From an optimization exercise on the open Yosys and OpenROAD flow, aimed at small area, a short achievable clock period and few clock cycles per item; shortcuts taken in it are not production practice. Where RTL was checked, it was by simulation tests only, not by an equivalence proof against the original. Some runs may be left out. An edit can pass the tests and still lose a function that they never use. The RTL of runs 5 to 10 and 12 to 14 was laid out without a check of its function.

### Metal layers overlaid, run 1

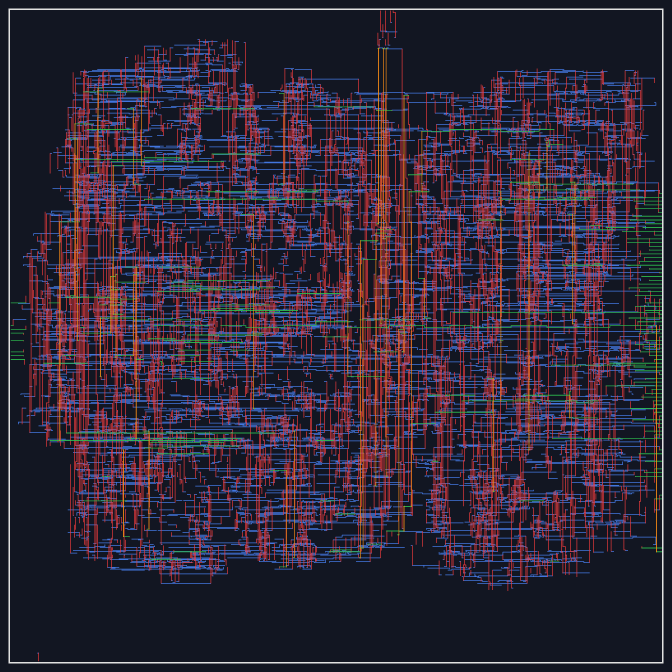
### Met3 routing, run 1

Scale bar: 50 um. Cells faint in the background.
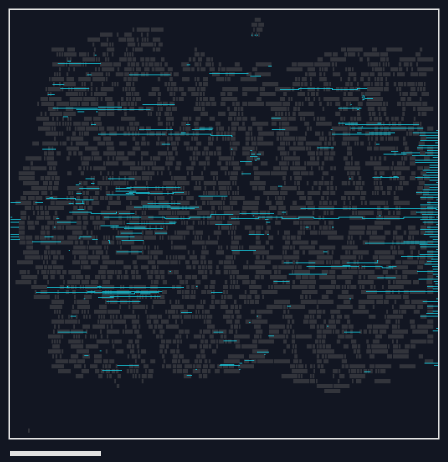
### Clock wiring as the flow saved it, run 1

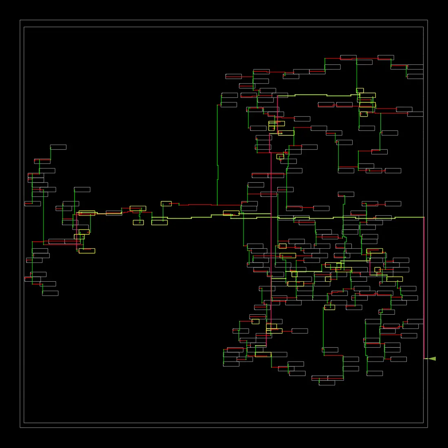
--- flow/run.sh ---
#!/bin/bash
# synth_recipe.tcl (not shown) runs the flow's synth.tcl, then flattens the netlist and writes it again
# the make line also repeats each setting of config.mk as NAME=value (left out here)
make -C /OpenROAD-flow-scripts/flow DESIGN_CONFIG=/design/flow/config.mk WORK_HOME=/design/flow/orfs CLKGATE_MAP_FILE= SYNTH_SCRIPT=/design/flow/synth_recipe.tcl finish
--- flow/design.v ---
module unsigned_mult #(
parameter DWIDTH = 8  
)(
input  [  DWIDTH -1:0] op1    ,  
input  [  DWIDTH -1:0] op2    ,  
output [2*DWIDTH -1:0] result    
); 
assign result = op1 * op2;   
endmodule  
module signed_mult #(
parameter DWIDTH = 8  
)(
input  [  DWIDTH -1:0] op1    ,  
input  [  DWIDTH -1:0] op2    ,  
output [2*DWIDTH -1:0] result    
); 
wire   [  DWIDTH -1:0] abs_op1    ;   
wire   [  DWIDTH -1:0] abs_op2    ;   
wire   [2*DWIDTH -1:0] abs_result ;   
assign abs_op1 = op1[DWIDTH-1] ? (~op1 + 'd1) : op1;  
assign abs_op2 = op2[DWIDTH-1] ? (~op2 + 'd1) : op2;  
unsigned_mult #(
.DWIDTH (DWIDTH)  
)i_unsigned_mult_1(
 .op1    (abs_op1    ),  
 .op2    (abs_op2    ),  
 .result (abs_result )   
);  
assign result = (op1[DWIDTH-1] ^ op2[DWIDTH-1]) ? (~abs_result + 'd1) : abs_result; 
endmodule  
module comp_mult_1 #(
parameter DWIDTH = 8  
)(
input                              clk      ,  
input                              rst_n    ,  
input                              sw_rst   ,  
input                              op_val   ,  
output reg                         op_rdy   ,  
input      [      2*2*DWIDTH -1:0] op_data  ,  
output reg                         res_val  ,  
input                              res_rdy  ,  
output     [2*2*(DWIDTH + 1) -1:0] res_data    
); 
wire op_ld    ;  
reg  op_ld_d1 ;  
reg  op_ld_d2 ;  
reg  op_ld_d3 ;  
reg  op_ld_d4 ;  
reg  [  DWIDTH -1:0] x1 ;  
reg  [  DWIDTH -1:0] x2 ;  
reg  [  DWIDTH -1:0] y1 ;  
reg  [  DWIDTH -1:0] y2 ;  
reg  [  DWIDTH -1:0] mult_op1 ;  
reg  [  DWIDTH -1:0] mult_op2 ;  
wire [2*DWIDTH -1:0] prod     ;  
reg  [2*DWIDTH -1:0] prod_1_reg ;  
reg  [2*DWIDTH -1:0] prod_3_reg ;  
reg  [2*DWIDTH -1:0] xr         ;  
reg  [2*DWIDTH -1:0] yr         ;  
always @(posedge clk or negedge rst_n)
if(~rst_n)            op_rdy <= 1'b1 ; else
if(sw_rst)            op_rdy <= 1'b1 ; else
if(op_val & op_rdy)   op_rdy <= 1'b0 ; else 
if(res_val & res_rdy) op_rdy <= 1'b1 ; 
assign op_ld = op_val & op_rdy;
always @(posedge clk or negedge rst_n)
if(~rst_n) begin 
    op_ld_d1 <= 1'b0;
    op_ld_d2 <= 1'b0;
    op_ld_d3 <= 1'b0;
    op_ld_d4 <= 1'b0;
end else 
if(sw_rst) begin 
    op_ld_d1 <= 1'b0;
    op_ld_d2 <= 1'b0;
    op_ld_d3 <= 1'b0;
    op_ld_d4 <= 1'b0;
end else begin                        
    op_ld_d1 <= op_ld;     
    op_ld_d2 <= op_ld_d1;  
    op_ld_d3 <= op_ld_d2;  
    op_ld_d4 <= op_ld_d3;  
end 
always @(posedge clk or negedge rst_n)
if(~rst_n)    res_val <= 1'b0 ; else  
if(sw_rst)    res_val <= 1'b0 ; else  
if(op_ld_d4)  res_val <= 1'b1 ; else  
if(res_rdy)   res_val <= 1'b0 ;       
always @(posedge clk or negedge rst_n)
if(~rst_n) begin 
    x1 <= 'd0;
    y1 <= 'd0;
    x2 <= 'd0;
    y2 <= 'd0;
end else 
if(sw_rst) begin 
    x1 <= 'd0;
    y1 <= 'd0;
    x2 <= 'd0;
    y2 <= 'd0;
end else 
if(op_ld) begin                        
    x1 <= op_data[4*DWIDTH -1 -: DWIDTH]; 
    y1 <= op_data[3*DWIDTH -1 -: DWIDTH]; 
    x2 <= op_data[2*DWIDTH -1 -: DWIDTH]; 
    y2 <= op_data[1*DWIDTH -1 -: DWIDTH]; 
end 
always @(*)
casex({op_ld_d1, op_ld_d2, op_ld_d3, op_ld_d4})
4'b1xxx: mult_op1 = x1  ;
4'b01xx: mult_op1 = y1  ;
4'b001x: mult_op1 = x1  ;
4'b0001: mult_op1 = x2  ;
default: mult_op1 = 'd0 ;
endcase 
always @(*)
casex({op_ld_d1, op_ld_d2, op_ld_d3, op_ld_d4})
4'b1xxx: mult_op2 = x2  ;
4'b01xx: mult_op2 = y2  ;
4'b001x: mult_op2 = y2  ;
4'b0001: mult_op2 = y1  ;
default: mult_op2 = 'd0 ;
endcase
signed_mult #(
.DWIDTH (DWIDTH)  
) i_signed_mult (
 .op1    (mult_op1),  
 .op2    (mult_op2),  
 .result (prod    )   
);  
always @(posedge clk or negedge rst_n)
if(~rst_n)   prod_1_reg <= 'b0 ; else 
if(sw_rst)   prod_1_reg <= 'b0 ; else 
if(op_ld_d1) prod_1_reg <= prod;           
always @(posedge clk or negedge rst_n)
if(~rst_n)   xr <= 'b0              ; else 
if(sw_rst)   xr <= 'b0              ; else 
if(op_ld_d2) xr <= prod_1_reg - prod;      
always @(posedge clk or negedge rst_n)
if(~rst_n)   prod_3_reg <= 'b0 ; else 
if(sw_rst)   prod_3_reg <= 'b0 ; else 
if(op_ld_d3) prod_3_reg <= prod;           
always @(posedge clk or negedge rst_n)
if(~rst_n)   yr <= 'b0              ; else 
if(sw_rst)   yr <= 'b0              ; else 
if(op_ld_d4) yr <= prod_3_reg + prod;       
assign res_data = {{{'d2{xr[2*DWIDTH-1]}},xr},
                   {{'d2{yr[2*DWIDTH-1]}},yr}};  
endmodule  
module comp_mult_2 #(
parameter DWIDTH = 8  
)(
input                              clk      ,  
input                              rst_n    ,  
input                              sw_rst   ,  
input                              op_val   ,  
output reg                         op_rdy   ,  
input      [      2*2*DWIDTH -1:0] op_data  ,  
output reg                         res_val  ,  
input                              res_rdy  ,  
output     [2*2*(DWIDTH + 1) -1:0] res_data    
); 
wire op_ld    ;  
reg  op_ld_d1 ;  
reg  op_ld_d2 ;  
reg  [  DWIDTH -1:0] x1 ;  
reg  [  DWIDTH -1:0] x2 ;  
reg  [  DWIDTH -1:0] y1 ;  
reg  [  DWIDTH -1:0] y2 ;  
wire [  DWIDTH -1:0] mult0_op2 ;  
wire [  DWIDTH -1:0] mult1_op2 ;  
wire [2*DWIDTH -1:0] prod1 ;  
wire [2*DWIDTH -1:0] prod2 ;  
reg  [ 2*DWIDTH-1:0] xr ;  
reg  [ 2*DWIDTH-1:0] yr ;  
always @(posedge clk or negedge rst_n)
if(~rst_n)            op_rdy <= 1'b1 ; else
if(sw_rst)            op_rdy <= 1'b1 ; else
if(op_val & op_rdy)   op_rdy <= 1'b0 ; else 
if(res_val & res_rdy) op_rdy <= 1'b1 ; 
assign op_ld = op_val & op_rdy;
always @(posedge clk or negedge rst_n)
if(~rst_n) begin 
    op_ld_d1 <= 1'b0;
    op_ld_d2 <= 1'b0;
end else 
if(sw_rst) begin 
    op_ld_d1 <= 1'b0;
    op_ld_d2 <= 1'b0;
end else begin                        
    op_ld_d1 <= op_ld; 
    op_ld_d2 <= op_ld_d1; 
end 
always @(posedge clk or negedge rst_n)
if(~rst_n)    res_val <= 1'b0 ; else  
if(sw_rst)    res_val <= 1'b0 ; else  
if(op_ld_d2)  res_val <= 1'b1 ; else  
if(res_rdy)   res_val <= 1'b0 ;       
always @(posedge clk or negedge rst_n)
if(~rst_n) begin 
    x1 <= 'd0;
    y1 <= 'd0;
    x2 <= 'd0;
    y2 <= 'd0;
end else 
if(sw_rst) begin 
    x1 <= 'd0;
    y1 <= 'd0;
    x2 <= 'd0;
    y2 <= 'd0;
end else 
if(op_ld) begin                        
    x1 <= op_data[4*DWIDTH -1 -: DWIDTH]; 
    y1 <= op_data[3*DWIDTH -1 -: DWIDTH]; 
    x2 <= op_data[2*DWIDTH -1 -: DWIDTH]; 
    y2 <= op_data[1*DWIDTH -1 -: DWIDTH]; 
end 
assign mult0_op2 = op_ld_d1 ? x2 : y2 ;  
assign mult1_op2 = op_ld_d1 ? y2 : x2 ;  
signed_mult #(
.DWIDTH (DWIDTH)  
)i_signed_mult_0(
 .op1    (x1        ),  
 .op2    (mult0_op2 ),  
 .result (prod1     )   
);  
signed_mult #(
.DWIDTH (DWIDTH)  
)i_signed_mult_1(
 .op1    (y1        ),  
 .op2    (mult1_op2 ),  
 .result (prod2     )   
);  
always @(posedge clk or negedge rst_n)
if(~rst_n)   xr <= 'b0             ; else 
if(sw_rst)   xr <= 'b0             ; else 
if(op_ld_d1) xr <= prod1 - prod2 ;       
always @(posedge clk or negedge rst_n)
if(~rst_n)   yr <= 'b0           ; else 
if(sw_rst)   yr <= 'b0           ; else 
if(op_ld_d2) yr <= prod1 + prod2 ;       
assign res_data = {{{'d2{xr[2*DWIDTH-1]}},xr},
                   {{'d2{yr[2*DWIDTH-1]}},yr}};  
endmodule  
module comp_mult_4 #(
parameter DWIDTH = 8  
)(
input                              clk      ,  
input                              rst_n    ,  
input                              sw_rst   ,  
input                              op_val   ,  
output reg                         op_rdy   ,  
input      [      2*2*DWIDTH -1:0] op_data  ,  
output reg                         res_val  ,  
input                              res_rdy  ,  
output     [2*2*(DWIDTH + 1) -1:0] res_data    
); 
wire op_ld;  
wire [  DWIDTH -1:0] x1 ;  
wire [  DWIDTH -1:0] x2 ;  
wire [  DWIDTH -1:0] y1 ;  
wire [  DWIDTH -1:0] y2 ;  
wire [2*DWIDTH -1:0] prod1  ;  
wire [2*DWIDTH -1:0] prod2  ;  
wire [2*DWIDTH -1:0] prod3  ;  
wire [2*DWIDTH -1:0] prod4  ;  
reg  [2*DWIDTH-1 :0] xr ;  
reg  [2*DWIDTH-1 :0] yr ;  
always @(posedge clk or negedge rst_n)
if(~rst_n)            op_rdy <= 1'b1 ; else
if(sw_rst)            op_rdy <= 1'b1 ; else
if(op_val & op_rdy)   op_rdy <= 1'b0 ; else 
if(res_rdy)           op_rdy <= 1'b1 ; 
assign op_ld = op_val & op_rdy;
always @(posedge clk or negedge rst_n)
if(~rst_n)              res_val <= 1'b0 ; else  
if(sw_rst)              res_val <= 1'b0 ; else  
if(op_ld)               res_val <= 1'b1 ; else  
if(res_rdy)             res_val <= 1'b0 ;       
assign x1 = op_data[4*DWIDTH -1 -: DWIDTH]; 
assign y1 = op_data[3*DWIDTH -1 -: DWIDTH]; 
assign x2 = op_data[2*DWIDTH -1 -: DWIDTH]; 
assign y2 = op_data[1*DWIDTH -1 -: DWIDTH]; 
signed_mult #(
.DWIDTH (DWIDTH)  
)i_signed_mult_0(
 .op1    (x1     ),  
 .op2    (x2     ),  
 .result (prod1  )   
);  
signed_mult #(
.DWIDTH (DWIDTH)  
)i_signed_mult_1(
 .op1    (x1     ),  
 .op2    (y2     ),  
 .result (prod2  )   
);  
signed_mult #(
.DWIDTH (DWIDTH)  
)i_signed_mult_2(
 .op1    (x2     ),  
 .op2    (y1     ),  
 .result (prod3  )   
);  
signed_mult #(
.DWIDTH (DWIDTH)  
)i_signed_mult_3(
 .op1    (y1     ),  
 .op2    (y2     ),  
 .result (prod4  )   
);  
always @(posedge clk or negedge rst_n)
if(~rst_n)   xr <= 'b0           ; else 
if(sw_rst)   xr <= 'b0           ; else 
if(op_ld)    xr <= prod1 - prod4 ;       
always @(posedge clk or negedge rst_n)
if(~rst_n)   yr <= 'b0           ; else 
if(sw_rst)   yr <= 'b0           ; else 
if(op_ld)    yr <= prod2 + prod3 ;       
assign res_data = {{{'d2{xr[2*DWIDTH-1]}},xr},
                   {{'d2{yr[2*DWIDTH-1]}},yr}};  
endmodule  
module comp_mult_wrapper #(
parameter DWIDTH  = 8 ,  
parameter NO_MULT = 4    
)(
input                          clk      ,  
input                          rst_n    ,  
input                          sw_rst   ,  
input                          op_val   ,  
output                         op_rdy   ,  
input  [      2*2*DWIDTH -1:0] op_data  ,  
output                         res_val  ,  
input                          res_rdy  ,  
output [2*2*(DWIDTH + 1) -1:0] res_data    
); 
generate 
    if(NO_MULT == 4) begin : GEN_4_MULTS
        comp_mult_4 #(
        .DWIDTH (DWIDTH)  
        )i_comp_mult_4 (
        .clk      (clk      ),  
        .rst_n    (rst_n    ),  
        .sw_rst   (sw_rst   ),  
        .op_val   (op_val   ),  
        .op_rdy   (op_rdy   ),  
        .op_data  (op_data  ),  
        .res_val  (res_val  ),  
        .res_rdy  (res_rdy  ),  
        .res_data (res_data )   
        ); 
    end
    else if(NO_MULT == 2) begin : GEN_2_MULTS
        comp_mult_2 #(
        .DWIDTH (DWIDTH)  
        )i_comp_mult_2 (
        .clk      (clk      ),  
        .rst_n    (rst_n    ),  
        .sw_rst   (sw_rst   ),  
        .op_val   (op_val   ),  
        .op_rdy   (op_rdy   ),  
        .op_data  (op_data  ),  
        .res_val  (res_val  ),  
        .res_rdy  (res_rdy  ),  
        .res_data (res_data )   
        ); 
    end else if(NO_MULT == 1) begin : GEN_1_MULT
        comp_mult_1 #(
        .DWIDTH (DWIDTH)  
        )i_comp_mult_1 (
        .clk      (clk      ),  
        .rst_n    (rst_n    ),  
        .sw_rst   (sw_rst   ),  
        .op_val   (op_val   ),  
        .op_rdy   (op_rdy   ),  
        .op_data  (op_data  ),  
        .res_val  (res_val  ),  
        .res_rdy  (res_rdy  ),  
        .res_data (res_data )   
        ); 
    end
    else begin : ERROR
        initial begin 
            $display("%M ERROR: Invalid number of multipliers, NO_MULT should be 1, 2 or 4 \n");
            $stop;
        end 
    end 
endgenerate 
endmodule  
module comp_mult_top #(
parameter NO_MULT   = 4     ,  
parameter APB_BADDR = 0     ,  
parameter SYS_AW    = 16    ,  
parameter REG_DW    = 16       
)(
input                    clk         ,  
input                    rst_n       ,  
input      [ SYS_AW-1:0] apb_paddr   ,  
input                    apb_psel    ,  
input                    apb_penable ,  
input                    apb_pwrite  ,  
input      [REG_DW -1:0] apb_pwdata  ,  
output                   apb_pready  ,  
output reg [REG_DW -1:0] apb_prdata  ,  
output reg               apb_pslverr ,  
output reg               mem_ce      ,  
output reg               mem_we      ,  
output reg [SYS_AW -1:0] mem_addr    ,  
output reg [     8 -1:0] mem_wr_data ,  
input      [     8 -1:0] mem_rd_data    
);
localparam DWIDTH = 8 ;
localparam IDLE   = 2'b00;  
localparam RD_OPS = 2'b01;  
localparam WORK   = 2'b10;  
localparam WR_RES = 2'b11;  
reg  [       REG_DW -1:0] op1_addr      ;  
reg  [       REG_DW -1:0] op2_addr      ;  
reg  [       REG_DW -1:0] res_addr      ;  
reg  [       REG_DW -1:0] no_op         ;  
reg  [       REG_DW -1:0] cfg_start     ;  
reg  [       REG_DW -1:0] sts_stop      ;  
wire                      wr_op1_addr   ;  
wire                      wr_op2_addr   ;  
wire                      wr_res_addr   ;  
wire                      wr_no_op      ;  
wire                      wr_cfg_start  ;  
wire                      wr_sts_stop   ;  
wire                      rd_sts_stop   ;  
wire                      rd_sts_state  ;  
wire                      sel_regs      ;  
reg                       op_val        ;  
wire                      op_rdy        ;  
wire [   2*2*DWIDTH -1:0] op_data       ;  
wire                      res_val       ;  
reg                       res_rdy       ;  
wire [2*2*(DWIDTH+1)-1:0] res_data      ;  
wire                      set_res_rdy   ;  
reg  [     3*DWIDTH -1:0] data_reg      ;  
reg  [            2 -1:0] sts_cstate    ;  
wire                      start         ;  
wire                      sw_rst        ;  
wire                      byte_rd_done  ;  
wire                      byte_wr_done  ;  
wire                      finish        ;  
wire                      next_op       ;  
reg                       mem_ce_d      ;  
reg                       mem_we_d      ;  
wire                      set_mem_ce    ;  
wire                      set_mem_we    ;  
reg  [            3 -1:0] byte_cnt      ;  
reg  [       REG_DW -1:0] op_cnt        ;  
comp_mult_wrapper #(
.DWIDTH  (DWIDTH  ),  
.NO_MULT (NO_MULT )   
) i_comp_mult_wrapper (
.clk      (clk     ),  
.rst_n    (rst_n   ),  
.sw_rst   (sw_rst  ),  
.op_val   (op_val  ),  
.op_rdy   (op_rdy  ),  
.op_data  (op_data ),  
.res_val  (res_val ),  
.res_rdy  (res_rdy ),  
.res_data (res_data)   
); 
assign apb_pready = 1'b1;  
assign wr_op1_addr  = apb_psel & apb_penable &  apb_pwrite & (apb_paddr == APB_BADDR + 0); 
assign wr_op2_addr  = apb_psel & apb_penable &  apb_pwrite & (apb_paddr == APB_BADDR + 1); 
assign wr_res_addr  = apb_psel & apb_penable &  apb_pwrite & (apb_paddr == APB_BADDR + 2); 
assign wr_no_op     = apb_psel & apb_penable &  apb_pwrite & (apb_paddr == APB_BADDR + 3); 
assign wr_cfg_start = apb_psel & apb_penable &  apb_pwrite & (apb_paddr == APB_BADDR + 4); 
assign wr_sts_stop  = apb_psel & apb_penable &  apb_pwrite & (apb_paddr == APB_BADDR + 5);  
assign rd_sts_stop  = apb_psel & apb_penable & ~apb_pwrite & (apb_paddr == APB_BADDR + 5);  
assign rd_sts_state = apb_psel & apb_penable & ~apb_pwrite & (apb_paddr == APB_BADDR + 6);  
assign sel_regs = wr_op1_addr  |
                  wr_op2_addr  |
                  wr_res_addr  |
                  wr_no_op     |
                  wr_cfg_start |
                  wr_sts_stop  |
                  rd_sts_stop  |
                  rd_sts_state ;
always @(posedge clk or negedge rst_n)
if(~rst_n)        apb_pslverr <= 'd0         ; else   
if(apb_pslverr)   apb_pslverr <= 'd0         ; else   
if(apb_penable)   apb_pslverr <= ~sel_regs   ;        
always @(posedge clk or negedge rst_n)
if(~rst_n)          op1_addr  <= 'd0            ; else  
if(wr_op1_addr)     op1_addr  <= apb_pwdata     ; else  
if(byte_rd_done)    op1_addr  <= op1_addr + 'd2 ;
always @(posedge clk or negedge rst_n)
if(~rst_n)          op2_addr  <= 'd0            ; else  
if(wr_op2_addr)     op2_addr  <= apb_pwdata     ; else  
if(byte_rd_done)    op2_addr  <= op2_addr + 'd2 ;
always @(posedge clk or negedge rst_n)
if(~rst_n)          res_addr  <= 'd0            ; else  
if(wr_res_addr)     res_addr  <= apb_pwdata     ; else  
if(byte_wr_done)    res_addr  <= res_addr + 'd6 ;
always @(posedge clk or negedge rst_n)
if(~rst_n)          no_op     <= 'd0            ; else  
if(wr_no_op)        no_op     <= apb_pwdata     ;       
always @(posedge clk or negedge rst_n)              
if(~rst_n)          cfg_start <= 'd0            ; else  
if(~sw_rst & start) cfg_start <= 'd0            ; else  
if(wr_cfg_start)    cfg_start <= apb_pwdata     ;       
always @(posedge clk or negedge rst_n)        
if(~rst_n)          sts_stop  <= 'd0            ; else  
if(wr_sts_stop)     sts_stop  <= apb_pwdata     ; else  
if(finish)          sts_stop  <= {{REG_DW-1{1'b0}}, 1'b1} ;  
always @(posedge clk or negedge rst_n)
if(~rst_n)          apb_prdata <= 'd0                            ; else  
if(rd_sts_stop)     apb_prdata <= sts_stop                       ; else  
if(rd_sts_state)    apb_prdata <= {{REG_DW-2{1'b0}}, sts_cstate} ;       
assign start  = cfg_start[0] & (no_op > 'd0);
assign sw_rst = cfg_start[1];
always @(posedge clk or negedge rst_n)
if(~rst_n) 
    sts_cstate <= IDLE;      
else if(sw_rst) 
    sts_cstate <= IDLE; 
else begin 
    case(sts_cstate)
        IDLE    : if(start)                 
                    sts_cstate <= RD_OPS;   
                  else
                    sts_cstate <= IDLE;
        RD_OPS  : if(byte_rd_done)  
                    sts_cstate <= WORK;     
                  else 
                    sts_cstate <= RD_OPS;
        WORK    : if(res_val)
                    sts_cstate <= WR_RES;   
                  else 
                    sts_cstate <= WORK;
        default : if(finish) 
                    sts_cstate <= IDLE;     
                  else if(next_op)
                    sts_cstate <= RD_OPS;   
                  else 
                    sts_cstate <= WR_RES;
    endcase 
end   
assign byte_rd_done = (sts_cstate == RD_OPS) & (byte_cnt == 3'd3);   
assign byte_wr_done = (sts_cstate == WR_RES) & (byte_cnt == 3'd5);   
assign next_op      = byte_wr_done & (op_cnt != (no_op - 'd1));      
assign finish       = byte_wr_done & (op_cnt == (no_op - 'd1));      
always @(posedge clk or negedge rst_n)
if(~rst_n)          byte_cnt <= 3'd0            ; else  
if(byte_rd_done)    byte_cnt <= 3'd0            ; else  
if(byte_wr_done)    byte_cnt <= 3'd0            ; else  
if(mem_ce)          byte_cnt <= byte_cnt + 3'd1 ;       
always @(posedge clk or negedge rst_n)
if(~rst_n)          op_cnt <= 'd0          ; else  
if(finish)          op_cnt <= 'd0          ; else  
if(next_op)         op_cnt <= op_cnt + 'd1 ;       
always @(posedge clk or negedge rst_n)
if(~rst_n)          op_val <= 1'b0; else   
if(byte_rd_done)    op_val <= 1'b1; else   
if(op_val & op_rdy) op_val <= 1'b0;        
always @(posedge clk or negedge rst_n)
if(~rst_n)          data_reg <= 'd0; else   
if(mem_ce_d & ~mem_we_d) begin              
    case(byte_cnt)
        3'b001 :    data_reg[3*DWIDTH-1 : 2*DWIDTH] <= mem_rd_data;  
        3'b010 :    data_reg[2*DWIDTH-1 : 1*DWIDTH] <= mem_rd_data;  
        3'b011 :    data_reg[1*DWIDTH-1 : 0       ] <= mem_rd_data;  
        default:    data_reg                        <= data_reg; 
    endcase 
end 
assign op_data = {data_reg, mem_rd_data};  
assign set_res_rdy = (sts_cstate == WR_RES) & (byte_cnt == 3'd4);  
always @(posedge clk or negedge rst_n)
if(~rst_n)       res_rdy <= 1'b0; else   
if(set_res_rdy)  res_rdy <= 1'b1; else   
if(byte_wr_done) res_rdy <= 1'b0;        
always @(*) 
    if(sts_cstate == RD_OPS)
        if(byte_cnt < 3'd2) mem_addr = op1_addr + byte_cnt       ; else  
                            mem_addr = op2_addr + byte_cnt - 'd2 ;       
    else  
                            mem_addr = res_addr + byte_cnt;              
always @(*)
    case(byte_cnt)
        3'b000  : mem_wr_data <= res_data[25:18];           
        3'b001  : mem_wr_data <= res_data[33:26];           
        3'b010  : mem_wr_data <= {6'd0, res_data[35:34]};   
        3'b011  : mem_wr_data <= res_data[ 7:0 ];           
        3'b100  : mem_wr_data <= res_data[15:8 ];           
        default : mem_wr_data <= {6'd0, res_data[17:16]};   
    endcase 
assign set_mem_ce = ((sts_cstate == IDLE)   & start   ) |   
                    ((sts_cstate == WR_RES) & next_op ) |   
                    ((sts_cstate == WORK)   & res_val ) ;   
always @(posedge clk or negedge rst_n)
if(~rst_n)        mem_ce <= 1'b0; else  
if(set_mem_ce)    mem_ce <= 1'b1; else  
if(byte_rd_done | byte_wr_done) 
                  mem_ce <= 1'b0;       
assign set_mem_we = (sts_cstate == WORK) & res_val;  
always @(posedge clk or negedge rst_n)
if(~rst_n)        mem_we <= 1'b0; else     
if(set_mem_we)    mem_we <= 1'b1; else     
if(byte_wr_done)  mem_we <= 1'b0;          
always @(posedge clk or negedge rst_n)
if(~rst_n) mem_ce_d <= 1'b0   ; else       
if(sw_rst) mem_ce_d <= 1'b0   ; else       
           mem_ce_d <= mem_ce ;        
always @(posedge clk or negedge rst_n)    
if(~rst_n) mem_we_d <= 1'b0   ; else       
if(sw_rst) mem_we_d <= 1'b0   ; else       
           mem_we_d <= mem_we ;
endmodule  
--- flow/constraint.sdc ---
create_clock -name core_clock -period 10.0 [get_ports {clk}]
set_input_delay 2.0000 -clock core_clock [delete_from_list [all_inputs] [get_ports {clk}]]
set_output_delay 2.0000 -clock core_clock [all_outputs]
set_load 0.01 [all_outputs]
--- flow/config.mk ---
export PLATFORM = sky130hd
export DESIGN_NAME = comp_mult_top
export DESIGN_NICKNAME = comp_mult_top
export VERILOG_FILES = /design/flow/design.v
export SDC_FILE = /design/flow/constraint.sdc
export NUM_CORES = 4
export LEC_CHECK = 0
export CAP_MARGIN = 20
export CORE_MARGIN = 2
export CORE_UTILIZATION = 40
export SLEW_MARGIN = 20
==> flow_summary.yaml, run 1 <==
drt:
  wl_met1_um: 24950
  drcViolationCount: 0
  dr_wl_met3_um: 2553
  postRouteAntennaNets: 0
  initialDrtViolationCount: 951
  dr.max_layer_used: "met4"
logic_synthesis:
  synth-simple-area-share_pct: 16.50
  avgSynthCellArea_um2: 8.564
  yosysMostFrequentCell: "nor2_1"
  ys_ff_latch: 184
  yosys.area.top_type_share_pct: 21.41
  synth_mux_area_share_pct: 2.885
  synth_xor_area_share_pct: 10.34
  synth-adder-area-share_pct: 27.23
grt:
  grt_busiest_layer: "met2"
  grt_pass1_vias: 17680
  grt_pass1_wl_um: 91820
  met1_usage_pct: 26.46
setup_path:
  crit_buf_inv: 6
  worstPathMaxFanout: 6
  worstReg2RegStart: "data_reg[16]$_DFFE_PN0P_"
  critPathKind: "in2reg"
sta:
  finalHoldViolCount: 0
  post-route-min-period_ps: 9276
  tightest_slew_ps: 1025
  setup-tns-final_ps: 0
  max_freq_mhz: 107.8
clock_tree:
  cts_tree: "built"
  cts_made_buffers: 17
  cts_resized: 0
  cts_root_buf: "clkbuf_16"
finish:
  design_area_um2: 23680
  num-nonclk-inverters: 291
  drive_above_1_share_pct: 7.316
  bufAreaShareNonClock_pct: 4.961
  antenna_cells: 0
  syn2layout_area_growth_pct: 10.75
  register_area_um2: 4606
status:
  outcome: "timing/DRC/antenna clean"
floorplanning:
  nWellTaps: 688
  dieHeight_um: 235.2
  die_w_um: 235.2
  die_area_um2: 55330
  initial_core_util_pct: 40.61
  core-area_um2: 52660
placement:
  dp_cells: 3212
  place_ws_ps: 243.2
Testbench counts for the RTL of run 1, summed over its fixed seeds: cycles 16,412, items 1,337.
Back to the opening pictures, 'Metal layers overlaid':
- M4: orange (wire length 2230 um)
- M1: blue (wire length 24.9 mm)
- M3: green (wire length 2550 um)
- M2: red (wire length 26.4 mm)
DRT Wirelength: 56130 um
via count: 17570
Tot GR Track Use: 20.42%
DR WL/cell: 17.30 um

Back to the opening pictures, 'Met3 routing':
- longest straight run: 75.0 um
- main direction: horizontal
- wire length on this layer: 2550 um
global-route met3 utilization: 3.014%

Back to the opening pictures, 'Clock wiring as the flow saved it':
seq_cells: 184
clock buf count: 17
Worst Skew: 18.92 ps
clock latency (worst-skew pair): 470 ps

==> run 2: a larger rewrite; changed files in full <==
==> flow/design.v <==
module comp_mult_top #(
parameter NO_MULT   = 4     ,  
parameter APB_BADDR = 0     ,  
parameter SYS_AW    = 16    ,  
parameter REG_DW    = 16       
)(
input                    clk         ,
input                    rst_n       ,
input      [ SYS_AW-1:0] apb_paddr   ,
input                    apb_psel    ,
input                    apb_penable ,
input                    apb_pwrite  ,
input      [REG_DW -1:0] apb_pwdata  ,
output                   apb_pready  ,
output reg [REG_DW -1:0] apb_prdata  ,
output reg               apb_pslverr ,
output reg               mem_ce      ,
output reg               mem_we      ,
output reg [SYS_AW -1:0] mem_addr    ,
output reg [     8 -1:0] mem_wr_data ,
input      [     8 -1:0] mem_rd_data
);
assign apb_pready = 1'b1;
wire acc   = apb_psel & apb_penable;
wire wr    = acc &  apb_pwrite;
wire rd    = acc & ~apb_pwrite;
wire a0 = (apb_paddr == APB_BADDR + 0);
wire a1 = (apb_paddr == APB_BADDR + 1);
wire a2 = (apb_paddr == APB_BADDR + 2);
wire a3 = (apb_paddr == APB_BADDR + 3);
wire a4 = (apb_paddr == APB_BADDR + 4);
wire a5 = (apb_paddr == APB_BADDR + 5);
wire a6 = (apb_paddr == APB_BADDR + 6);
wire wr_op1 = wr & a0;
wire wr_op2 = wr & a1;
wire wr_res = wr & a2;
wire wr_nop = wr & a3;
wire wr_cfg = wr & a4;
wire wr_sts = wr & a5;
wire rd_sts = rd & a5;
wire rd_st6 = rd & a6;
wire valid  = (wr & (a0 | a1 | a2 | a3 | a4 | a5)) | rd_sts | rd_st6;
reg  [15:0] op1_ptr, op2_ptr, res_ptr;    
reg  [15:0] no_op;
reg         cfg0, cfg1;                   
reg  [15:0] sts_stop;
reg  [ 4:0] jc;                           
reg         rv;                           
reg         cv;                           
reg         wv2;                          
reg  [15:0] cnt;                          
wire busy = rv | cv | wv2;
wire ph0 = ~jc[4] & ~jc[0];
wire ph1 =  jc[0] & ~jc[1];
wire ph2 =  jc[1] & ~jc[2];
wire ph3 =  jc[2] & ~jc[3];
wire ph4 =  jc[3] & ~jc[4];
wire ph5 =  jc[4] &  jc[0];
wire ph6 = ~jc[0] &  jc[1];
wire ph7 = ~jc[1] &  jc[2];
wire ph8 = ~jc[2] &  jc[3];
wire ph9 = ~jc[3] &  jc[4];
wire start_req = cfg0 & ~cfg1 & (no_op != 16'd0);
wire start_go  = start_req & ~busy;
wire finish    = busy & ph1 & ~rv & ~cv;
always @(posedge clk or negedge rst_n)
if (~rst_n)        apb_pslverr <= 1'b0;
else               apb_pslverr <= acc & ~valid;
wire [15:0] addr_inc = mem_addr + 16'd1;
wire reg_op1 = ph2 | ph3;
wire reg_op2 = ph4 | ph7;
wire reg_res = ~(reg_op1 | reg_op2);
always @(posedge clk or negedge rst_n)
if (~rst_n)                  op1_ptr <= 16'd0;
else if (wr_op1)             op1_ptr <= apb_pwdata;
else if (mem_ce & reg_op1)   op1_ptr <= addr_inc;
always @(posedge clk or negedge rst_n)
if (~rst_n)                  op2_ptr <= 16'd0;
else if (wr_op2)             op2_ptr <= apb_pwdata;
else if (mem_ce & reg_op2)   op2_ptr <= addr_inc;
always @(posedge clk or negedge rst_n)
if (~rst_n)                  res_ptr <= 16'd0;
else if (wr_res)             res_ptr <= apb_pwdata;
else if (mem_ce & reg_res)   res_ptr <= addr_inc;
always @(posedge clk or negedge rst_n)
if (~rst_n)                  no_op <= 16'd0;
else if (wr_nop)             no_op <= apb_pwdata;
always @(posedge clk or negedge rst_n)
if (~rst_n)                  begin cfg0 <= 1'b0; cfg1 <= 1'b0; end
else if (start_req)          begin cfg0 <= 1'b0; cfg1 <= 1'b0; end
else if (wr_cfg)             begin cfg0 <= apb_pwdata[0]; cfg1 <= apb_pwdata[1]; end
always @(posedge clk or negedge rst_n)
if (~rst_n)                  sts_stop <= 16'd0;
else if (wr_sts)             sts_stop <= apb_pwdata;
else if (finish)             sts_stop <= 16'd1;
always @(posedge clk or negedge rst_n)
if (~rst_n)                  apb_prdata <= 16'd0;
else if (rd_sts)             apb_prdata <= sts_stop;
else if (rd_st6)             apb_prdata <= {15'd0, busy};
always @(posedge clk or negedge rst_n)
if (~rst_n)                  jc <= 5'b00000;
else if (start_go)           jc <= 5'b00011;                  
else                         jc <= {jc[3:0], ~jc[4]};
always @(posedge clk or negedge rst_n)
if (~rst_n)                  begin rv <= 1'b0; cv <= 1'b0; wv2 <= 1'b0; end
else if (start_go)           begin rv <= 1'b1; cv <= 1'b0; wv2 <= 1'b0; end
else if (finish)             wv2 <= 1'b0;
else if (ph9) begin
                             rv  <= rv & (cnt != no_op);
                             cv  <= rv;
                             wv2 <= cv;
end
always @(posedge clk)
if (start_go)                cnt <= 16'd1;
else if (ph9)                cnt <= cnt + 16'd1;
wire nx_rd = ph1 | ph2 | ph3 | ph6;                           
wire nx_wc = ph4 | ph5 | ph7 | ph8;                           
always @(posedge clk or negedge rst_n)
if (~rst_n)                  begin mem_ce <= 1'b0; mem_we <= 1'b0; end
else if (start_go)           begin mem_ce <= 1'b1; mem_we <= 1'b0; end
else begin
    mem_ce <= (nx_rd & rv) | (nx_wc & cv) | (ph9 & cv) | (ph0 & wv2);
    mem_we <= ~nx_rd;
end
always @(posedge clk)
if (start_go | ph1 )         mem_addr <= op1_ptr;
else if (ph3 | ph6)          mem_addr <= op2_ptr;
else if (ph4 | ph7)          mem_addr <= res_ptr;
else                         mem_addr <= addr_inc;
reg  [7:0] x1, y1;            
reg  [7:0] qa, qb;            
reg        pa, pb;            
reg  [8:0] ra, rb;            
wire step  = cv & (ph0 | ph1 | ph2 | ph3);
wire first = ph0;
wire nx_ = qa[1];
wire ox_ = qa[0] ^ pa;
wire tx_ = (qa[1] & ~qa[0] & ~pa) | (~qa[1] & qa[0] & pa);
wire ny_ = qb[1];
wire oy_ = qb[0] ^ pb;
wire ty_ = (qb[1] & ~qb[0] & ~pb) | (~qb[1] & qb[0] & pb);
function [10:0] mag;
    input [7:0] m;
    input       one, two;
    mag = two ? {{2{m[7]}}, m, 1'b0} : (one ? {{3{m[7]}}, m} : 11'd0);
endfunction
wire [10:0] ma1 = mag(x1, ox_, tx_);
wire [10:0] ma2 = mag(y1, oy_, ty_);
wire [10:0] mb1 = mag(x1, oy_, ty_);
wire [10:0] mb2 = mag(y1, ox_, tx_);
wire        na1 =  nx_;
wire        na2 = ~ny_;
wire        nb1 =  ny_;
wire        nb2 =  nx_;
wire [10:0] ra1 = ma1 ^ {11{na1}};
wire [10:0] ra2 = ma2 ^ {11{na2}};
wire [10:0] rb1 = mb1 ^ {11{nb1}};
wire [10:0] rb2 = mb2 ^ {11{nb2}};
wire [10:0] acc_a = first ? 11'd0 : {{2{ra[8]}}, ra};
wire [10:0] acc_b = first ? 11'd0 : {{2{rb[8]}}, rb};
wire [10:0] sa_s = acc_a ^ ra1 ^ ra2;
wire [10:0] sa_c = (acc_a & ra1) | (acc_a & ra2) | (ra1 & ra2);
wire [10:0] sb_s = acc_b ^ rb1 ^ rb2;
wire [10:0] sb_c = (acc_b & rb1) | (acc_b & rb2) | (rb1 & rb2);
wire [10:0] suma = sa_s + {sa_c[9:0], na1} + {10'd0, na2};
wire [10:0] sumb = sb_s + {sb_c[9:0], nb1} + {10'd0, nb2};
always @(posedge clk) begin
    if (ph3 & rv)            x1 <= mem_rd_data;
    if (ph4 & rv)            y1 <= mem_rd_data;
    if (ph5 & rv)            begin qa <= mem_rd_data; pa <= 1'b0; end
    else if (step)           begin qa <= {suma[1:0], qa[7:2]}; pa <= qa[1]; end
    if (ph8 & rv)            begin qb <= mem_rd_data; pb <= 1'b0; end
    else if (step)           begin qb <= {sumb[1:0], qb[7:2]}; pb <= qb[1]; end
    if (step)                begin ra <= suma[10:2]; rb <= sumb[10:2]; end
end
always @(posedge clk)
if (ph4)                     mem_wr_data <= qa;                                    
else if (ph5)                mem_wr_data <= ra[7:0];                               
else if (ph7 | ph0)          mem_wr_data <= {6'd0, mem_wr_data[7], mem_wr_data[7]};  
else if (ph8)                mem_wr_data <= qb;                                    
else if (ph9)                mem_wr_data <= rb[7:0];                               
endmodule  
==> flow/config.mk <==
export PLATFORM = sky130hd
export DESIGN_NAME = comp_mult_top
export DESIGN_NICKNAME = comp_mult_top
export VERILOG_FILES = /design/flow/design.v
export SDC_FILE = /design/flow/constraint.sdc
export NUM_CORES = 4
export LEC_CHECK = 0
export ABC_AREA = 1
export CAP_MARGIN = 20
export CORE_MARGIN = 2
export CORE_UTILIZATION = 40
export SLEW_MARGIN = 20
### The metal 2 layer, run 2

Scale bar: 50 um.
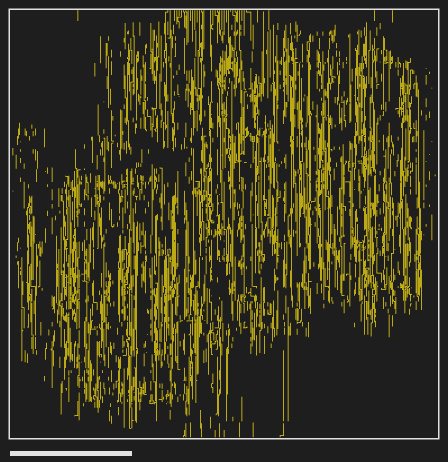
- share of all routed wire: 47%
- longest straight run: 87.4 um
- main direction: vertical
- nets with wire on the layer: 1309
- wire length on this layer: 15100 um
via count: 10050
DRT Wirelength: 32310 um
met2 Use GR: 34.40%

### Met3 routing, run 2

Scale bar: 50 um. Cells faint in the background.
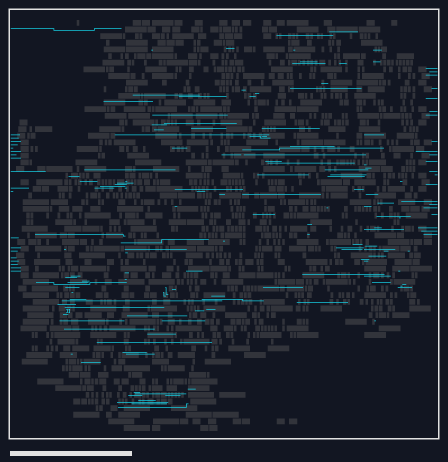
- main direction: horizontal
- wire length on this layer: 1820 um
global-route met3 utilization: 3.290%

==> flow_summary.yaml, run 2 <==
status:
  outcome: "timing/DRC/antenna clean"
logic_synthesis:
  yosysMostFrequentCell: "nand2_1"
  synth_xor_area_share_pct: 5.077
  yosys.area.top_type_share_pct: 23.25
  avgSynthCellArea_um2: 7.858
  synth-simple-area-share_pct: 25.34
  synth_mux_area_share_pct: 0
  synth-adder-area-share_pct: 5.887
  synth_edf_count: 58
  ys_ff_latch: 201
clock_tree:
  clk_latency_ps: 520
  cts_made_buffers: 24
  cts_tree: "built"
  cts_resized: 0
  cts_root_buf: "clkbuf_16"
grt:
  grt_pass1_vias: 9447
  met1_usage_pct: 29.17
  grt_busiest_layer: "met2"
  grt_use_total_pct: 20.93
  antenna_found_initial: 2
  grt_pass1_wl_um: 51320
finish:
  syn2layout_area_growth_pct: 15.98
  final_common_cell: "nand2_1"
  design_area_um2: 13610
  antenna_cells: 1
  register_area_um2: 5150
  bufAreaShareNonClock_pct: 6.631
  num-nonclk-inverters: 204
  clkbuf_count: 36
  seq_cells: 201
drt:
  drcViolationCount: 0
  dr_wl_met3_um: 1823
  wire_per_inst_um: 16.40
  initialDrtViolationCount: 924
  postRouteAntennaNets: 0
  wl_met1_um: 14820
  dr.max_layer_used: "met5"
placement:
  hpwl_um: 23740
  place_ws_ps: 5709
  dp_cells: 1924
floorplanning:
  core-area_um2: 28780
  nWellTaps: 384
  initial_core_util_pct: 40.76
  dieHeight_um: 175.3
  die_area_um2: 30710
setup_path:
  cpLargestDelayFamily: "compound AO/OA/AOI/OAI gates"
  worstPathMaxFanout: 14
  worstReg2RegStart: "qb[1]$_DFFE_PP_"
  critical_path_depth: 12
  crit_path_start_kind: "register"
  cp_cell_sequence: "o21ai_1 > o22ai_1 > xor2_1 > fa_1 > inv_1 > ha_1 > a21oi_1 > o21ai_0 > a21oi_1 > o21ai_0 > nand2_1 > nand2_1"
  critical_path.startpoint: "qb[1]$_DFFE_PP_"
sta:
  max_freq_mhz: 247.9
  finalClockSkew_ps: 9.361
  tightest_slew_ps: 1037
  post-route-min-period_ps: 4034
  finalHoldViolCount: 0
  timing.hold.ws_ps: 468.7
  setup-tns-final_ps: 0
hold_path:
  min_from: "op1_ptr[6]$_DFFE_PN0P_"
Testbench counts for the RTL of run 2, summed over its fixed seeds: cycles 14,058, items 1,337.
==> run 2 -> run 3 <==
--- a/flow/config.mk
+++ b/flow/config.mk
@@ -5,7 +5,6 @@
 export SDC_FILE = /design/flow/constraint.sdc
 export NUM_CORES = 4
 export LEC_CHECK = 0
-export ABC_AREA = 1
 export CAP_MARGIN = 20
 export CORE_MARGIN = 2
 export CORE_UTILIZATION = 40
### Metal layers overlaid, run 3

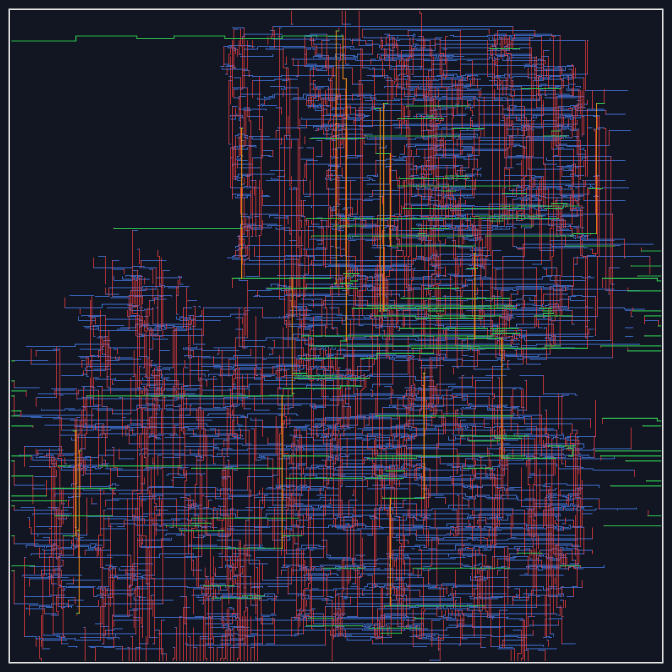
- M1: blue (wire length 15900 um)
- M4: orange (wire length 630 um)
- M3: green (wire length 2020 um)
- M2: red (wire length 14100 um)
DR WL/cell: 18.39 um
via count: 9859
DRT Wirelength: 32700 um
Tot GR Track Use: 21.20%

### The metal 2 layer, run 3

Scale bar: 50 um.
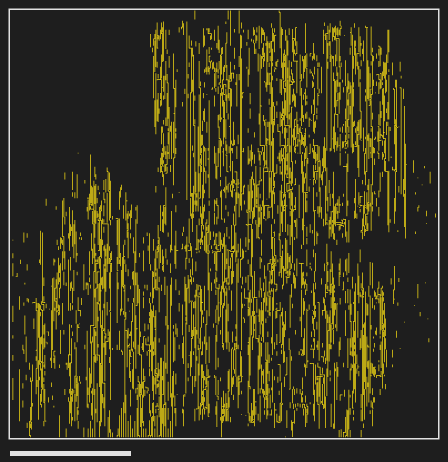
- nets with wire on the layer: 1138
- longest straight run: 73.8 um
- share of all routed wire: 43%
met2 Use GR: 31.02%

==> flow_summary.yaml, run 3 <==
floorplanning:
  dieHeight_um: 177.4
  die_w_um: 177.4
  die_area_um2: 31480
  initial_core_util_pct: 40.59
  core-area_um2: 29640
grt:
  antenna_found_initial: 0
  grt_busiest_layer: "met1"
  grt_pass1_vias: 9316
  grt_use_met3_pct: 3.449
  grt_pass1_wl_um: 52610
  met1_usage_pct: 32.69
placement:
  dp_cells: 1732
  place_ws_ps: 5279
  hpwl_um: 22820
setup_path:
  cp_cell_sequence: "buf_4 > inv_1 > nor2_1 > a221oi_1 > o22ai_1 > fa_1 > inv_1 > ha_1 > nor2b_1 > o2111ai_1 > nand3_1 > or4_1 > a2111o_1 > o211ai_1"
  crit_path_start_kind: "register"
  worstPathMaxFanout: 32
  crit_buf_inv: 3
  critical_path_depth: 14
  critical_path.startpoint: "qb[0]$_DFFE_PP_"
logic_synthesis:
  synth_mux_area_share_pct: 3.713
  synth-adder-area-share_pct: 8.071
  yosys.area.top_type_share_pct: 22.67
  ys_ff_latch: 201
  yosysMostFrequentCell: "nand2_1"
  synth_xor_area_share_pct: 4.878
finish:
  design_area_um2: 13890
  drive_above_1_share_pct: 6.916
  num-nonclk-inverters: 53
  register_area_um2: 5150
  antenna_cells: 0
  final_common_cell: "nand2_1"
  seq_cells: 201
  final_cell_mix: "nand2_1 (218), dfrtp_1 (109), nor2_1 (103)"
sta:
  tightest_slew_ps: 1031
  max_freq_mhz: 218.8
  timing.hold.ws_ps: 477.1
  setup-tns-final_ps: 0
drt:
  postRouteAntennaNets: 0
  dr.max_layer_used: "met4"
  initialDrtViolationCount: 693
  drcViolationCount: 0
clock_tree:
  cts_root_buf: "clkbuf_16"
  cts_made_buffers: 25
  clk_latency_ps: 530
  cts_resized: 0
hold_path:
  min_from: "op1_ptr[14]$_DFFE_PN0P_"
status:
  outcome: "timing/DRC/antenna clean"
==> run 3 -> run 4 <==
--- a/flow/config.mk
+++ b/flow/config.mk
@@ -5,6 +5,7 @@
 export SDC_FILE = /design/flow/constraint.sdc
 export NUM_CORES = 4
 export LEC_CHECK = 0
+export ABC_CLOCK_PERIOD_IN_PS = 3000
 export CAP_MARGIN = 20
 export CORE_MARGIN = 2
 export CORE_UTILIZATION = 40
### Met3 routing, run 4

Scale bar: 50 um. Cells faint in the background.
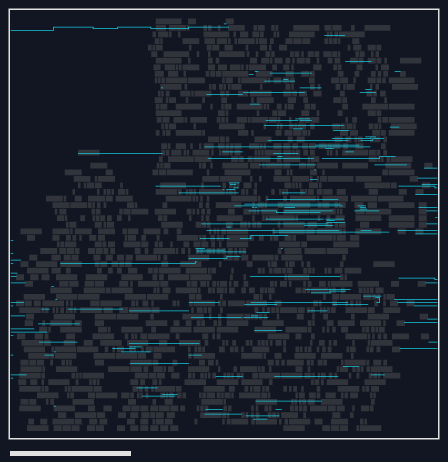
- wire length on this layer: 2020 um
- longest straight run: 68.5 um
global-route met3 utilization: 3.449%

### Nets reached from selected ports, run 4

Scale bar: 50 um.
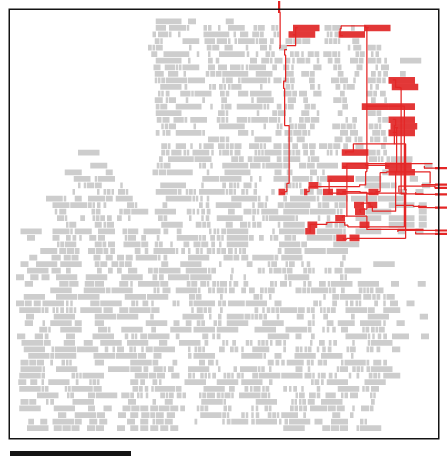
- mem_rd_data: red (bits 8; direction input; edge 7 right, 1 top; end cells 32; wire 841 um)
num ports: 89
I/O Buffers: 87

==> flow_summary.yaml, run 4 <==
status:
  outcome: "timing/DRC/antenna clean"
setup_path:
  reg2reg_to: "rb[7]$_DFFE_PP_"
  crit_buf_inv: 3
  cpPeakStageDelay_ps: 840
  rrSetupSlack_ps: 5430
  worstReg2RegStart: "qb[0]$_DFFE_PP_"
  critPathKind: "reg2reg"
  worstPathMaxFanout: 32
  cpLargestDelayFamily: "simple AND/OR/NAND/NOR gates"
  critPathCapture: "rb[7]$_DFFE_PP_"
  critical_path.startpoint: "qb[0]$_DFFE_PP_"
  crit_path_start_kind: "register"
  cp_slowest_cell: "nor2_1"
  cp_cell_sequence: "buf_4 > inv_1 > nor2_1 > a221oi_1 > o22ai_1 > fa_1 > inv_1 > ha_1 > nor2b_1 > o2111ai_1 > nand3_1 > or4_1 > a2111o_1 > o211ai_1"
  critical_path_depth: 14
finish:
  bufAreaShareNonClock_pct: 7.006
  final_cell_mix: "nand2_1 (218), dfrtp_1 (109), nor2_1 (103)"
  seq_cells: 201
  register_area_um2: 5150
  clkbuf_count: 33
  largestClassByArea: "multi-input gates"
  seq_area_share_pct: 37.07
  design_area_um2: 13890
  drive_above_1_share_pct: 6.916
  antenna_cells: 0
  multiInputGateArea_um2: 6297
  final_core_util_pct: 46.88
  num-nonclk-inverters: 53
  fill_cells: 2851
  syn2layout_area_growth_pct: 15.49
  multi_input_area_share_pct: 45.33
  final_common_cell: "nand2_1"
sta:
  max_freq_mhz: 218.8
  setup-tns-final_ps: 0
  layout_setup_ws_ps: 5429
  timing.hold.ws_ps: 477.1
  tightest_slew_ps: 1031
  slew_violations: 0
  finalClockSkew_ps: 9.911
  post-route-min-period_ps: 4571
  finalHoldViolCount: 0
drt:
  wire_per_inst_um: 18.39
  met2WireLength_um: 14130
  wl_met1_um: 15920
  dr_wl_met3_um: 2018
  dr.pass1.iters: 5
  viasPerCell: 5.545
  vias: 9859
  dr.max_layer_used: "met4"
  initialDrtViolationCount: 693
  postRouteAntennaNets: 0
  drcViolationCount: 0
  wl_um: 32700
logic_synthesis:
  synth_edf_count: 58
  synth_xor_area_share_pct: 4.878
  avgSynthCellArea_um2: 8.998
  ys_types: 68
  ys_async_sr_fraction_pct: 54.23
  ys_ff_latch: 201
  synth_mux_area_share_pct: 3.713
  synth-simple-area-share_pct: 17.34
  synth.cells.most_frequent: "nand2_1 (218), dfrtp_1 (109), nor2_1 (103)"
  syn_inst: 1337
  synth_top_family_by_area: "compound AO/OA/AOI/OAI gates"
  yosys_warnings: 1
  synth-adder-area-share_pct: 8.071
  yosysMostFrequentCell: "nand2_1"
  synth_seq_area_share_pct: 42.81
  yosys.area.top_type_share_pct: 22.67
grt:
  antenna_found_initial: 0
  grt_use_total_pct: 21.20
  grt_pass1_vias: 9316
  grt_pass1_wl_um: 52610
  grt_busiest_layer: "met1"
  met1_usage_pct: 32.69
  grt_max_degree: 59
  use_met2_pct: 31.02
clock_tree:
  cts_root_buf: "clkbuf_16"
  cts_made_buffers: 25
  cts_tree: "built"
  cts_setup_buffers: 0
  cts_sinks: 201
  clk_latency_ps: 530
  cts_max_level: 1
  cts_resized: 0
  cts_buffer_depth: 3
floorplanning:
  dieHeight_um: 177.4
  die_w_um: 177.4
  nWellTaps: 390
  initial_core_util_pct: 40.59
  core-area_um2: 29640
  die_area_um2: 31480
hold_path:
  min_to: "mem_addr[14]$_DFF_P_"
  min_from: "op1_ptr[14]$_DFFE_PN0P_"
placement:
  dp_cells: 1732
  hpwl_um: 22820
  postPlaceCellArea_um2: 13110
  place_ws_ps: 5279
run:
  maxCapViolCount: 0
--- run 5 (changed files replaced; the others as in run 4) ---
==> flow/design.v <==
module comp_mult_top #(
parameter NO_MULT   = 4     ,  
parameter APB_BADDR = 0     ,  
parameter SYS_AW    = 16    ,  
parameter REG_DW    = 16       
)(
input                    clk         ,
input                    rst_n       ,
input      [ SYS_AW-1:0] apb_paddr   ,
input                    apb_psel    ,
input                    apb_penable ,
input                    apb_pwrite  ,
input      [REG_DW -1:0] apb_pwdata  ,
output                   apb_pready  ,
output reg [REG_DW -1:0] apb_prdata  ,
output reg               apb_pslverr ,
output reg               mem_ce      ,
output reg               mem_we      ,
output reg [SYS_AW -1:0] mem_addr    ,
output reg [     8 -1:0] mem_wr_data ,
input      [     8 -1:0] mem_rd_data
);
assign apb_pready = 1'b1;
wire        setup  = apb_psel & ~apb_penable;
wire [15:0] offs   = apb_paddr - APB_BADDR;
reg         wq, rq;                       
reg  [ 2:0] aq;                           
reg         okq;                          
always @(posedge clk or negedge rst_n)
if (~rst_n)                  begin wq <= 1'b0; rq <= 1'b0; end
else                         begin wq <= setup & apb_pwrite; rq <= setup & ~apb_pwrite; end
always @(posedge clk)        begin aq <= offs[2:0]; okq <= (offs[15:3] == 13'd0); end
wire a0 = okq & (aq == 3'd0);
wire a1 = okq & (aq == 3'd1);
wire a2 = okq & (aq == 3'd2);
wire a3 = okq & (aq == 3'd3);
wire a4 = okq & (aq == 3'd4);
wire a5 = okq & (aq == 3'd5);
wire a6 = okq & (aq == 3'd6);
wire wr_op1 = wq & a0;
wire wr_op2 = wq & a1;
wire wr_res = wq & a2;
wire wr_nop = wq & a3;
wire wr_cfg = wq & a4;
wire wr_sts = wq & a5;
wire rd_sts = rq & a5;
wire rd_st6 = rq & a6;
wire valid  = (wq & okq & (aq != 3'd6) & (aq != 3'd7)) | rd_sts | rd_st6;
reg  [15:0] op1_ptr, op2_ptr, res_ptr;    
reg  [15:0] no_op;
reg         cfg0, cfg1;                   
reg  [15:0] sts_stop;
reg  [ 4:0] jc;                           
reg         rv;                           
reg         cv;                           
reg         wv2;                          
reg  [15:0] cnt;                          
wire busy = rv | cv | wv2;
wire ph0 = ~jc[4] & ~jc[0];
wire ph1 =  jc[0] & ~jc[1];
wire ph2 =  jc[1] & ~jc[2];
wire ph3 =  jc[2] & ~jc[3];
wire ph4 =  jc[3] & ~jc[4];
wire ph5 =  jc[4] &  jc[0];
wire ph6 = ~jc[0] &  jc[1];
wire ph7 = ~jc[1] &  jc[2];
wire ph8 = ~jc[2] &  jc[3];
wire ph9 = ~jc[3] &  jc[4];
wire start_req = cfg0 & ~cfg1 & (no_op != 16'd0);
wire start_go  = start_req & ~busy;
wire finish    = busy & ph1 & ~rv & ~cv;
always @(posedge clk or negedge rst_n)
if (~rst_n)        apb_pslverr <= 1'b0;
else               apb_pslverr <= (wq | rq) & ~valid;
wire [15:0] addr_inc = mem_addr + 16'd1;
wire reg_op1 = ph2 | ph3;
wire reg_op2 = ph4 | ph7;
wire reg_res = ~(reg_op1 | reg_op2);
always @(posedge clk or negedge rst_n)
if (~rst_n)                  op1_ptr <= 16'd0;
else if (wr_op1)             op1_ptr <= apb_pwdata;
else if (mem_ce & reg_op1)   op1_ptr <= addr_inc;
always @(posedge clk or negedge rst_n)
if (~rst_n)                  op2_ptr <= 16'd0;
else if (wr_op2)             op2_ptr <= apb_pwdata;
else if (mem_ce & reg_op2)   op2_ptr <= addr_inc;
always @(posedge clk or negedge rst_n)
if (~rst_n)                  res_ptr <= 16'd0;
else if (wr_res)             res_ptr <= apb_pwdata;
else if (mem_ce & reg_res)   res_ptr <= addr_inc;
always @(posedge clk or negedge rst_n)
if (~rst_n)                  no_op <= 16'd0;
else if (wr_nop)             no_op <= apb_pwdata;
always @(posedge clk or negedge rst_n)
if (~rst_n)                  begin cfg0 <= 1'b0; cfg1 <= 1'b0; end
else if (start_req)          begin cfg0 <= 1'b0; cfg1 <= 1'b0; end
else if (wr_cfg)             begin cfg0 <= apb_pwdata[0]; cfg1 <= apb_pwdata[1]; end
always @(posedge clk or negedge rst_n)
if (~rst_n)                  sts_stop <= 16'd0;
else if (wr_sts)             sts_stop <= apb_pwdata;
else if (finish)             sts_stop <= 16'd1;
always @(posedge clk or negedge rst_n)
if (~rst_n)                  apb_prdata <= 16'd0;
else if (rd_sts)             apb_prdata <= sts_stop;
else if (rd_st6)             apb_prdata <= {15'd0, busy};
always @(posedge clk or negedge rst_n)
if (~rst_n)                  jc <= 5'b00000;
else if (start_go)           jc <= 5'b00011;                  
else                         jc <= {jc[3:0], ~jc[4]};
always @(posedge clk or negedge rst_n)
if (~rst_n)                  begin rv <= 1'b0; cv <= 1'b0; wv2 <= 1'b0; end
else if (start_go)           begin rv <= 1'b1; cv <= 1'b0; wv2 <= 1'b0; end
else if (finish)             wv2 <= 1'b0;
else if (ph9) begin
                             rv  <= rv & (cnt != no_op);
                             cv  <= rv;
                             wv2 <= cv;
end
always @(posedge clk)
if (start_go)                cnt <= 16'd1;
else if (ph9)                cnt <= cnt + 16'd1;
wire nx_rd = ph1 | ph2 | ph3 | ph6;                           
wire nx_wc = ph4 | ph5 | ph7 | ph8;                           
always @(posedge clk or negedge rst_n)
if (~rst_n)                  begin mem_ce <= 1'b0; mem_we <= 1'b0; end
else if (start_go)           begin mem_ce <= 1'b1; mem_we <= 1'b0; end
else begin
    mem_ce <= (nx_rd & rv) | (nx_wc & cv) | (ph9 & cv) | (ph0 & wv2);
    mem_we <= ~nx_rd;
end
always @(posedge clk)
if (start_go | ph1 )         mem_addr <= op1_ptr;
else if (ph3 | ph6)          mem_addr <= op2_ptr;
else if (ph4 | ph7)          mem_addr <= res_ptr;
else                         mem_addr <= addr_inc;
reg  [7:0] x1, y1;            
reg  [7:0] qa, qb;            
reg        nx, ox, tx;        
reg        ny, oy, ty;        
reg  [8:0] sa, ca, sb, cb;    
reg        ka, kb;            
wire step = cv & (ph0 | ph1 | ph2 | ph3);
function [10:0] row;          
    input [7:0] m;
    input       one, two, neg;
    row = (two ? {{2{m[7]}}, m, 1'b0} : (one ? {{3{m[7]}}, m} : 11'd0)) ^ {11{neg}};
endfunction
wire [10:0] ra1 = row(x1, ox, tx,  nx);
wire [10:0] ra2 = row(y1, oy, ty, ~ny);
wire [10:0] rb1 = row(x1, oy, ty,  ny);
wire [10:0] rb2 = row(y1, ox, tx,  nx);
wire [10:0] sae = {{2{sa[8]}}, sa}, cae = {{2{ca[8]}}, ca};
wire [10:0] sbe = {{2{sb[8]}}, sb}, cbe = {{2{cb[8]}}, cb};
wire [10:0] sa1 = sae ^ cae ^ ra1;
wire [10:0] ca1 = {((sae & cae) | (sae & ra1) | (cae & ra1)), nx} ;
wire [10:0] sa2 = sa1 ^ ca1 ^ ra2;
wire [10:0] ca2 = {((sa1 & ca1) | (sa1 & ra2) | (ca1 & ra2)), ~ny};
wire [ 2:0] la  = {1'b0, sa2[1:0]} + {1'b0, ca2[1:0]} + {2'b0, ka};
wire [10:0] sb1 = sbe ^ cbe ^ rb1;
wire [10:0] cb1 = {((sbe & cbe) | (sbe & rb1) | (cbe & rb1)), ny} ;
wire [10:0] sb2 = sb1 ^ cb1 ^ rb2;
wire [10:0] cb2 = {((sb1 & cb1) | (sb1 & rb2) | (cb1 & rb2)), nx};
wire [ 2:0] lb  = {1'b0, sb2[1:0]} + {1'b0, cb2[1:0]} + {2'b0, kb};
always @(posedge clk) begin
    if (ph3 & rv)            x1 <= mem_rd_data;
    if (ph4 & rv)            y1 <= mem_rd_data;
    if (ph5 & rv) begin
                             qa <= mem_rd_data;
                             nx <= mem_rd_data[1]; ox <= mem_rd_data[0]; tx <= mem_rd_data[1] & ~mem_rd_data[0];
    end else if (step) begin
                             qa <= {la[1:0], qa[7:2]};
                             nx <= qa[3]; ox <= qa[2] ^ qa[1]; tx <= (qa[3] & ~qa[2] & ~qa[1]) | (~qa[3] & qa[2] & qa[1]);
    end
    if (ph8 & rv) begin
                             qb <= mem_rd_data;
                             ny <= mem_rd_data[1]; oy <= mem_rd_data[0]; ty <= mem_rd_data[1] & ~mem_rd_data[0];
    end else if (step) begin
                             qb <= {lb[1:0], qb[7:2]};
                             ny <= qb[3]; oy <= qb[2] ^ qb[1]; ty <= (qb[3] & ~qb[2] & ~qb[1]) | (~qb[3] & qb[2] & qb[1]);
    end
    if (step)                begin sa <= sa2[10:2]; ca <= ca2[10:2]; ka <= la[2];
                                   sb <= sb2[10:2]; cb <= cb2[10:2]; kb <= lb[2]; end
    else if (ph9)            begin sa <= 9'd0; ca <= 9'd0; ka <= 1'b0;         
                                   sb <= 9'd0; cb <= 9'd0; kb <= 1'b0; end
end
wire [7:0] xr_hi = sa[7:0] + ca[7:0] + {7'd0, ka};
wire [7:0] yr_hi = sb[7:0] + cb[7:0] + {7'd0, kb};
always @(posedge clk)
if (ph4)                     mem_wr_data <= qa;                                    
else if (ph5)                mem_wr_data <= xr_hi;                                 
else if (ph7 | ph0)          mem_wr_data <= {6'd0, mem_wr_data[7], mem_wr_data[7]};  
else if (ph8)                mem_wr_data <= qb;                                    
else if (ph9)                mem_wr_data <= yr_hi;                                 
endmodule  
==> flow/config.mk <==
export PLATFORM = sky130hd
export DESIGN_NAME = comp_mult_top
export DESIGN_NICKNAME = comp_mult_top
export VERILOG_FILES = /design/flow/design.v
export SDC_FILE = /design/flow/constraint.sdc
export NUM_CORES = 4
export LEC_CHECK = 0
export ABC_AREA = 1
export CAP_MARGIN = 20
export CORE_MARGIN = 2
export CORE_UTILIZATION = 40
export SLEW_MARGIN = 20
### Nets reached from selected ports, run 5

Scale bar: 50 um.
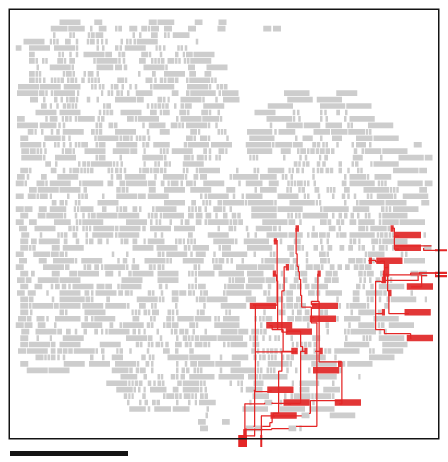
- mem_rd_data: red (bits 8; direction input; edge 5 bottom, 3 right; end cells 34; wire 762 um)

### Met3 routing, run 5

Scale bar: 50 um. Cells faint in the background.
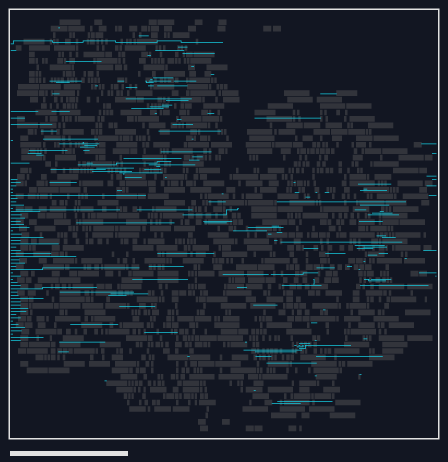
- nets with wire on the layer: 160
- share of all routed wire: 6.1%
global-route met3 utilization: 3.618%
via count: 9933

==> flow_summary.yaml, run 5 <==
status:
  outcome: "timing/DRC/antenna clean"
finish:
  multiInputGateArea_um2: 5456
  clkbuf_count: 33
  antenna_cells: 0
  final_core_util_pct: 47.77
  fill_cells: 2952
  num-nonclk-inverters: 245
  register_area_um2: 5901
  bufAreaShareNonClock_pct: 6.081
  syn2layout_area_growth_pct: 17.43
  design_area_um2: 14650
  multi_input_area_share_pct: 37.24
  largestClassByArea: "flip-flops and latches"
  seq_cells: 227
  final_cell_mix: "nand2_1 (343), inv_1 (235), nor2_1 (117)"
  seq_area_share_pct: 40.28
sta:
  timing.hold.ws_ps: 473.8
  tightest_slew_ps: 1018
  finalClockSkew_ps: 26.90
  finalHoldViolCount: 0
  post-route-min-period_ps: 3691
  max_freq_mhz: 271.0
logic_synthesis:
  synth_seq_area_share_pct: 47.30
  yosysMostFrequentCell: "nand2_1"
  synth-simple-area-share_pct: 19.08
  syn_inst: 1430
  synth_top_family_by_area: "simple AND/OR/NAND/NOR gates"
  synth-adder-area-share_pct: 8.986
  synth_edf_count: 80
floorplanning:
  die_area_um2: 32620
  nWellTaps: 396
  die_w_um: 180.6
  pin_count: 89
  dieHeight_um: 180.6
  core-area_um2: 30670
grt:
  met1_usage_pct: 27.18
  grt_pass1_wl_um: 53900
  grt_use_total_pct: 20.80
  grt_max_degree: 71
  grt_pass1_vias: 9866
  use_met2_pct: 34.81
  antenna_found_initial: 0
setup_path:
  cpLargestDelayFamily: "buffers and inverters"
  critPathKind: "reg2out"
  crit_buf_inv: 1
  worstPathMaxFanout: 7
  rrSetupSlack_ps: 6550
  cpPeakStageDelay_ps: 610
  crit_path_start_kind: "register"
  critPathCapture: "mem_addr[0]"
  reg2reg_to: "qb[7]$_DFFE_PP_"
  cp_cell_sequence: "clkdlybuf4s50_1"
  critical_path_depth: 1
clock_tree:
  cts_resized: 0
  cts_max_level: 1
  cts_root_buf: "clkbuf_16"
  cts_sinks: 227
  clk_latency_ps: 560
  cts_buffer_depth: 3
drt:
  met2WireLength_um: 15900
  wire_per_inst_um: 17.53
  wl_um: 33800
  dr.pass1.iters: 5
  dr_wl_met3_um: 2075
  dr.max_layer_used: "met4"
  drcViolationCount: 0
placement:
  dp_cells: 1878
  portBuffers: 87
  hpwl_um: 24160
  place_ws_ps: 6542
run:
  maxCapViolCount: 0
hold_path:
  min_to: "mem_addr[9]$_DFF_P_"
  min_from: "op1_ptr[9]$_DFFE_PN0P_"
==> run 5 -> run 6 <==
--- a/flow/config.mk
+++ b/flow/config.mk
@@ -5,7 +5,6 @@
 export SDC_FILE = /design/flow/constraint.sdc
 export NUM_CORES = 4
 export LEC_CHECK = 0
-export ABC_AREA = 1
 export CAP_MARGIN = 20
 export CORE_MARGIN = 2
 export CORE_UTILIZATION = 40
### The metal 2 layer, run 6

Scale bar: 50 um.
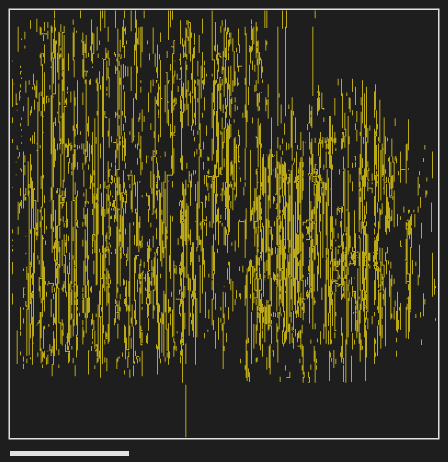
- nets with wire on the layer: 1116
- main direction: vertical
- share of all routed wire: 46%
met2 Use GR: 31.82%
via count: 9020
DRT Wirelength: 32110 um

### Clock wiring as the flow saved it, run 6

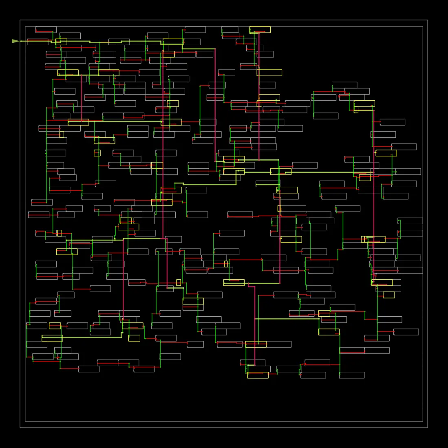
CTS sink cnt: 227
cts bufs inserted: 26
seq_cells: 227
clock latency (worst-skew pair): 540 ps

==> flow_summary.yaml, run 6 <==
clock_tree:
  cts_setup_buffers: 0
  cts_tree: "built"
  cts_buffer_depth: 3
setup_path:
  cp_cell_sequence: "nor2b_1 > nand2_1 > xor2_1 > fa_1 > inv_1 > fa_1 > fa_1 > fa_1 > mux2_2"
  cpLargestDelayFamily: "adder cells"
  critPathKind: "reg2reg"
sta:
  layout_setup_ws_ps: 5921
  post-route-min-period_ps: 4079
  finalClockSkew_ps: 10.63
  setup-tns-final_ps: 0
  tightest_slew_ps: 1041
  timing.hold.ws_ps: 500.3
logic_synthesis:
  synth_top_family_by_area: "simple AND/OR/NAND/NOR gates"
  yosys.area.top_type_share_pct: 22.50
  ys_types: 67
  syn_inst: 1155
  avgSynthCellArea_um2: 10.69
  synth-simple-area-share_pct: 14.22
  ys_ff_latch: 227
  synth.cells.most_frequent: "nand2_1 (112), dfrtp_1 (111), o21ai_0 (81)"
  synth-adder-area-share_pct: 9.082
  yosys_warnings: 1
  ys_async_sr_fraction_pct: 48.90
  synth_xor_area_share_pct: 5.960
floorplanning:
  pin_count: 89
  die_w_um: 179.7
  dieHeight_um: 179.7
  initial_core_util_pct: 40.46
  nWellTaps: 396
  core-area_um2: 30510
grt:
  antenna_found_initial: 0
  grt_pass1_wl_um: 50680
  grt_busiest_layer: "met2"
  grt_use_total_pct: 19.70
  grt_pass1_vias: 8925
  met1_usage_pct: 27.73
hold_path:
  min_from: "sts_stop[8]$_DFFE_PN0P_"
finish:
  multiInputGateArea_um2: 6092
  largestClassByArea: "multi-input gates"
  drive_above_1_share_pct: 9.106
  design_area_um2: 14490
  final_cell_mix: "nand2_1 (112), dfrtp_1 (111), clkdlybuf4s50_1 (86)"
  final_common_cell: "nand2_1"
  fill_cells: 2795
  final_core_util_pct: 47.51
  seq_area_share_pct: 40.71
  antenna_cells: 0
  register_area_um2: 5901
  multi_input_area_share_pct: 42.03
placement:
  hpwl_um: 22140
  place_ws_ps: 5967
drt:
  dr.max_layer_used: "met4"
  drcViolationCount: 0
  wire_per_inst_um: 19.62
  met2WireLength_um: 14830
status:
  outcome: "timing/DRC/antenna clean"
==> run 6 -> run 7 <==
==> flow/flow/run.sh (new file) <==
#!/bin/bash
# Standard layout, with the port buffers made of sky130_fd_sc_hd__buf_2 instead of the resizer's default choice.
set -euo pipefail
export BUFFER_PORTS_ARGS="-buffer_cell sky130_fd_sc_hd__buf_2"
bash standard.sh > standard_flow.log 2>&1
==> flow/standard.sh (new file) <==
#!/bin/bash
# synth_recipe.tcl (not shown) runs the flow's synth.tcl, then flattens the netlist and writes it again
# the make line also repeats each setting of config.mk as NAME=value (left out here)
make -C /OpenROAD-flow-scripts/flow DESIGN_CONFIG=/design/flow/config.mk WORK_HOME=/design/flow/orfs CLKGATE_MAP_FILE= SYNTH_SCRIPT=/design/flow/synth_recipe.tcl "${@:-finish}"
--- a/flow/config.mk
+++ b/flow/config.mk
@@ -5,6 +5,7 @@
 export SDC_FILE = /design/flow/constraint.sdc
 export NUM_CORES = 4
 export LEC_CHECK = 0
+export ABC_AREA = 1
 export CAP_MARGIN = 20
 export CORE_MARGIN = 2
 export CORE_UTILIZATION = 40
removed: flow/run.sh
### Clock wiring as the flow saved it, run 7

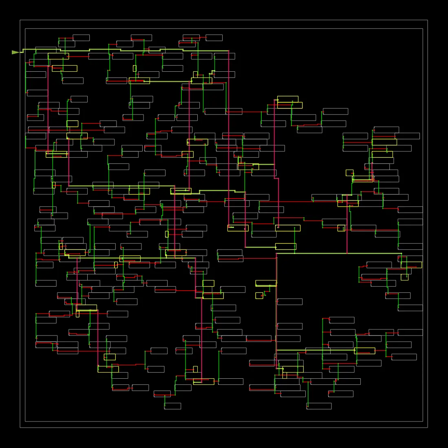
clock buf count: 36
clock latency (worst-skew pair): 560 ps
Worst Skew: 28.61 ps

### Met3 routing, run 7

Scale bar: 50 um. Cells faint in the background.
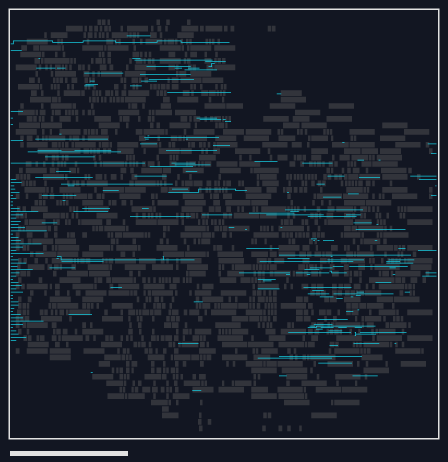
- main direction: horizontal
- wire length on this layer: 2010 um
- nets with wire on the layer: 169
- longest straight run: 56.4 um
via count: 9972
global-route met3 utilization: 2.991%
DRT Wirelength: 33890 um

==> flow_summary.yaml, run 7 <==
setup_path:
  critPathCapture: "qb[7]$_DFFE_PP_"
  cpPeakStageDelay_ps: 970
  cp_cell_sequence: "xor2_1 > fa_1 > inv_1 > fa_1 > fa_1 > fa_1 > nand2_1 > o21ai_0"
  worstReg2RegStart: "qb[1]$_DFFE_PP_"
  crit_buf_inv: 1
  cpLargestDelayFamily: "adder cells"
  reg2reg_to: "qb[7]$_DFFE_PP_"
  critPathKind: "reg2reg"
  cp_slowest_cell: "edfxtp_1"
  critical_path.startpoint: "qb[1]$_DFFE_PP_"
  rrSetupSlack_ps: 6520
grt:
  grt_pass1_vias: 9883
  grt_pass1_wl_um: 54920
  met1_usage_pct: 28.59
  use_met2_pct: 35.40
  grt_max_degree: 78
  grt_busiest_layer: "met2"
finish:
  final_cell_mix: "nand2_1 (343), inv_1 (235), nor2_1 (117)"
  final_common_cell: "nand2_1"
  final_core_util_pct: 46.09
  drive_above_1_share_pct: 11.11
  register_area_um2: 5901
  num-nonclk-inverters: 245
  seq_cells: 227
  multi_input_area_share_pct: 38.60
  antenna_cells: 0
  largestClassByArea: "flip-flops and latches"
  syn2layout_area_growth_pct: 13.30
  bufAreaShareNonClock_pct: 3.258
drt:
  wl_met1_um: 14790
  dr_wl_met3_um: 2011
  drcViolationCount: 0
  postRouteAntennaNets: 0
floorplanning:
  die_area_um2: 32620
  initial_core_util_pct: 40.68
  core-area_um2: 30670
  nWellTaps: 396
  dieHeight_um: 180.6
  die_w_um: 180.6
logic_synthesis:
  synth_mux_area_share_pct: 0
  ys_async_sr_fraction_pct: 48.90
  synth_top_family_by_area: "simple AND/OR/NAND/NOR gates"
  ys_ff_latch: 227
  synth-simple-area-share_pct: 19.08
  synth_edf_count: 80
  yosysMostFrequentCell: "nand2_1"
  avgSynthCellArea_um2: 8.724
  yosys.area.top_type_share_pct: 22.26
  synth.cells.most_frequent: "nand2_1 (343), inv_1 (235), nor2_1 (117)"
  ys_types: 49
  syn_inst: 1430
  synth_xor_area_share_pct: 3.931
  synth_seq_area_share_pct: 47.30
sta:
  post-route-min-period_ps: 3484
  max_freq_mhz: 287.0
  tightest_slew_ps: 1046
  layout_setup_ws_ps: 6516
  timing.hold.ws_ps: 475.0
  slew_violations: 0
  finalHoldViolCount: 0
  setup-tns-final_ps: 0
clock_tree:
  cts_resized: 0
  cts_buffer_depth: 3
  cts_sinks: 227
  cts_max_level: 1
  cts_root_buf: "clkbuf_16"
  cts_tree: "built"
  cts_setup_buffers: 0
placement:
  portBuffers: 87
  dp_cells: 1878
  hpwl_um: 24190
  place_ws_ps: 6534
  postPlaceCellArea_um2: 13230
hold_path:
  min_to: "mem_addr[9]$_DFF_P_"
  min_from: "op1_ptr[9]$_DFFE_PN0P_"
status:
  outcome: "timing/DRC/antenna clean"
==> run 7 -> run 8 <==
==> flow/flow/run.sh (replaced) <==
#!/bin/bash
# Standard layout, with the port buffers made of sky130_fd_sc_hd__buf_2 and a larger setup repair margin.
set -euo pipefail
export BUFFER_PORTS_ARGS="-buffer_cell sky130_fd_sc_hd__buf_2"
export SETUP_SLACK_MARGIN=6.7
bash standard.sh > standard_flow.log 2>&1
### Met3 routing, run 8

Scale bar: 50 um. Cells faint in the background.
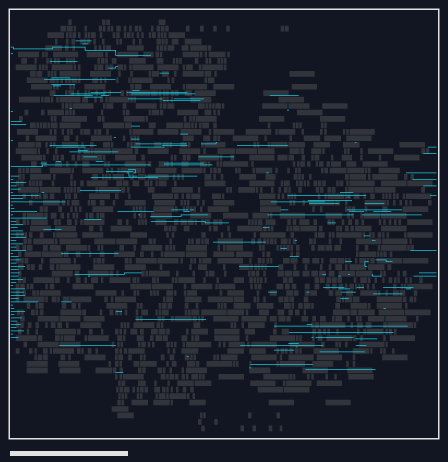
- nets with wire on the layer: 146
- main direction: horizontal
global-route met3 utilization: 3.011%
DRT Wirelength: 33810 um
via count: 10060

### Nets reached from selected ports, run 8

Scale bar: 50 um.
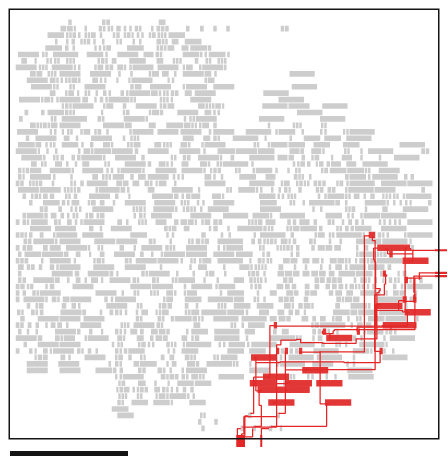
- mem_rd_data: red (bits 8; direction input; edge 5 bottom, 3 right; end cells 34; wire 933 um)

==> flow_summary.yaml, run 8 <==
floorplanning:
  core-area_um2: 30670
  dieHeight_um: 180.6
  initial_core_util_pct: 40.68
logic_synthesis:
  yosys_warnings: 1
  ys_ff_latch: 227
  yosys.area.top_type_share_pct: 22.26
  syn_inst: 1430
  synth_mux_area_share_pct: 0
  synth_xor_area_share_pct: 3.931
  synth-adder-area-share_pct: 8.986
  synth_top_family_by_area: "simple AND/OR/NAND/NOR gates"
  synth_edf_count: 80
  ys_types: 49
  avgSynthCellArea_um2: 8.724
finish:
  fill_cells: 2985
  design_area_um2: 14220
  final_cell_mix: "nand2_1 (343), inv_1 (235), nor2_1 (116)"
  register_area_um2: 5902
  multi_input_area_share_pct: 38.35
  num-nonclk-inverters: 245
  final_common_cell: "nand2_1"
  syn2layout_area_growth_pct: 13.96
hold_path:
  min_from: "op1_ptr[2]$_DFFE_PN0P_"
clock_tree:
  cts_buffer_depth: 3
  cts_max_level: 1
  clk_latency_ps: 560
  cts_resized: 0
  cts_root_buf: "clkbuf_16"
placement:
  hpwl_um: 24240
  portBuffers: 87
  dp_cells: 1879
setup_path:
  cpPeakStageDelay_ps: 490
  cpLargestDelayFamily: "flip-flops"
  worstReg2RegStart: "tx$_DFFE_PP_"
  crit_path_start_kind: "register"
  rrSetupSlack_ps: 6850
  cp_cell_sequence: "buf_2"
  cp_slowest_cell: "dfrtp_1"
  critPathKind: "reg2out"
drt:
  wl_met1_um: 14640
  wire_per_inst_um: 17.50
  postRouteAntennaNets: 0
  drcViolationCount: 0
sta:
  setup-tns-final_ps: 0
  slew_violations: 0
grt:
  grt_max_degree: 67
  grt_use_total_pct: 20.99
  met1_usage_pct: 27.55
run:
  maxCapViolCount: 0
status:
  outcome: "timing/DRC/antenna clean"
==> run 8 -> run 9 <==
==> flow/flow/run.sh (replaced) <==
#!/bin/bash
# Standard layout, with the port buffers made of sky130_fd_sc_hd__buf_2 and a larger setup repair margin.
set -euo pipefail
export BUFFER_PORTS_ARGS="-buffer_cell sky130_fd_sc_hd__buf_2"
export SETUP_SLACK_MARGIN=7.2
bash standard.sh > standard_flow.log 2>&1
### Met3 routing, run 9

Scale bar: 50 um. Cells faint in the background.
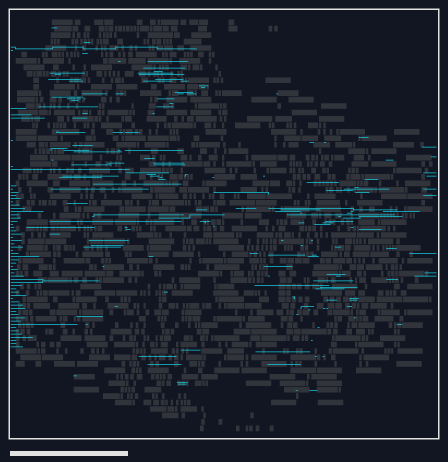
- main direction: horizontal
- wire length on this layer: 1790 um
- nets with wire on the layer: 161
global-route met3 utilization: 2.910%
via count: 10100

### Clock wiring as the flow saved it, run 9

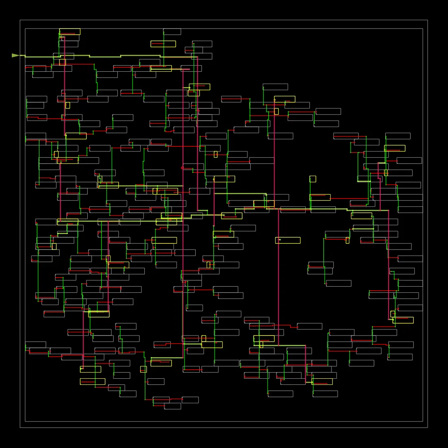
clock buf count: 30
Worst Skew: 20.99 ps

==> flow_summary.yaml, run 9 <==
grt:
  grt_max_degree: 65
  antenna_found_initial: 0
  grt_pass1_vias: 10080
  grt_pass1_wl_um: 54430
logic_synthesis:
  synth-simple-area-share_pct: 19.08
  synth.cells.most_frequent: "nand2_1 (343), inv_1 (235), nor2_1 (117)"
  avgSynthCellArea_um2: 8.724
  synth-adder-area-share_pct: 8.986
  syn_inst: 1430
  ys_async_sr_fraction_pct: 48.90
  synth_xor_area_share_pct: 3.931
  synth_seq_area_share_pct: 47.30
  ys_ff_latch: 227
  ys_types: 49
  synth_edf_count: 80
  yosys_warnings: 1
sta:
  tightest_slew_ps: 980.6
  finalHoldViolCount: 0
  setup-tns-final_ps: 0
  timing.hold.ws_ps: 469.2
  post-route-min-period_ps: 3139
  max_freq_mhz: 318.6
hold_path:
  min_from: "op1_ptr[7]$_DFFE_PN0P_"
  min_to: "mem_addr[7]$_DFF_P_"
floorplanning:
  nWellTaps: 396
  initial_core_util_pct: 40.68
  pin_count: 89
  die_w_um: 180.6
  dieHeight_um: 180.6
  die_area_um2: 32620
clock_tree:
  cts_buffer_depth: 3
  cts_root_buf: "clkbuf_16"
  clk_latency_ps: 560
  cts_made_buffers: 26
  cts_resized: 56
  cts_max_level: 1
  cts_tree: "built"
  cts_setup_buffers: 24
setup_path:
  cpLargestDelayFamily: "flip-flops"
  worstReg2RegStart: "tx$_DFFE_PP_"
  crit_buf_inv: 1
  critPathKind: "reg2out"
  critical_path.startpoint: "mem_ce$_DFF_PN0_"
  cp_slowest_cell: "dfrtp_2"
  cpPeakStageDelay_ps: 450
  crit_path_start_kind: "register"
  critPathCapture: "mem_ce"
  critical_path_depth: 1
drt:
  dr.max_layer_used: "met4"
  dr.pass1.iters: 5
  initialDrtViolationCount: 624
  viasPerCell: 5.151
  wire_per_inst_um: 17.29
  drcViolationCount: 0
  dr_wl_met3_um: 1786
  wl_um: 33910
status:
  outcome: "timing/DRC/antenna clean"
placement:
  place_ws_ps: 6603
  hpwl_um: 23980
  dp_cells: 1878
  portBuffers: 87
finish:
  register_area_um2: 5944
  largestClassByArea: "flip-flops and latches"
  final_core_util_pct: 47.79
  fill_cells: 2978
  multi_input_area_share_pct: 37.64
  final_cell_mix: "nand2_1 (341), inv_1 (231), nor2_1 (114)"
  design_area_um2: 14660
  drive_above_1_share_pct: 15.34
  num-nonclk-inverters: 245
  antenna_cells: 0
  multiInputGateArea_um2: 5517
  final_common_cell: "nand2_1"
==> run 9 -> run 10 <==
==> flow/flow/run.sh (replaced) <==
#!/bin/bash
# Standard layout, with the port buffers made of sky130_fd_sc_hd__buf_4 instead of the resizer's default choice.
set -euo pipefail
export BUFFER_PORTS_ARGS="-buffer_cell sky130_fd_sc_hd__buf_4"
bash standard.sh > standard_flow.log 2>&1
### Clock wiring as the flow saved it, run 10

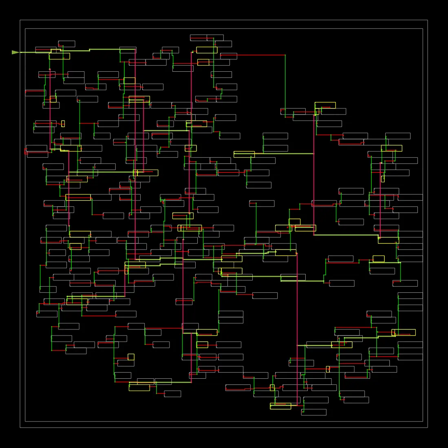
Worst Skew: 26.45 ps
cts bufs inserted: 25

### Metal layers overlaid, run 10

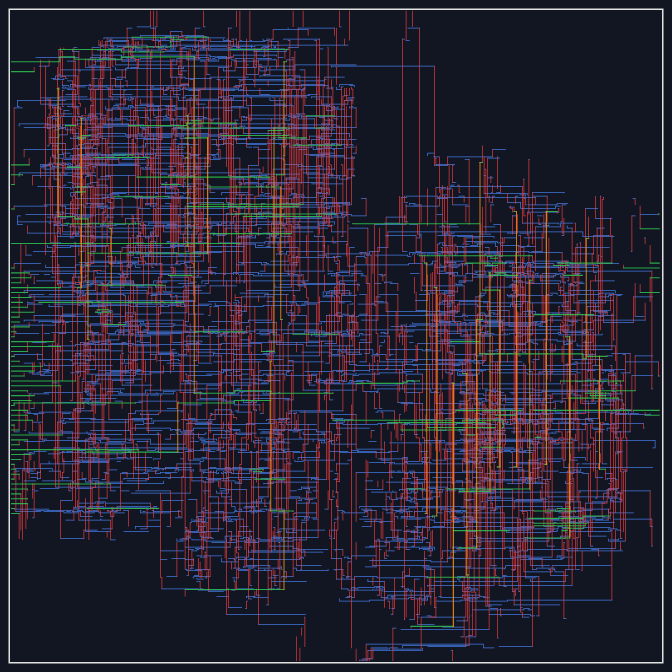
- M2: red (wire length 15900 um)
- M4: orange (wire length 1300 um)
- M3: green (wire length 1890 um)
- M1: blue (wire length 14600 um)
via count: 9900
Tot GR Track Use: 20.77%
DRT Wirelength: 33740 um
DR WL/cell: 17.53 um

==> flow_summary.yaml, run 10 <==
status:
  outcome: "timing/DRC/antenna clean"
drt:
  initialDrtViolationCount: 833
  viasPerCell: 5.146
  drcViolationCount: 0
  met2WireLength_um: 15950
  postRouteAntennaNets: 0
  dr_wl_met3_um: 1886
  wl_met1_um: 14600
grt:
  use_met2_pct: 34.60
  grt_use_met3_pct: 2.991
  grt_pass1_vias: 9780
  grt_max_degree: 75
  met1_usage_pct: 27.61
  grt_busiest_layer: "met2"
finish:
  register_area_um2: 5901
  seq_cells: 227
  design_area_um2: 14280
  antenna_cells: 0
  seq_area_share_pct: 41.32
  clkbuf_count: 39
  num-nonclk-inverters: 245
  multi_input_area_share_pct: 38.23
  multiInputGateArea_um2: 5459
  bufAreaShareNonClock_pct: 4.732
floorplanning:
  initial_core_util_pct: 40.68
  dieHeight_um: 180.6
setup_path:
  cpLargestDelayFamily: "adder cells"
  critical_path.startpoint: "qb[1]$_DFFE_PP_"
  critical_path_depth: 8
  cpPeakStageDelay_ps: 970
  worstReg2RegStart: "qb[1]$_DFFE_PP_"
  cp_cell_sequence: "xor2_1 > fa_1 > inv_1 > fa_1 > fa_1 > fa_1 > nand2_1 > o21ai_0"
  rrSetupSlack_ps: 6530
  worstPathMaxFanout: 18
  crit_buf_inv: 1
  crit_path_start_kind: "register"
clock_tree:
  cts_setup_buffers: 0
  cts_max_level: 1
  cts_buffer_depth: 3
  cts_resized: 0
  cts_sinks: 227
  clk_latency_ps: 550
logic_synthesis:
  synth_top_family_by_area: "simple AND/OR/NAND/NOR gates"
  synth-adder-area-share_pct: 8.986
  avgSynthCellArea_um2: 8.724
  synth-simple-area-share_pct: 19.08
  synth_xor_area_share_pct: 3.931
  ys_ff_latch: 227
  yosys.area.top_type_share_pct: 22.26
  yosysMostFrequentCell: "nand2_1"
  ys_types: 49
  synth.cells.most_frequent: "nand2_1 (343), inv_1 (235), nor2_1 (117)"
  synth_edf_count: 80
run:
  maxCapViolCount: 0
sta:
  max_freq_mhz: 287.8
  layout_setup_ws_ps: 6525
  slew_violations: 0
placement:
  dp_cells: 1878
  portBuffers: 87
==> run 10 -> run 11 <==
--- a/flow/design.v
+++ b/flow/design.v
@@ -99,10 +99,8 @@
 if (~rst_n)                  sts_stop <= 16'd0;
 else if (wr_sts)             sts_stop <= apb_pwdata;
 else if (finish)             sts_stop <= 16'd1;
-always @(posedge clk or negedge rst_n)
-if (~rst_n)                  apb_prdata <= 16'd0;
-else if (rd_sts)             apb_prdata <= sts_stop;
-else if (rd_st6)             apb_prdata <= {15'd0, busy};
+always @(posedge clk)
+apb_prdata <= ({16{rd_sts}} & sts_stop) | {15'd0, rd_st6 & busy};
 always @(posedge clk or negedge rst_n)
 if (~rst_n)                  jc <= 5'b00000;
 else if (start_go)           jc <= 5'b00011;                  
@@ -188,7 +186,8 @@
 always @(posedge clk)
 if (ph4)                     mem_wr_data <= qa;                                    
 else if (ph5)                mem_wr_data <= xr_hi;                                 
-else if (ph7 | ph0)          mem_wr_data <= {6'd0, mem_wr_data[7], mem_wr_data[7]};  
+else if (ph7)                mem_wr_data <= {6'd0, xr_hi[7], xr_hi[7]};            
 else if (ph8)                mem_wr_data <= qb;                                    
 else if (ph9)                mem_wr_data <= yr_hi;                                 
+else                         mem_wr_data <= {6'd0, mem_wr_data[7], mem_wr_data[7]};  
 endmodule  
==> flow/flow/run.sh (replaced) <==
#!/bin/bash
# Standard layout, with the port buffers made of sky130_fd_sc_hd__buf_2 and a larger setup repair margin.
set -euo pipefail
export BUFFER_PORTS_ARGS="-buffer_cell sky130_fd_sc_hd__buf_2"
export SETUP_SLACK_MARGIN=7.2
bash standard.sh > standard_flow.log 2>&1
### Met3 routing, run 11

Scale bar: 50 um. Cells faint in the background.
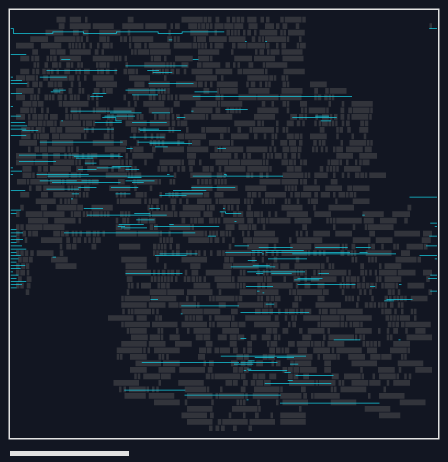
- longest straight run: 66.5 um
- share of all routed wire: 6.3%
- wire length on this layer: 2090 um
- main direction: horizontal
global-route met3 utilization: 2.188%
DRT Wirelength: 33040 um
via count: 9907

### The metal 2 layer, run 11

Scale bar: 50 um.
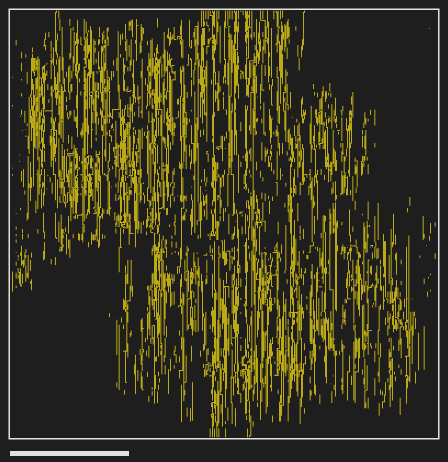
- main direction: vertical
- wire length on this layer: 14600 um
- nets with wire on the layer: 1302
met2 Use GR: 31.48%

==> flow_summary.yaml, run 11 <==
floorplanning:
  die_w_um: 179.5
  core-area_um2: 30430
  nWellTaps: 396
  die_area_um2: 32210
  dieHeight_um: 179.5
  pin_count: 89
finish:
  seq_area_share_pct: 39.73
  final_core_util_pct: 47.96
  bufAreaShareNonClock_pct: 6.353
  syn2layout_area_growth_pct: 18.50
  multi_input_area_share_pct: 38.14
  largestClassByArea: "flip-flops and latches"
  register_area_um2: 5798
  design_area_um2: 14590
  fill_cells: 2881
  final_cell_mix: "nand2_1 (323), inv_1 (215), nor2_1 (122)"
  seq_cells: 227
  multi_input_cells: 904
  num-nonclk-inverters: 235
  drive_above_1_share_pct: 17.66
setup_path:
  reg2reg_to: "qa[7]$_DFFE_PP_"
  cp_cell_sequence: "buf_6"
  cp_slowest_cell: "dfrtp_2"
  cpLargestDelayFamily: "flip-flops"
  crit_path_start_kind: "register"
  worstReg2RegStart: "tx$_DFFE_PP_"
  rrSetupSlack_ps: 6970
  reg2reg_depth: 11
  crit_buf_inv: 1
  critical_path_depth: 1
  critPathKind: "reg2out"
  critPathCapture: "mem_ce"
logic_synthesis:
  synth_mux_area_share_pct: 0
  synth_top_family_by_area: "simple AND/OR/NAND/NOR gates"
  synth-adder-area-share_pct: 9.104
  synthFlopType: "dfrtp_1"
  yosys_warnings: 1
  synth_seq_area_share_pct: 46.62
  ys_ff_latch: 227
  yosysMostFrequentCell: "nand2_1"
  synth_xor_area_share_pct: 4.552
  yosys.area.top_type_share_pct: 19.31
  syn_inst: 1404
  avgSynthCellArea_um2: 8.771
  ys_async_sr_fraction_pct: 41.85
  synth_edf_count: 72
  synth-simple-area-share_pct: 19.96
  ys_types: 48
clock_tree:
  cts_buffer_depth: 3
  cts_made_buffers: 27
  cts_root_buf: "clkbuf_16"
  cts_tree: "built"
  cts_setup_buffers: 27
  cts_resized: 61
  cts_max_level: 1
sta:
  layout_setup_ws_ps: 6874
  slew_violations: 0
  finalClockSkew_ps: 20.78
  finalHoldViolCount: 0
  max_freq_mhz: 319.9
  rsz0062_at_grt: "true"
  tightest_slew_ps: 859.7
  setup-tns-final_ps: 0
  timing.hold.ws_ps: 482.7
drt:
  met2WireLength_um: 14630
  dr.max_layer_used: "met4"
  viasPerCell: 5.117
  wire_per_inst_um: 17.07
  wl_met1_um: 15720
  dr.pass1.iters: 6
  drcViolationCount: 0
hold_path:
  min_to: "mem_addr[10]$_DFF_P_"
  worstHoldPathType: "reg2reg"
  min_from: "op1_ptr[10]$_DFFE_PN0P_"
grt:
  grt_use_total_pct: 20.52
  grt_pass1_wl_um: 53340
  grt_max_degree: 61
  antenna_found_initial: 0
  met1_usage_pct: 31.27
  grt_pass1_vias: 9586
  grt_busiest_layer: "met2"
placement:
  postPlaceCellArea_um2: 13100
  dp_cells: 1852
  place_ws_ps: 6255
  hpwl_um: 23310
  portBuffers: 87
status:
  outcome: "timing/DRC/antenna clean"
run:
  maxCapViolCount: 0
Testbench counts for the RTL of run 11, summed over its fixed seeds: cycles 14,058, items 1,337.
==> run 11 -> run 12 <==
--- a/flow/design.v
+++ b/flow/design.v
@@ -136,8 +136,11 @@
 reg        nx, ox, tx;        
 reg        ny, oy, ty;        
 reg  [8:0] sa, ca, sb, cb;    
+reg  [1:0] psa, pca, psb, pcb;  
 reg        ka, kb;            
-wire step = cv & (ph0 | ph1 | ph2 | ph3);
+wire step  = cv & (ph0 | ph1 | ph2 | ph3);    
+wire shift = cv & (ph0 | ph1 | ph2 | ph3 | ph4);  
+wire lowok = ph1 | ph2 | ph3 | ph4;           
 function [10:0] row;          
     input [7:0] m;
     input       one, two, neg;
@@ -153,38 +156,39 @@
 wire [10:0] ca1 = {((sae & cae) | (sae & ra1) | (cae & ra1)), nx} ;
 wire [10:0] sa2 = sa1 ^ ca1 ^ ra2;
 wire [10:0] ca2 = {((sa1 & ca1) | (sa1 & ra2) | (ca1 & ra2)), ~ny};
-wire [ 2:0] la  = {1'b0, sa2[1:0]} + {1'b0, ca2[1:0]} + {2'b0, ka};
 wire [10:0] sb1 = sbe ^ cbe ^ rb1;
 wire [10:0] cb1 = {((sbe & cbe) | (sbe & rb1) | (cbe & rb1)), ny} ;
 wire [10:0] sb2 = sb1 ^ cb1 ^ rb2;
 wire [10:0] cb2 = {((sb1 & cb1) | (sb1 & rb2) | (cb1 & rb2)), nx};
-wire [ 2:0] lb  = {1'b0, sb2[1:0]} + {1'b0, cb2[1:0]} + {2'b0, kb};
+wire [ 2:0] la  = {1'b0, psa} + {1'b0, pca} + {2'b0, ka};
+wire [ 2:0] lb  = {1'b0, psb} + {1'b0, pcb} + {2'b0, kb};
 always @(posedge clk) begin
     if (ph3 & rv)            x1 <= mem_rd_data;
     if (ph4 & rv)            y1 <= mem_rd_data;
+    if (ph5 & rv)            qa <= mem_rd_data;
+    else if (shift)          qa <= {la[1:0], qa[7:2]};
+    if (ph8 & rv)            qb <= mem_rd_data;
+    else if (shift)          qb <= {lb[1:0], qb[7:2]};
     if (ph5 & rv) begin
-                             qa <= mem_rd_data;
                              nx <= mem_rd_data[1]; ox <= mem_rd_data[0]; tx <= mem_rd_data[1] & ~mem_rd_data[0];
     end else if (step) begin
-                             qa <= {la[1:0], qa[7:2]};
                              nx <= qa[3]; ox <= qa[2] ^ qa[1]; tx <= (qa[3] & ~qa[2] & ~qa[1]) | (~qa[3] & qa[2] & qa[1]);
     end
     if (ph8 & rv) begin
-                             qb <= mem_rd_data;
                              ny <= mem_rd_data[1]; oy <= mem_rd_data[0]; ty <= mem_rd_data[1] & ~mem_rd_data[0];
     end else if (step) begin
-                             qb <= {lb[1:0], qb[7:2]};
                              ny <= qb[3]; oy <= qb[2] ^ qb[1]; ty <= (qb[3] & ~qb[2] & ~qb[1]) | (~qb[3] & qb[2] & qb[1]);
     end
-    if (step)                begin sa <= sa2[10:2]; ca <= ca2[10:2]; ka <= la[2];
-                                   sb <= sb2[10:2]; cb <= cb2[10:2]; kb <= lb[2]; end
-    else if (ph9)            begin sa <= 9'd0; ca <= 9'd0; ka <= 1'b0;         
-                                   sb <= 9'd0; cb <= 9'd0; kb <= 1'b0; end
+    if (step)                begin sa <= sa2[10:2]; ca <= ca2[10:2]; psa <= sa2[1:0]; pca <= ca2[1:0];
+                                   sb <= sb2[10:2]; cb <= cb2[10:2]; psb <= sb2[1:0]; pcb <= cb2[1:0]; end
+    else if (ph9)            begin sa <= 9'd0; ca <= 9'd0; sb <= 9'd0; cb <= 9'd0; end    
+    if (lowok)               begin ka <= la[2]; kb <= lb[2]; end
+    else if (ph9)            begin ka <= 1'b0;  kb <= 1'b0;  end
 end
 wire [7:0] xr_hi = sa[7:0] + ca[7:0] + {7'd0, ka};
 wire [7:0] yr_hi = sb[7:0] + cb[7:0] + {7'd0, kb};
 always @(posedge clk)
-if (ph4)                     mem_wr_data <= qa;                                    
+if (ph4)                     mem_wr_data <= {la[1:0], qa[7:2]};                    
 else if (ph5)                mem_wr_data <= xr_hi;                                 
 else if (ph7)                mem_wr_data <= {6'd0, xr_hi[7], xr_hi[7]};            
 else if (ph8)                mem_wr_data <= qb;                                    
--- a/flow/config.mk
+++ b/flow/config.mk
@@ -9,4 +9,5 @@
 export CAP_MARGIN = 20
 export CORE_MARGIN = 2
 export CORE_UTILIZATION = 40
+export CTS_BUF_LIST = sky130_fd_sc_hd__clkbuf_8
 export SLEW_MARGIN = 20
### Clock wiring as the flow saved it, run 12

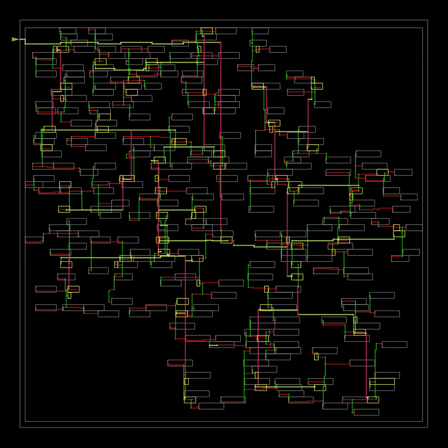
seq_cells: 236
Worst Skew: 66.59 ps
CTS sink cnt: 236
clock latency (worst-skew pair): 600 ps

### Metal layers overlaid, run 12

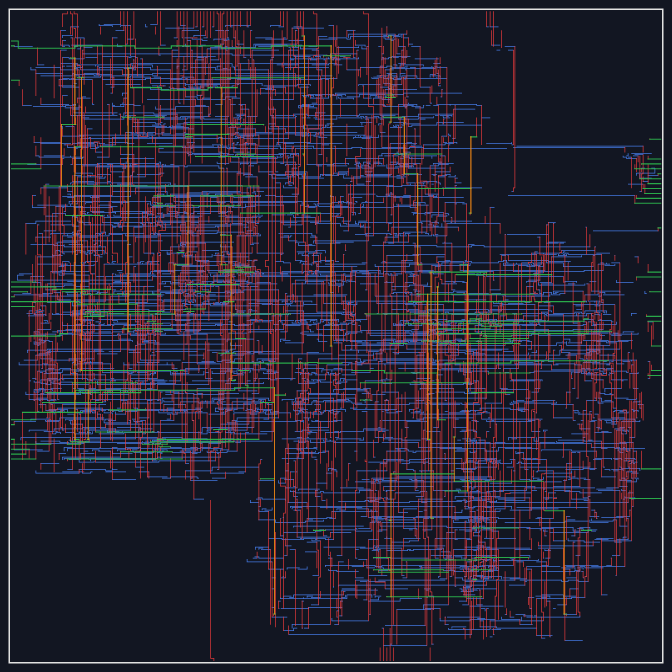
- M1: blue (wire length 14700 um)
- M2: red (wire length 15100 um)
- M3: green (wire length 1940 um)
- M4: orange (wire length 970 um)
Tot GR Track Use: 20.47%
via count: 9817
DR WL/cell: 16.84 um

==> flow_summary.yaml, run 12 <==
finish:
  multi_input_area_share_pct: 37.28
  final_common_cell: "nand2_1"
  register_area_um2: 6068
  design_area_um2: 14470
  seq_area_share_pct: 41.93
  largestClassByArea: "flip-flops and latches"
drt:
  drcViolationCount: 0
  postRouteAntennaNets: 0
  dr_wl_met3_um: 1943
  wl_um: 32780
  dr.max_layer_used: "met4"
  met2WireLength_um: 15120
  dr.pass1.iters: 5
sta:
  layout_setup_ws_ps: 6852
  setup-tns-final_ps: 0
  rsz0062_at_grt: "true"
  timing.hold.ws_ps: 479.7
  finalHoldViolCount: 0
setup_path:
  cpPeakStageDelay_ps: 400
  critPathCapture: "mem_we"
  worstReg2RegStart: "ty$_DFFE_PP_"
logic_synthesis:
  synth_xor_area_share_pct: 4.582
  synth.cells.most_frequent: "nand2_1 (313), inv_1 (216), nor2_1 (138)"
  synthFlopType: "dfrtp_1"
  yosys_warnings: 1
  synth-adder-area-share_pct: 9.022
  avgSynthCellArea_um2: 8.869
  synth_edf_count: 81
  synth_mux_area_share_pct: 0
floorplanning:
  nWellTaps: 396
  dieHeight_um: 180.3
hold_path:
  min_to: "apb_prdata[2]$_DFF_P_"
  worstHoldPathType: "reg2reg"
clock_tree:
  cts_buffer_depth: 3
  cts_root_buf: "clkbuf_8"
  cts_resized: 63
grt:
  use_met2_pct: 32.58
  met1_usage_pct: 28.47
placement:
  portBuffers: 87
  dp_cells: 1847
status:
  outcome: "timing/DRC/antenna clean"
run:
  maxCapViolCount: 0
==> run 12 -> run 13 <==
--- a/flow/config.mk
+++ b/flow/config.mk
@@ -8,6 +8,6 @@
 export ABC_AREA = 1
 export CAP_MARGIN = 20
 export CORE_MARGIN = 2
-export CORE_UTILIZATION = 40
+export CORE_UTILIZATION = 75
 export CTS_BUF_LIST = sky130_fd_sc_hd__clkbuf_8
 export SLEW_MARGIN = 20
### Met3 routing, run 13

Scale bar: 50 um. Cells faint in the background.
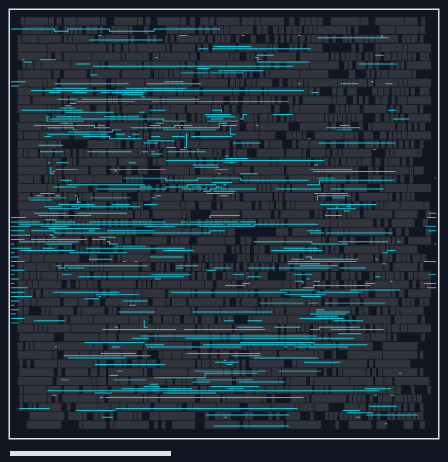
- nets with wire on the layer: 269
- longest straight run: 103 um
- main direction: horizontal
- share of all routed wire: 12%
DRT Wirelength: 33380 um
global-route met3 utilization: 10.04%
via count: 10670

### The metal 2 layer, run 13

Scale bar: 50 um.
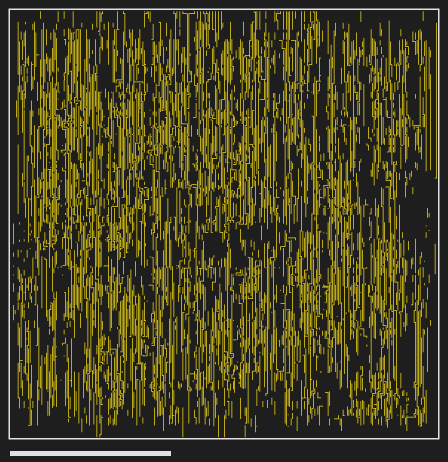
- main direction: vertical
- wire length on this layer: 15400 um
- share of all routed wire: 46%
met2 Use GR: 57.48%

==> flow_summary.yaml, run 13 <==
status:
  outcome: "timing/DRC/antenna clean"
finish:
  multiInputGateArea_um2: 5395
  multi_input_area_share_pct: 38.00
  antenna_cells: 0
  syn2layout_area_growth_pct: 14.25
  fill_cells: 884
  seq_area_share_pct: 42.69
  multi_input_cells: 900
  register_area_um2: 6061
  clkbuf_count: 49
  drive_above_1_share_pct: 15.08
  final_cell_mix: "nand2_1 (310), inv_1 (233), nor2_1 (138)"
  final_core_util_pct: 86.52
sta:
  finalHoldViolCount: 0
  rsz0062_at_grt: "true"
  finalClockSkew_ps: 24.98
  timing.hold.ws_ps: 483.0
  slew_violations: 0
  setup-tns-final_ps: 0
  max_freq_mhz: 324.5
setup_path:
  rrSetupSlack_ps: 7350
  critical_path_depth: 1
  critPathKind: "reg2out"
  cpLargestDelayFamily: "flip-flops"
  cp_cell_sequence: "buf_6"
  reg2reg_depth: 8
  cpPeakStageDelay_ps: 410
  worstReg2RegStart: "tx$_DFFE_PP_"
  crit_buf_inv: 1
  crit_path_start_kind: "register"
  critPathCapture: "mem_ce"
  reg2reg_to: "sa[5]$_SDFFCE_PN0P_"
floorplanning:
  die_w_um: 132.7
  nWellTaps: 220
  die_area_um2: 17610
  pin_count: 89
  dieHeight_um: 132.7
  core-area_um2: 16410
clock_tree:
  cts_setup_buffers: 13
  cts_buffer_depth: 3
  cts_made_buffers: 39
  cts_max_level: 2
  cts_root_buf: "clkbuf_8"
  clk_latency_ps: 550
  cts_sinks: 236
grt:
  grt_busiest_layer: "met2"
  antenna_found_initial: 0
  grt_max_degree: 58
  met1_usage_pct: 52.80
  grt_pass1_wl_um: 51200
run:
  maxCapViolCount: 0
placement:
  hpwl_um: 22370
  portBuffers: 87
  postPlaceCellArea_um2: 12960
  place_ws_ps: 6816
logic_synthesis:
  synth-simple-area-share_pct: 18.35
  avgSynthCellArea_um2: 8.869
  synth_mux_area_share_pct: 0
  synth_top_family_by_area: "simple AND/OR/NAND/NOR gates"
  synth.cells.most_frequent: "nand2_1 (313), inv_1 (216), nor2_1 (138)"
  yosys.area.top_type_share_pct: 19.58
drt:
  drcViolationCount: 0
  initialDrtViolationCount: 1215
  dr.pass1.iters: 6
  viasPerCell: 6.021
  wl_met1_um: 13080
  dr_wl_met3_um: 3888
hold_path:
  worstHoldPathType: "reg2reg"
==> run 13 -> run 14 <==
--- a/flow/config.mk
+++ b/flow/config.mk
@@ -8,6 +8,6 @@
 export ABC_AREA = 1
 export CAP_MARGIN = 20
 export CORE_MARGIN = 2
-export CORE_UTILIZATION = 75
+export CORE_UTILIZATION = 60
 export CTS_BUF_LIST = sky130_fd_sc_hd__clkbuf_8
 export SLEW_MARGIN = 20
### Met3 routing, run 14

Scale bar: 50 um. Cells faint in the background.
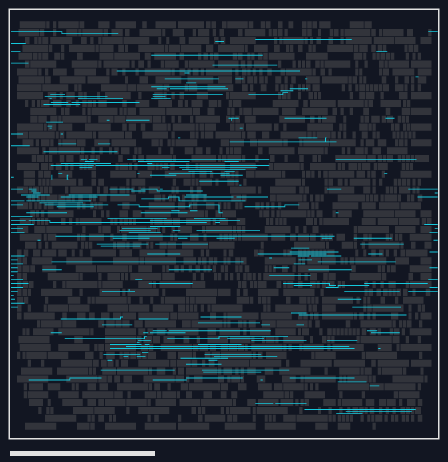
- wire length on this layer: 2930 um
- main direction: horizontal
- longest straight run: 96.1 um
- share of all routed wire: 9.0%
global-route met3 utilization: 7.068%
DRT Wirelength: 32500 um

### The metal 2 layer, run 14

Scale bar: 50 um.
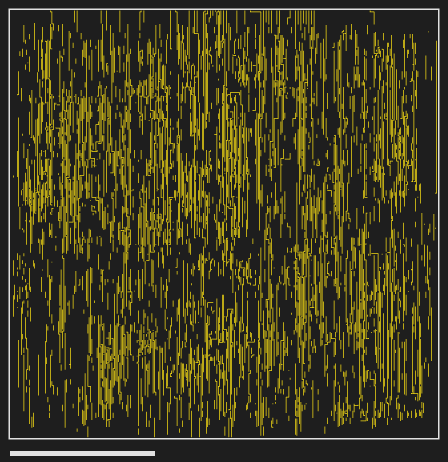
- longest straight run: 55.6 um
- wire length on this layer: 14100 um
- share of all routed wire: 43%
- nets with wire on the layer: 1328
- main direction: vertical
met2 Use GR: 44.42%
via count: 10140

==> flow_summary.yaml, run 14 <==
status:
  outcome: "timing/DRC/antenna clean"
grt:
  grt_pass1_wl_um: 51760
  met1_usage_pct: 45.81
run:
  maxCapViolCount: 0
finish:
  design_area_um2: 14390
  multi_input_area_share_pct: 37.43
  drive_above_1_share_pct: 16.21
  num-nonclk-inverters: 224
  multi_input_cells: 900
  syn2layout_area_growth_pct: 15.80
logic_synthesis:
  synth_mux_area_share_pct: 0
  synth_top_family_by_area: "simple AND/OR/NAND/NOR gates"
  synthFlopType: "dfrtp_1"
  synth.cells.most_frequent: "nand2_1 (313), inv_1 (216), nor2_1 (138)"
  ys_ff_latch: 236
  ys_types: 47
  yosys_warnings: 1
  synth-simple-area-share_pct: 18.35
floorplanning:
  pin_count: 89
  dieHeight_um: 147.9
  nWellTaps: 270
placement:
  dp_cells: 1722
  place_ws_ps: 6813
  portBuffers: 87
  hpwl_um: 22450
  postPlaceCellArea_um2: 13040
setup_path:
  cpLargestDelayFamily: "flip-flops"
  critical_path.startpoint: "mem_ce$_DFF_PN0_"
  cp_slowest_cell: "dfrtp_2"
  critPathCapture: "mem_ce"
  cp_cell_sequence: "buf_6"
  crit_buf_inv: 1
hold_path:
  min_to: "mem_addr[3]$_DFF_P_"
  worstHoldPathType: "reg2reg"
drt:
  dr_wl_met3_um: 2933
  wire_per_inst_um: 17.81
  drcViolationCount: 0
  postRouteAntennaNets: 0
  dr.max_layer_used: "met4"
sta:
  finalClockSkew_ps: 23.35
  finalHoldViolCount: 0
  timing.hold.ws_ps: 474.3
  post-route-min-period_ps: 3076
  slew_violations: 0
clock_tree:
  clk_latency_ps: 550
  cts_tree: "built"
  cts_max_level: 2
  cts_buffer_depth: 3
==> run 15: too many edits to list; what changed since run 14 <==
flow/design.v: 197 -> 196 lines; modules unchanged: 0
  comp_mult_top: edited, 197 -> 196 lines
--- a/flow/config.mk
+++ b/flow/config.mk
@@ -9,5 +9,4 @@
 export CAP_MARGIN = 20
 export CORE_MARGIN = 2
-export CORE_UTILIZATION = 60
-export CTS_BUF_LIST = sky130_fd_sc_hd__clkbuf_8
+export CORE_UTILIZATION = 50
 export SLEW_MARGIN = 20
### Nets reached from selected ports, run 15

Scale bar: 50 um.
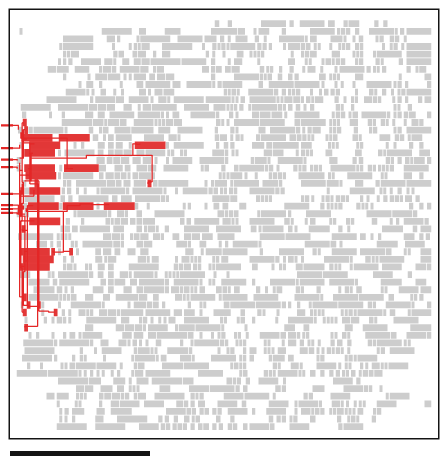
- mem_rd_data: red (bits 8; direction input; edge left; end cells 31; wire 575 um)

### Metal layers overlaid, run 15

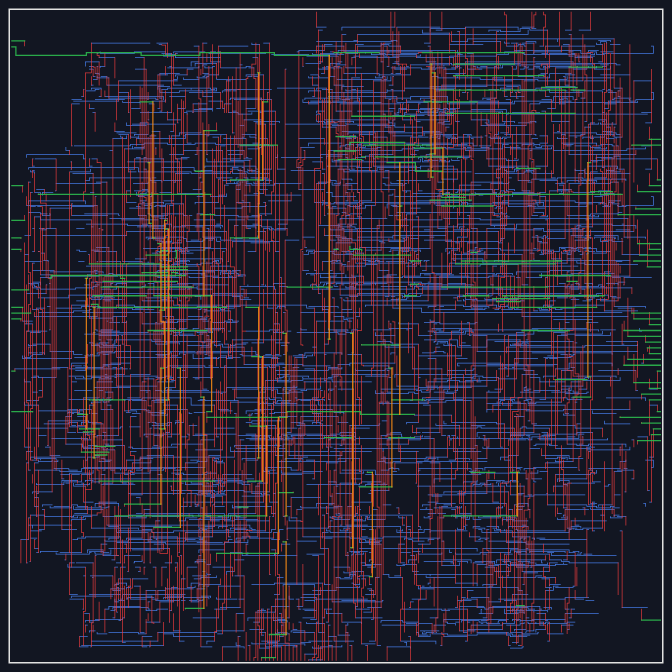
- M2: red (wire length 14800 um)
- M1: blue (wire length 12700 um)
- M3: green (wire length 1380 um)
- M4: orange (wire length 992 um)
Tot GR Track Use: 25.60%
DR WL/cell: 17.00 um
DRT Wirelength: 29850 um
via count: 9227

==> flow_summary.yaml, run 15 <==
finish:
  register_area_um2: 5105
  multiInputGateArea_um2: 5223
  syn2layout_area_growth_pct: 17.44
  fill_cells: 1996
  final_common_cell: "nand2_1"
  antenna_cells: 0
  final_core_util_pct: 59.84
  multi_input_area_share_pct: 39.99
  design_area_um2: 13060
  clkbuf_count: 18
setup_path:
  critPathKind: "reg2reg"
  critPathCapture: "ra[6]$_DFFE_PP_"
  rrSetupSlack_ps: 6940
  cpPeakStageDelay_ps: 560
  cp_slowest_cell: "fa_1"
  worstPathMaxFanout: 3
  cp_cell_sequence: "inv_1 > nor2_2 > xor2_1 > fa_1 > inv_2 > fa_2 > fa_2 > nand3_2 > nand3_2 > nand2_1 > nand2_1 > a21oi_2 > o21ai_2 > xor2_1"
  worstReg2RegStart: "y1[0]$_DFFE_PP_"
  critical_path_depth: 14
  crit_buf_inv: 2
  critical_path.startpoint: "y1[0]$_DFFE_PP_"
hold_path:
  worstHoldPathType: "reg2reg"
  min_from: "sts_stop[13]$_DFFE_PN0P_"
sta:
  post-route-min-period_ps: 3064
  rsz0062_at_grt: "true"
  layout_setup_ws_ps: 6936
  slew_violations: 0
  max_freq_mhz: 326.3
drt:
  drcViolationCount: 0
  met2WireLength_um: 14750
  postRouteAntennaNets: 0
  initialDrtViolationCount: 547
  viasPerCell: 5.255
  wl_met1_um: 12720
grt:
  grt_pass1_vias: 9006
  antenna_found_initial: 0
  grt_use_met3_pct: 3.487
  grt_pass1_wl_um: 46800
  met1_usage_pct: 32.25
  grt_busiest_layer: "met2"
  grt_max_degree: 52
floorplanning:
  dieHeight_um: 153.1
  core-area_um2: 21820
  initial_core_util_pct: 50.96
  pin_count: 89
  nWellTaps: 280
  die_area_um2: 23450
  die_w_um: 153.1
run:
  maxCapViolCount: 0
clock_tree:
  cts_made_buffers: 17
  cts_buffer_depth: 2
  cts_root_buf: "clkbuf_16"
  cts_setup_buffers: 38
  cts_resized: 34
logic_synthesis:
  synth_top_family_by_area: "simple AND/OR/NAND/NOR gates"
  synthFlopType: "dfrtp_1"
  ys_ff_latch: 200
  yosysMostFrequentCell: "nand2_1"
  syn_inst: 1343
  synth_seq_area_share_pct: 45.72
  synth_edf_count: 60
  avgSynthCellArea_um2: 8.280
  ys_async_sr_fraction_pct: 48.00
  synth_xor_area_share_pct: 5.986
  ys_types: 49
  yosys.area.top_type_share_pct: 21.60
status:
  outcome: "timing/DRC/antenna clean"
placement:
  dp_cells: 1674
  place_ws_ps: 6666
  hpwl_um: 21110
Testbench counts for the RTL of run 15, summed over its fixed seeds: cycles 14,058, items 1,337.
==> run 15 -> run 16 <==
==> flow/flow/run.sh (replaced) <==
#!/bin/bash
# Standard layout, with the port buffers made of sky130_fd_sc_hd__buf_2 and a larger setup repair margin.
set -euo pipefail
export BUFFER_PORTS_ARGS="-buffer_cell sky130_fd_sc_hd__buf_2"
export SETUP_SLACK_MARGIN=6.95
bash standard.sh > standard_flow.log 2>&1
### Met3 routing, run 16

Scale bar: 50 um. Cells faint in the background.
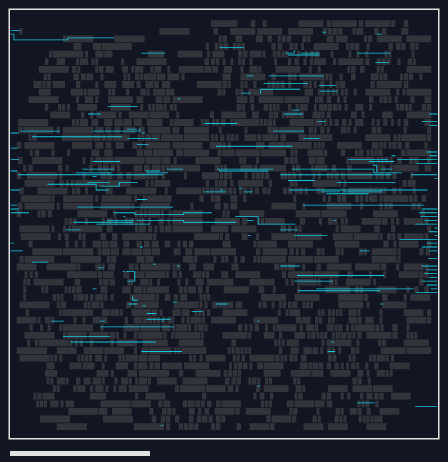
- wire length on this layer: 1450 um
- nets with wire on the layer: 110
- share of all routed wire: 5.0%
- main direction: horizontal
via count: 9113
global-route met3 utilization: 3.799%
DRT Wirelength: 29230 um

### Nets reached from selected ports, run 16

Scale bar: 50 um.
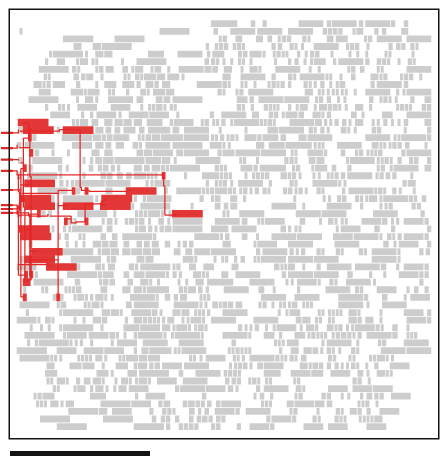
- mem_rd_data: red (bits 8; direction input; edge left; end cells 31; wire 543 um)

==> flow_summary.yaml, run 16 <==
drt:
  dr.pass1.iters: 8
  initialDrtViolationCount: 752
  drcViolationCount: 0
  dr_wl_met3_um: 1446
clock_tree:
  cts_sinks: 200
  cts_made_buffers: 17
  cts_resized: 17
  cts_root_buf: "clkbuf_16"
  clk_latency_ps: 460
  cts_tree: "built"
finish:
  fill_cells: 2019
  multiInputGateArea_um2: 5131
  syn2layout_area_growth_pct: 14.74
  antenna_cells: 0
  final_core_util_pct: 58.47
  bufAreaShareNonClock_pct: 5.697
  clkbuf_count: 17
  seq_area_share_pct: 39.89
  final_common_cell: "nand2_1"
  seq_cells: 200
  multi_input_area_share_pct: 40.21
  largestClassByArea: "multi-input gates"
  final_cell_mix: "nand2_1 (290), inv_1 (215), nor2_1 (102)"
  drive_above_1_share_pct: 16.26
floorplanning:
  die_w_um: 153.1
  core-area_um2: 21820
  initial_core_util_pct: 50.96
  pin_count: 89
logic_synthesis:
  ys_types: 49
  yosys_warnings: 1
  yosysMostFrequentCell: "nand2_1"
  synth_seq_area_share_pct: 45.72
  synthFlopType: "dfrtp_1"
  synth_mux_area_share_pct: 0
  avgSynthCellArea_um2: 8.280
  synth-simple-area-share_pct: 20.86
  synth-adder-area-share_pct: 6.323
  synth_xor_area_share_pct: 5.986
sta:
  slew_violations: 0
  finalClockSkew_ps: 14.73
  tightest_slew_ps: 976.6
  rsz0062_at_grt: "true"
  max_freq_mhz: 325.4
  setup-tns-final_ps: 0
status:
  outcome: "timing/DRC/antenna clean"
setup_path:
  crit_buf_inv: 0
  critPathKind: "reg2reg"
  critical_path_depth: 14
  critPathCapture: "rb[8]$_DFFE_PP_"
  worstReg2RegStart: "oyb$_DFFE_PP_"
  cpLargestDelayFamily: "adder cells"
  cp_slowest_cell: "fa_1"
grt:
  met1_usage_pct: 33.01
  grt_max_degree: 83
  use_met2_pct: 42.67
hold_path:
  worstHoldPathType: "reg2reg"
placement:
  postPlaceCellArea_um2: 11750
  place_ws_ps: 6235
==> run 16 -> run 17 <==
==> flow/flow/run.sh (replaced) <==
#!/bin/bash
set -euo pipefail
export BUFFER_PORTS_ARGS="-buffer_cell sky130_fd_sc_hd__buf_2"
export SETUP_SLACK_MARGIN=6.95
bash standard.sh > standard_flow.log 2>&1
### The metal 2 layer, run 17

Scale bar: 50 um.
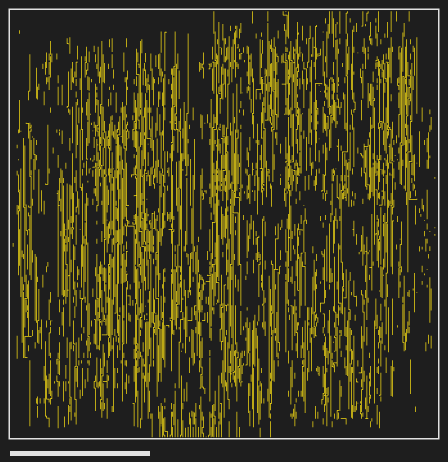
- share of all routed wire: 49%
- nets with wire on the layer: 1222
met2 Use GR: 42.67%

### Clock wiring as the flow saved it, run 17

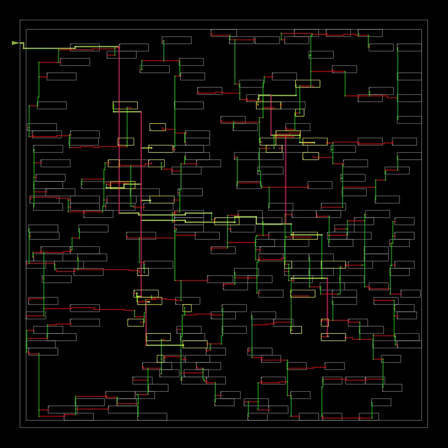
clock latency (worst-skew pair): 460 ps
clock buf count: 17
CTS sink cnt: 200
cts bufs inserted: 17

==> flow_summary.yaml, run 17 <==
sta:
  finalHoldViolCount: 0
  slew_violations: 0
  max_freq_mhz: 325.4
  rsz0062_at_grt: "true"
  timing.hold.ws_ps: 485.0
  post-route-min-period_ps: 3074
  finalClockSkew_ps: 14.73
hold_path:
  worstHoldPathType: "reg2reg"
logic_synthesis:
  synth_top_family_by_area: "simple AND/OR/NAND/NOR gates"
  synth-adder-area-share_pct: 6.323
  synth_xor_area_share_pct: 5.986
  yosys_warnings: 1
  ys_types: 49
  ys_async_sr_fraction_pct: 48.00
  synth-simple-area-share_pct: 20.86
  synth_mux_area_share_pct: 0
  synthFlopType: "dfrtp_1"
  yosys.area.top_type_share_pct: 21.60
  yosysMostFrequentCell: "nand2_1"
setup_path:
  cpPeakStageDelay_ps: 460
  critical_path.startpoint: "oyb$_DFFE_PP_"
  reg2reg_depth: 14
  crit_path_start_kind: "register"
  worstPathMaxFanout: 2
  rrSetupSlack_ps: 6930
  critical_path_depth: 14
  cp_slowest_cell: "fa_1"
  cpLargestDelayFamily: "adder cells"
  worstReg2RegStart: "oyb$_DFFE_PP_"
  critPathKind: "reg2reg"
  critPathCapture: "rb[8]$_DFFE_PP_"
  cp_cell_sequence: "nor2_2 > nand2_2 > xnor2_2 > fa_1 > fa_2 > fa_2 > o21ai_2 > nand2_1 > nand2_2 > a21oi_2 > o21ai_2 > nand2_1 > nand2_1 > nand2_1"
drt:
  initialDrtViolationCount: 752
  vias: 9113
  drcViolationCount: 0
  met2WireLength_um: 14360
  dr_wl_met3_um: 1446
  postRouteAntennaNets: 0
  dr.max_layer_used: "met4"
  wl_met1_um: 12530
  wl_um: 29230
  dr.pass1.iters: 8
grt:
  grt_pass1_vias: 8746
  grt_busiest_layer: "met2"
  grt_max_degree: 83
  grt_pass1_wl_um: 46460
floorplanning:
  dieHeight_um: 153.1
  die_w_um: 153.1
  initial_core_util_pct: 50.96
  core-area_um2: 21820
  pin_count: 89
run:
  maxCapViolCount: 0
finish:
  final_common_cell: "nand2_1"
  fill_cells: 2019
  multiInputGateArea_um2: 5131
  multi_input_cells: 876
  syn2layout_area_growth_pct: 14.74
  final_core_util_pct: 58.47
  largestClassByArea: "multi-input gates"
  design_area_um2: 12760
  final_cell_mix: "nand2_1 (290), inv_1 (215), nor2_1 (102)"
  multi_input_area_share_pct: 40.21
  drive_above_1_share_pct: 16.26
placement:
  hpwl_um: 20640
  place_ws_ps: 6235
  postPlaceCellArea_um2: 11750
clock_tree:
  cts_resized: 17
  cts_tree: "built"
  cts_root_buf: "clkbuf_16"
status:
  outcome: "timing/DRC/antenna clean"

## re-timing with driven ports
The flow's constraints put no driver on any port. The routed layouts listed below were extracted and timed again, unchanged, in two steps. Step 1 sets driving cells, clkbuf_16 on the clock port and buf_2 on the other inputs (assumed; they add their load-dependent delay and slew). Step 2 moves the port delays by t, midway between the first and last clock arrival at a register: inputs arrive t later, outputs are due t later. That takes back most of the time a late clock gives input paths. Slacks: ideal ports / drivers / drivers and shift; pairs: ideal ports / drivers.
run	shift t [ns]	setup WS [ns]	worst setup path after step 2	clock arrival spread, ns	slew at the worst register clock pin (ns)
run 1	0.514	0.724 / 0.759 / 0.245	input to register	0.019 / 0.019	0.09 / 0.09
run 2	0.569	5.966 / 5.966 / 5.944	input to register	0.009 / 0.010	0.06 / 0.06
run 3	0.570	5.429 / 5.429 / 5.284	input to register	0.010 / 0.010	0.06 / 0.06
run 4	0.570	5.429 / 5.429 / 5.284	input to register	0.010 / 0.010	0.06 / 0.06
run 5	0.593	6.309 / 6.260 / 6.553	register to register	0.027 / 0.027	0.06 / 0.06
run 6	0.581	5.921 / 5.921 / 5.921	register to register	0.010 / 0.011	0.06 / 0.06
run 7	0.603	6.516 / 6.516 / 6.516	register to register	0.029 / 0.029	0.07 / 0.07
run 8	0.594	6.742 / 6.690 / 6.701	input, reset recovery	0.040 / 0.040	0.06 / 0.06
run 9	0.601	6.861 / 6.809 / 6.933	input, reset recovery	0.022 / 0.023	0.06 / 0.06
run 10	0.595	6.525 / 6.525 / 6.525	register to register	0.028 / 0.028	0.06 / 0.06
run 11	0.595	6.874 / 6.821 / 6.853	input, reset recovery	0.025 / 0.025	0.07 / 0.07
run 12	0.614	6.852 / 6.803 / 6.834	input, reset recovery	0.067 / 0.066	0.07 / 0.07
run 13	0.574	6.918 / 6.878 / 6.898	input, reset recovery	0.025 / 0.025	0.07 / 0.07
run 14	0.583	6.924 / 6.881 / 7.000	input to register	0.023 / 0.023	0.07 / 0.07
run 15	0.484	6.936 / 6.936 / 6.936	register to register	0.019 / 0.018	0.08 / 0.08
run 16	0.497	6.926 / 6.925 / 6.926	register to register	0.017 / 0.016	0.09 / 0.09
run 17	0.497	6.926 / 6.925 / 6.926	register to register	0.017 / 0.016	0.09 / 0.09
After both steps setup and hold are still met in every run listed. For run 1, which loses most, drivers alone change the setup slack by +0.035 ns; drivers and shift together by -0.479 ns. Setup slack includes reset recovery checks.
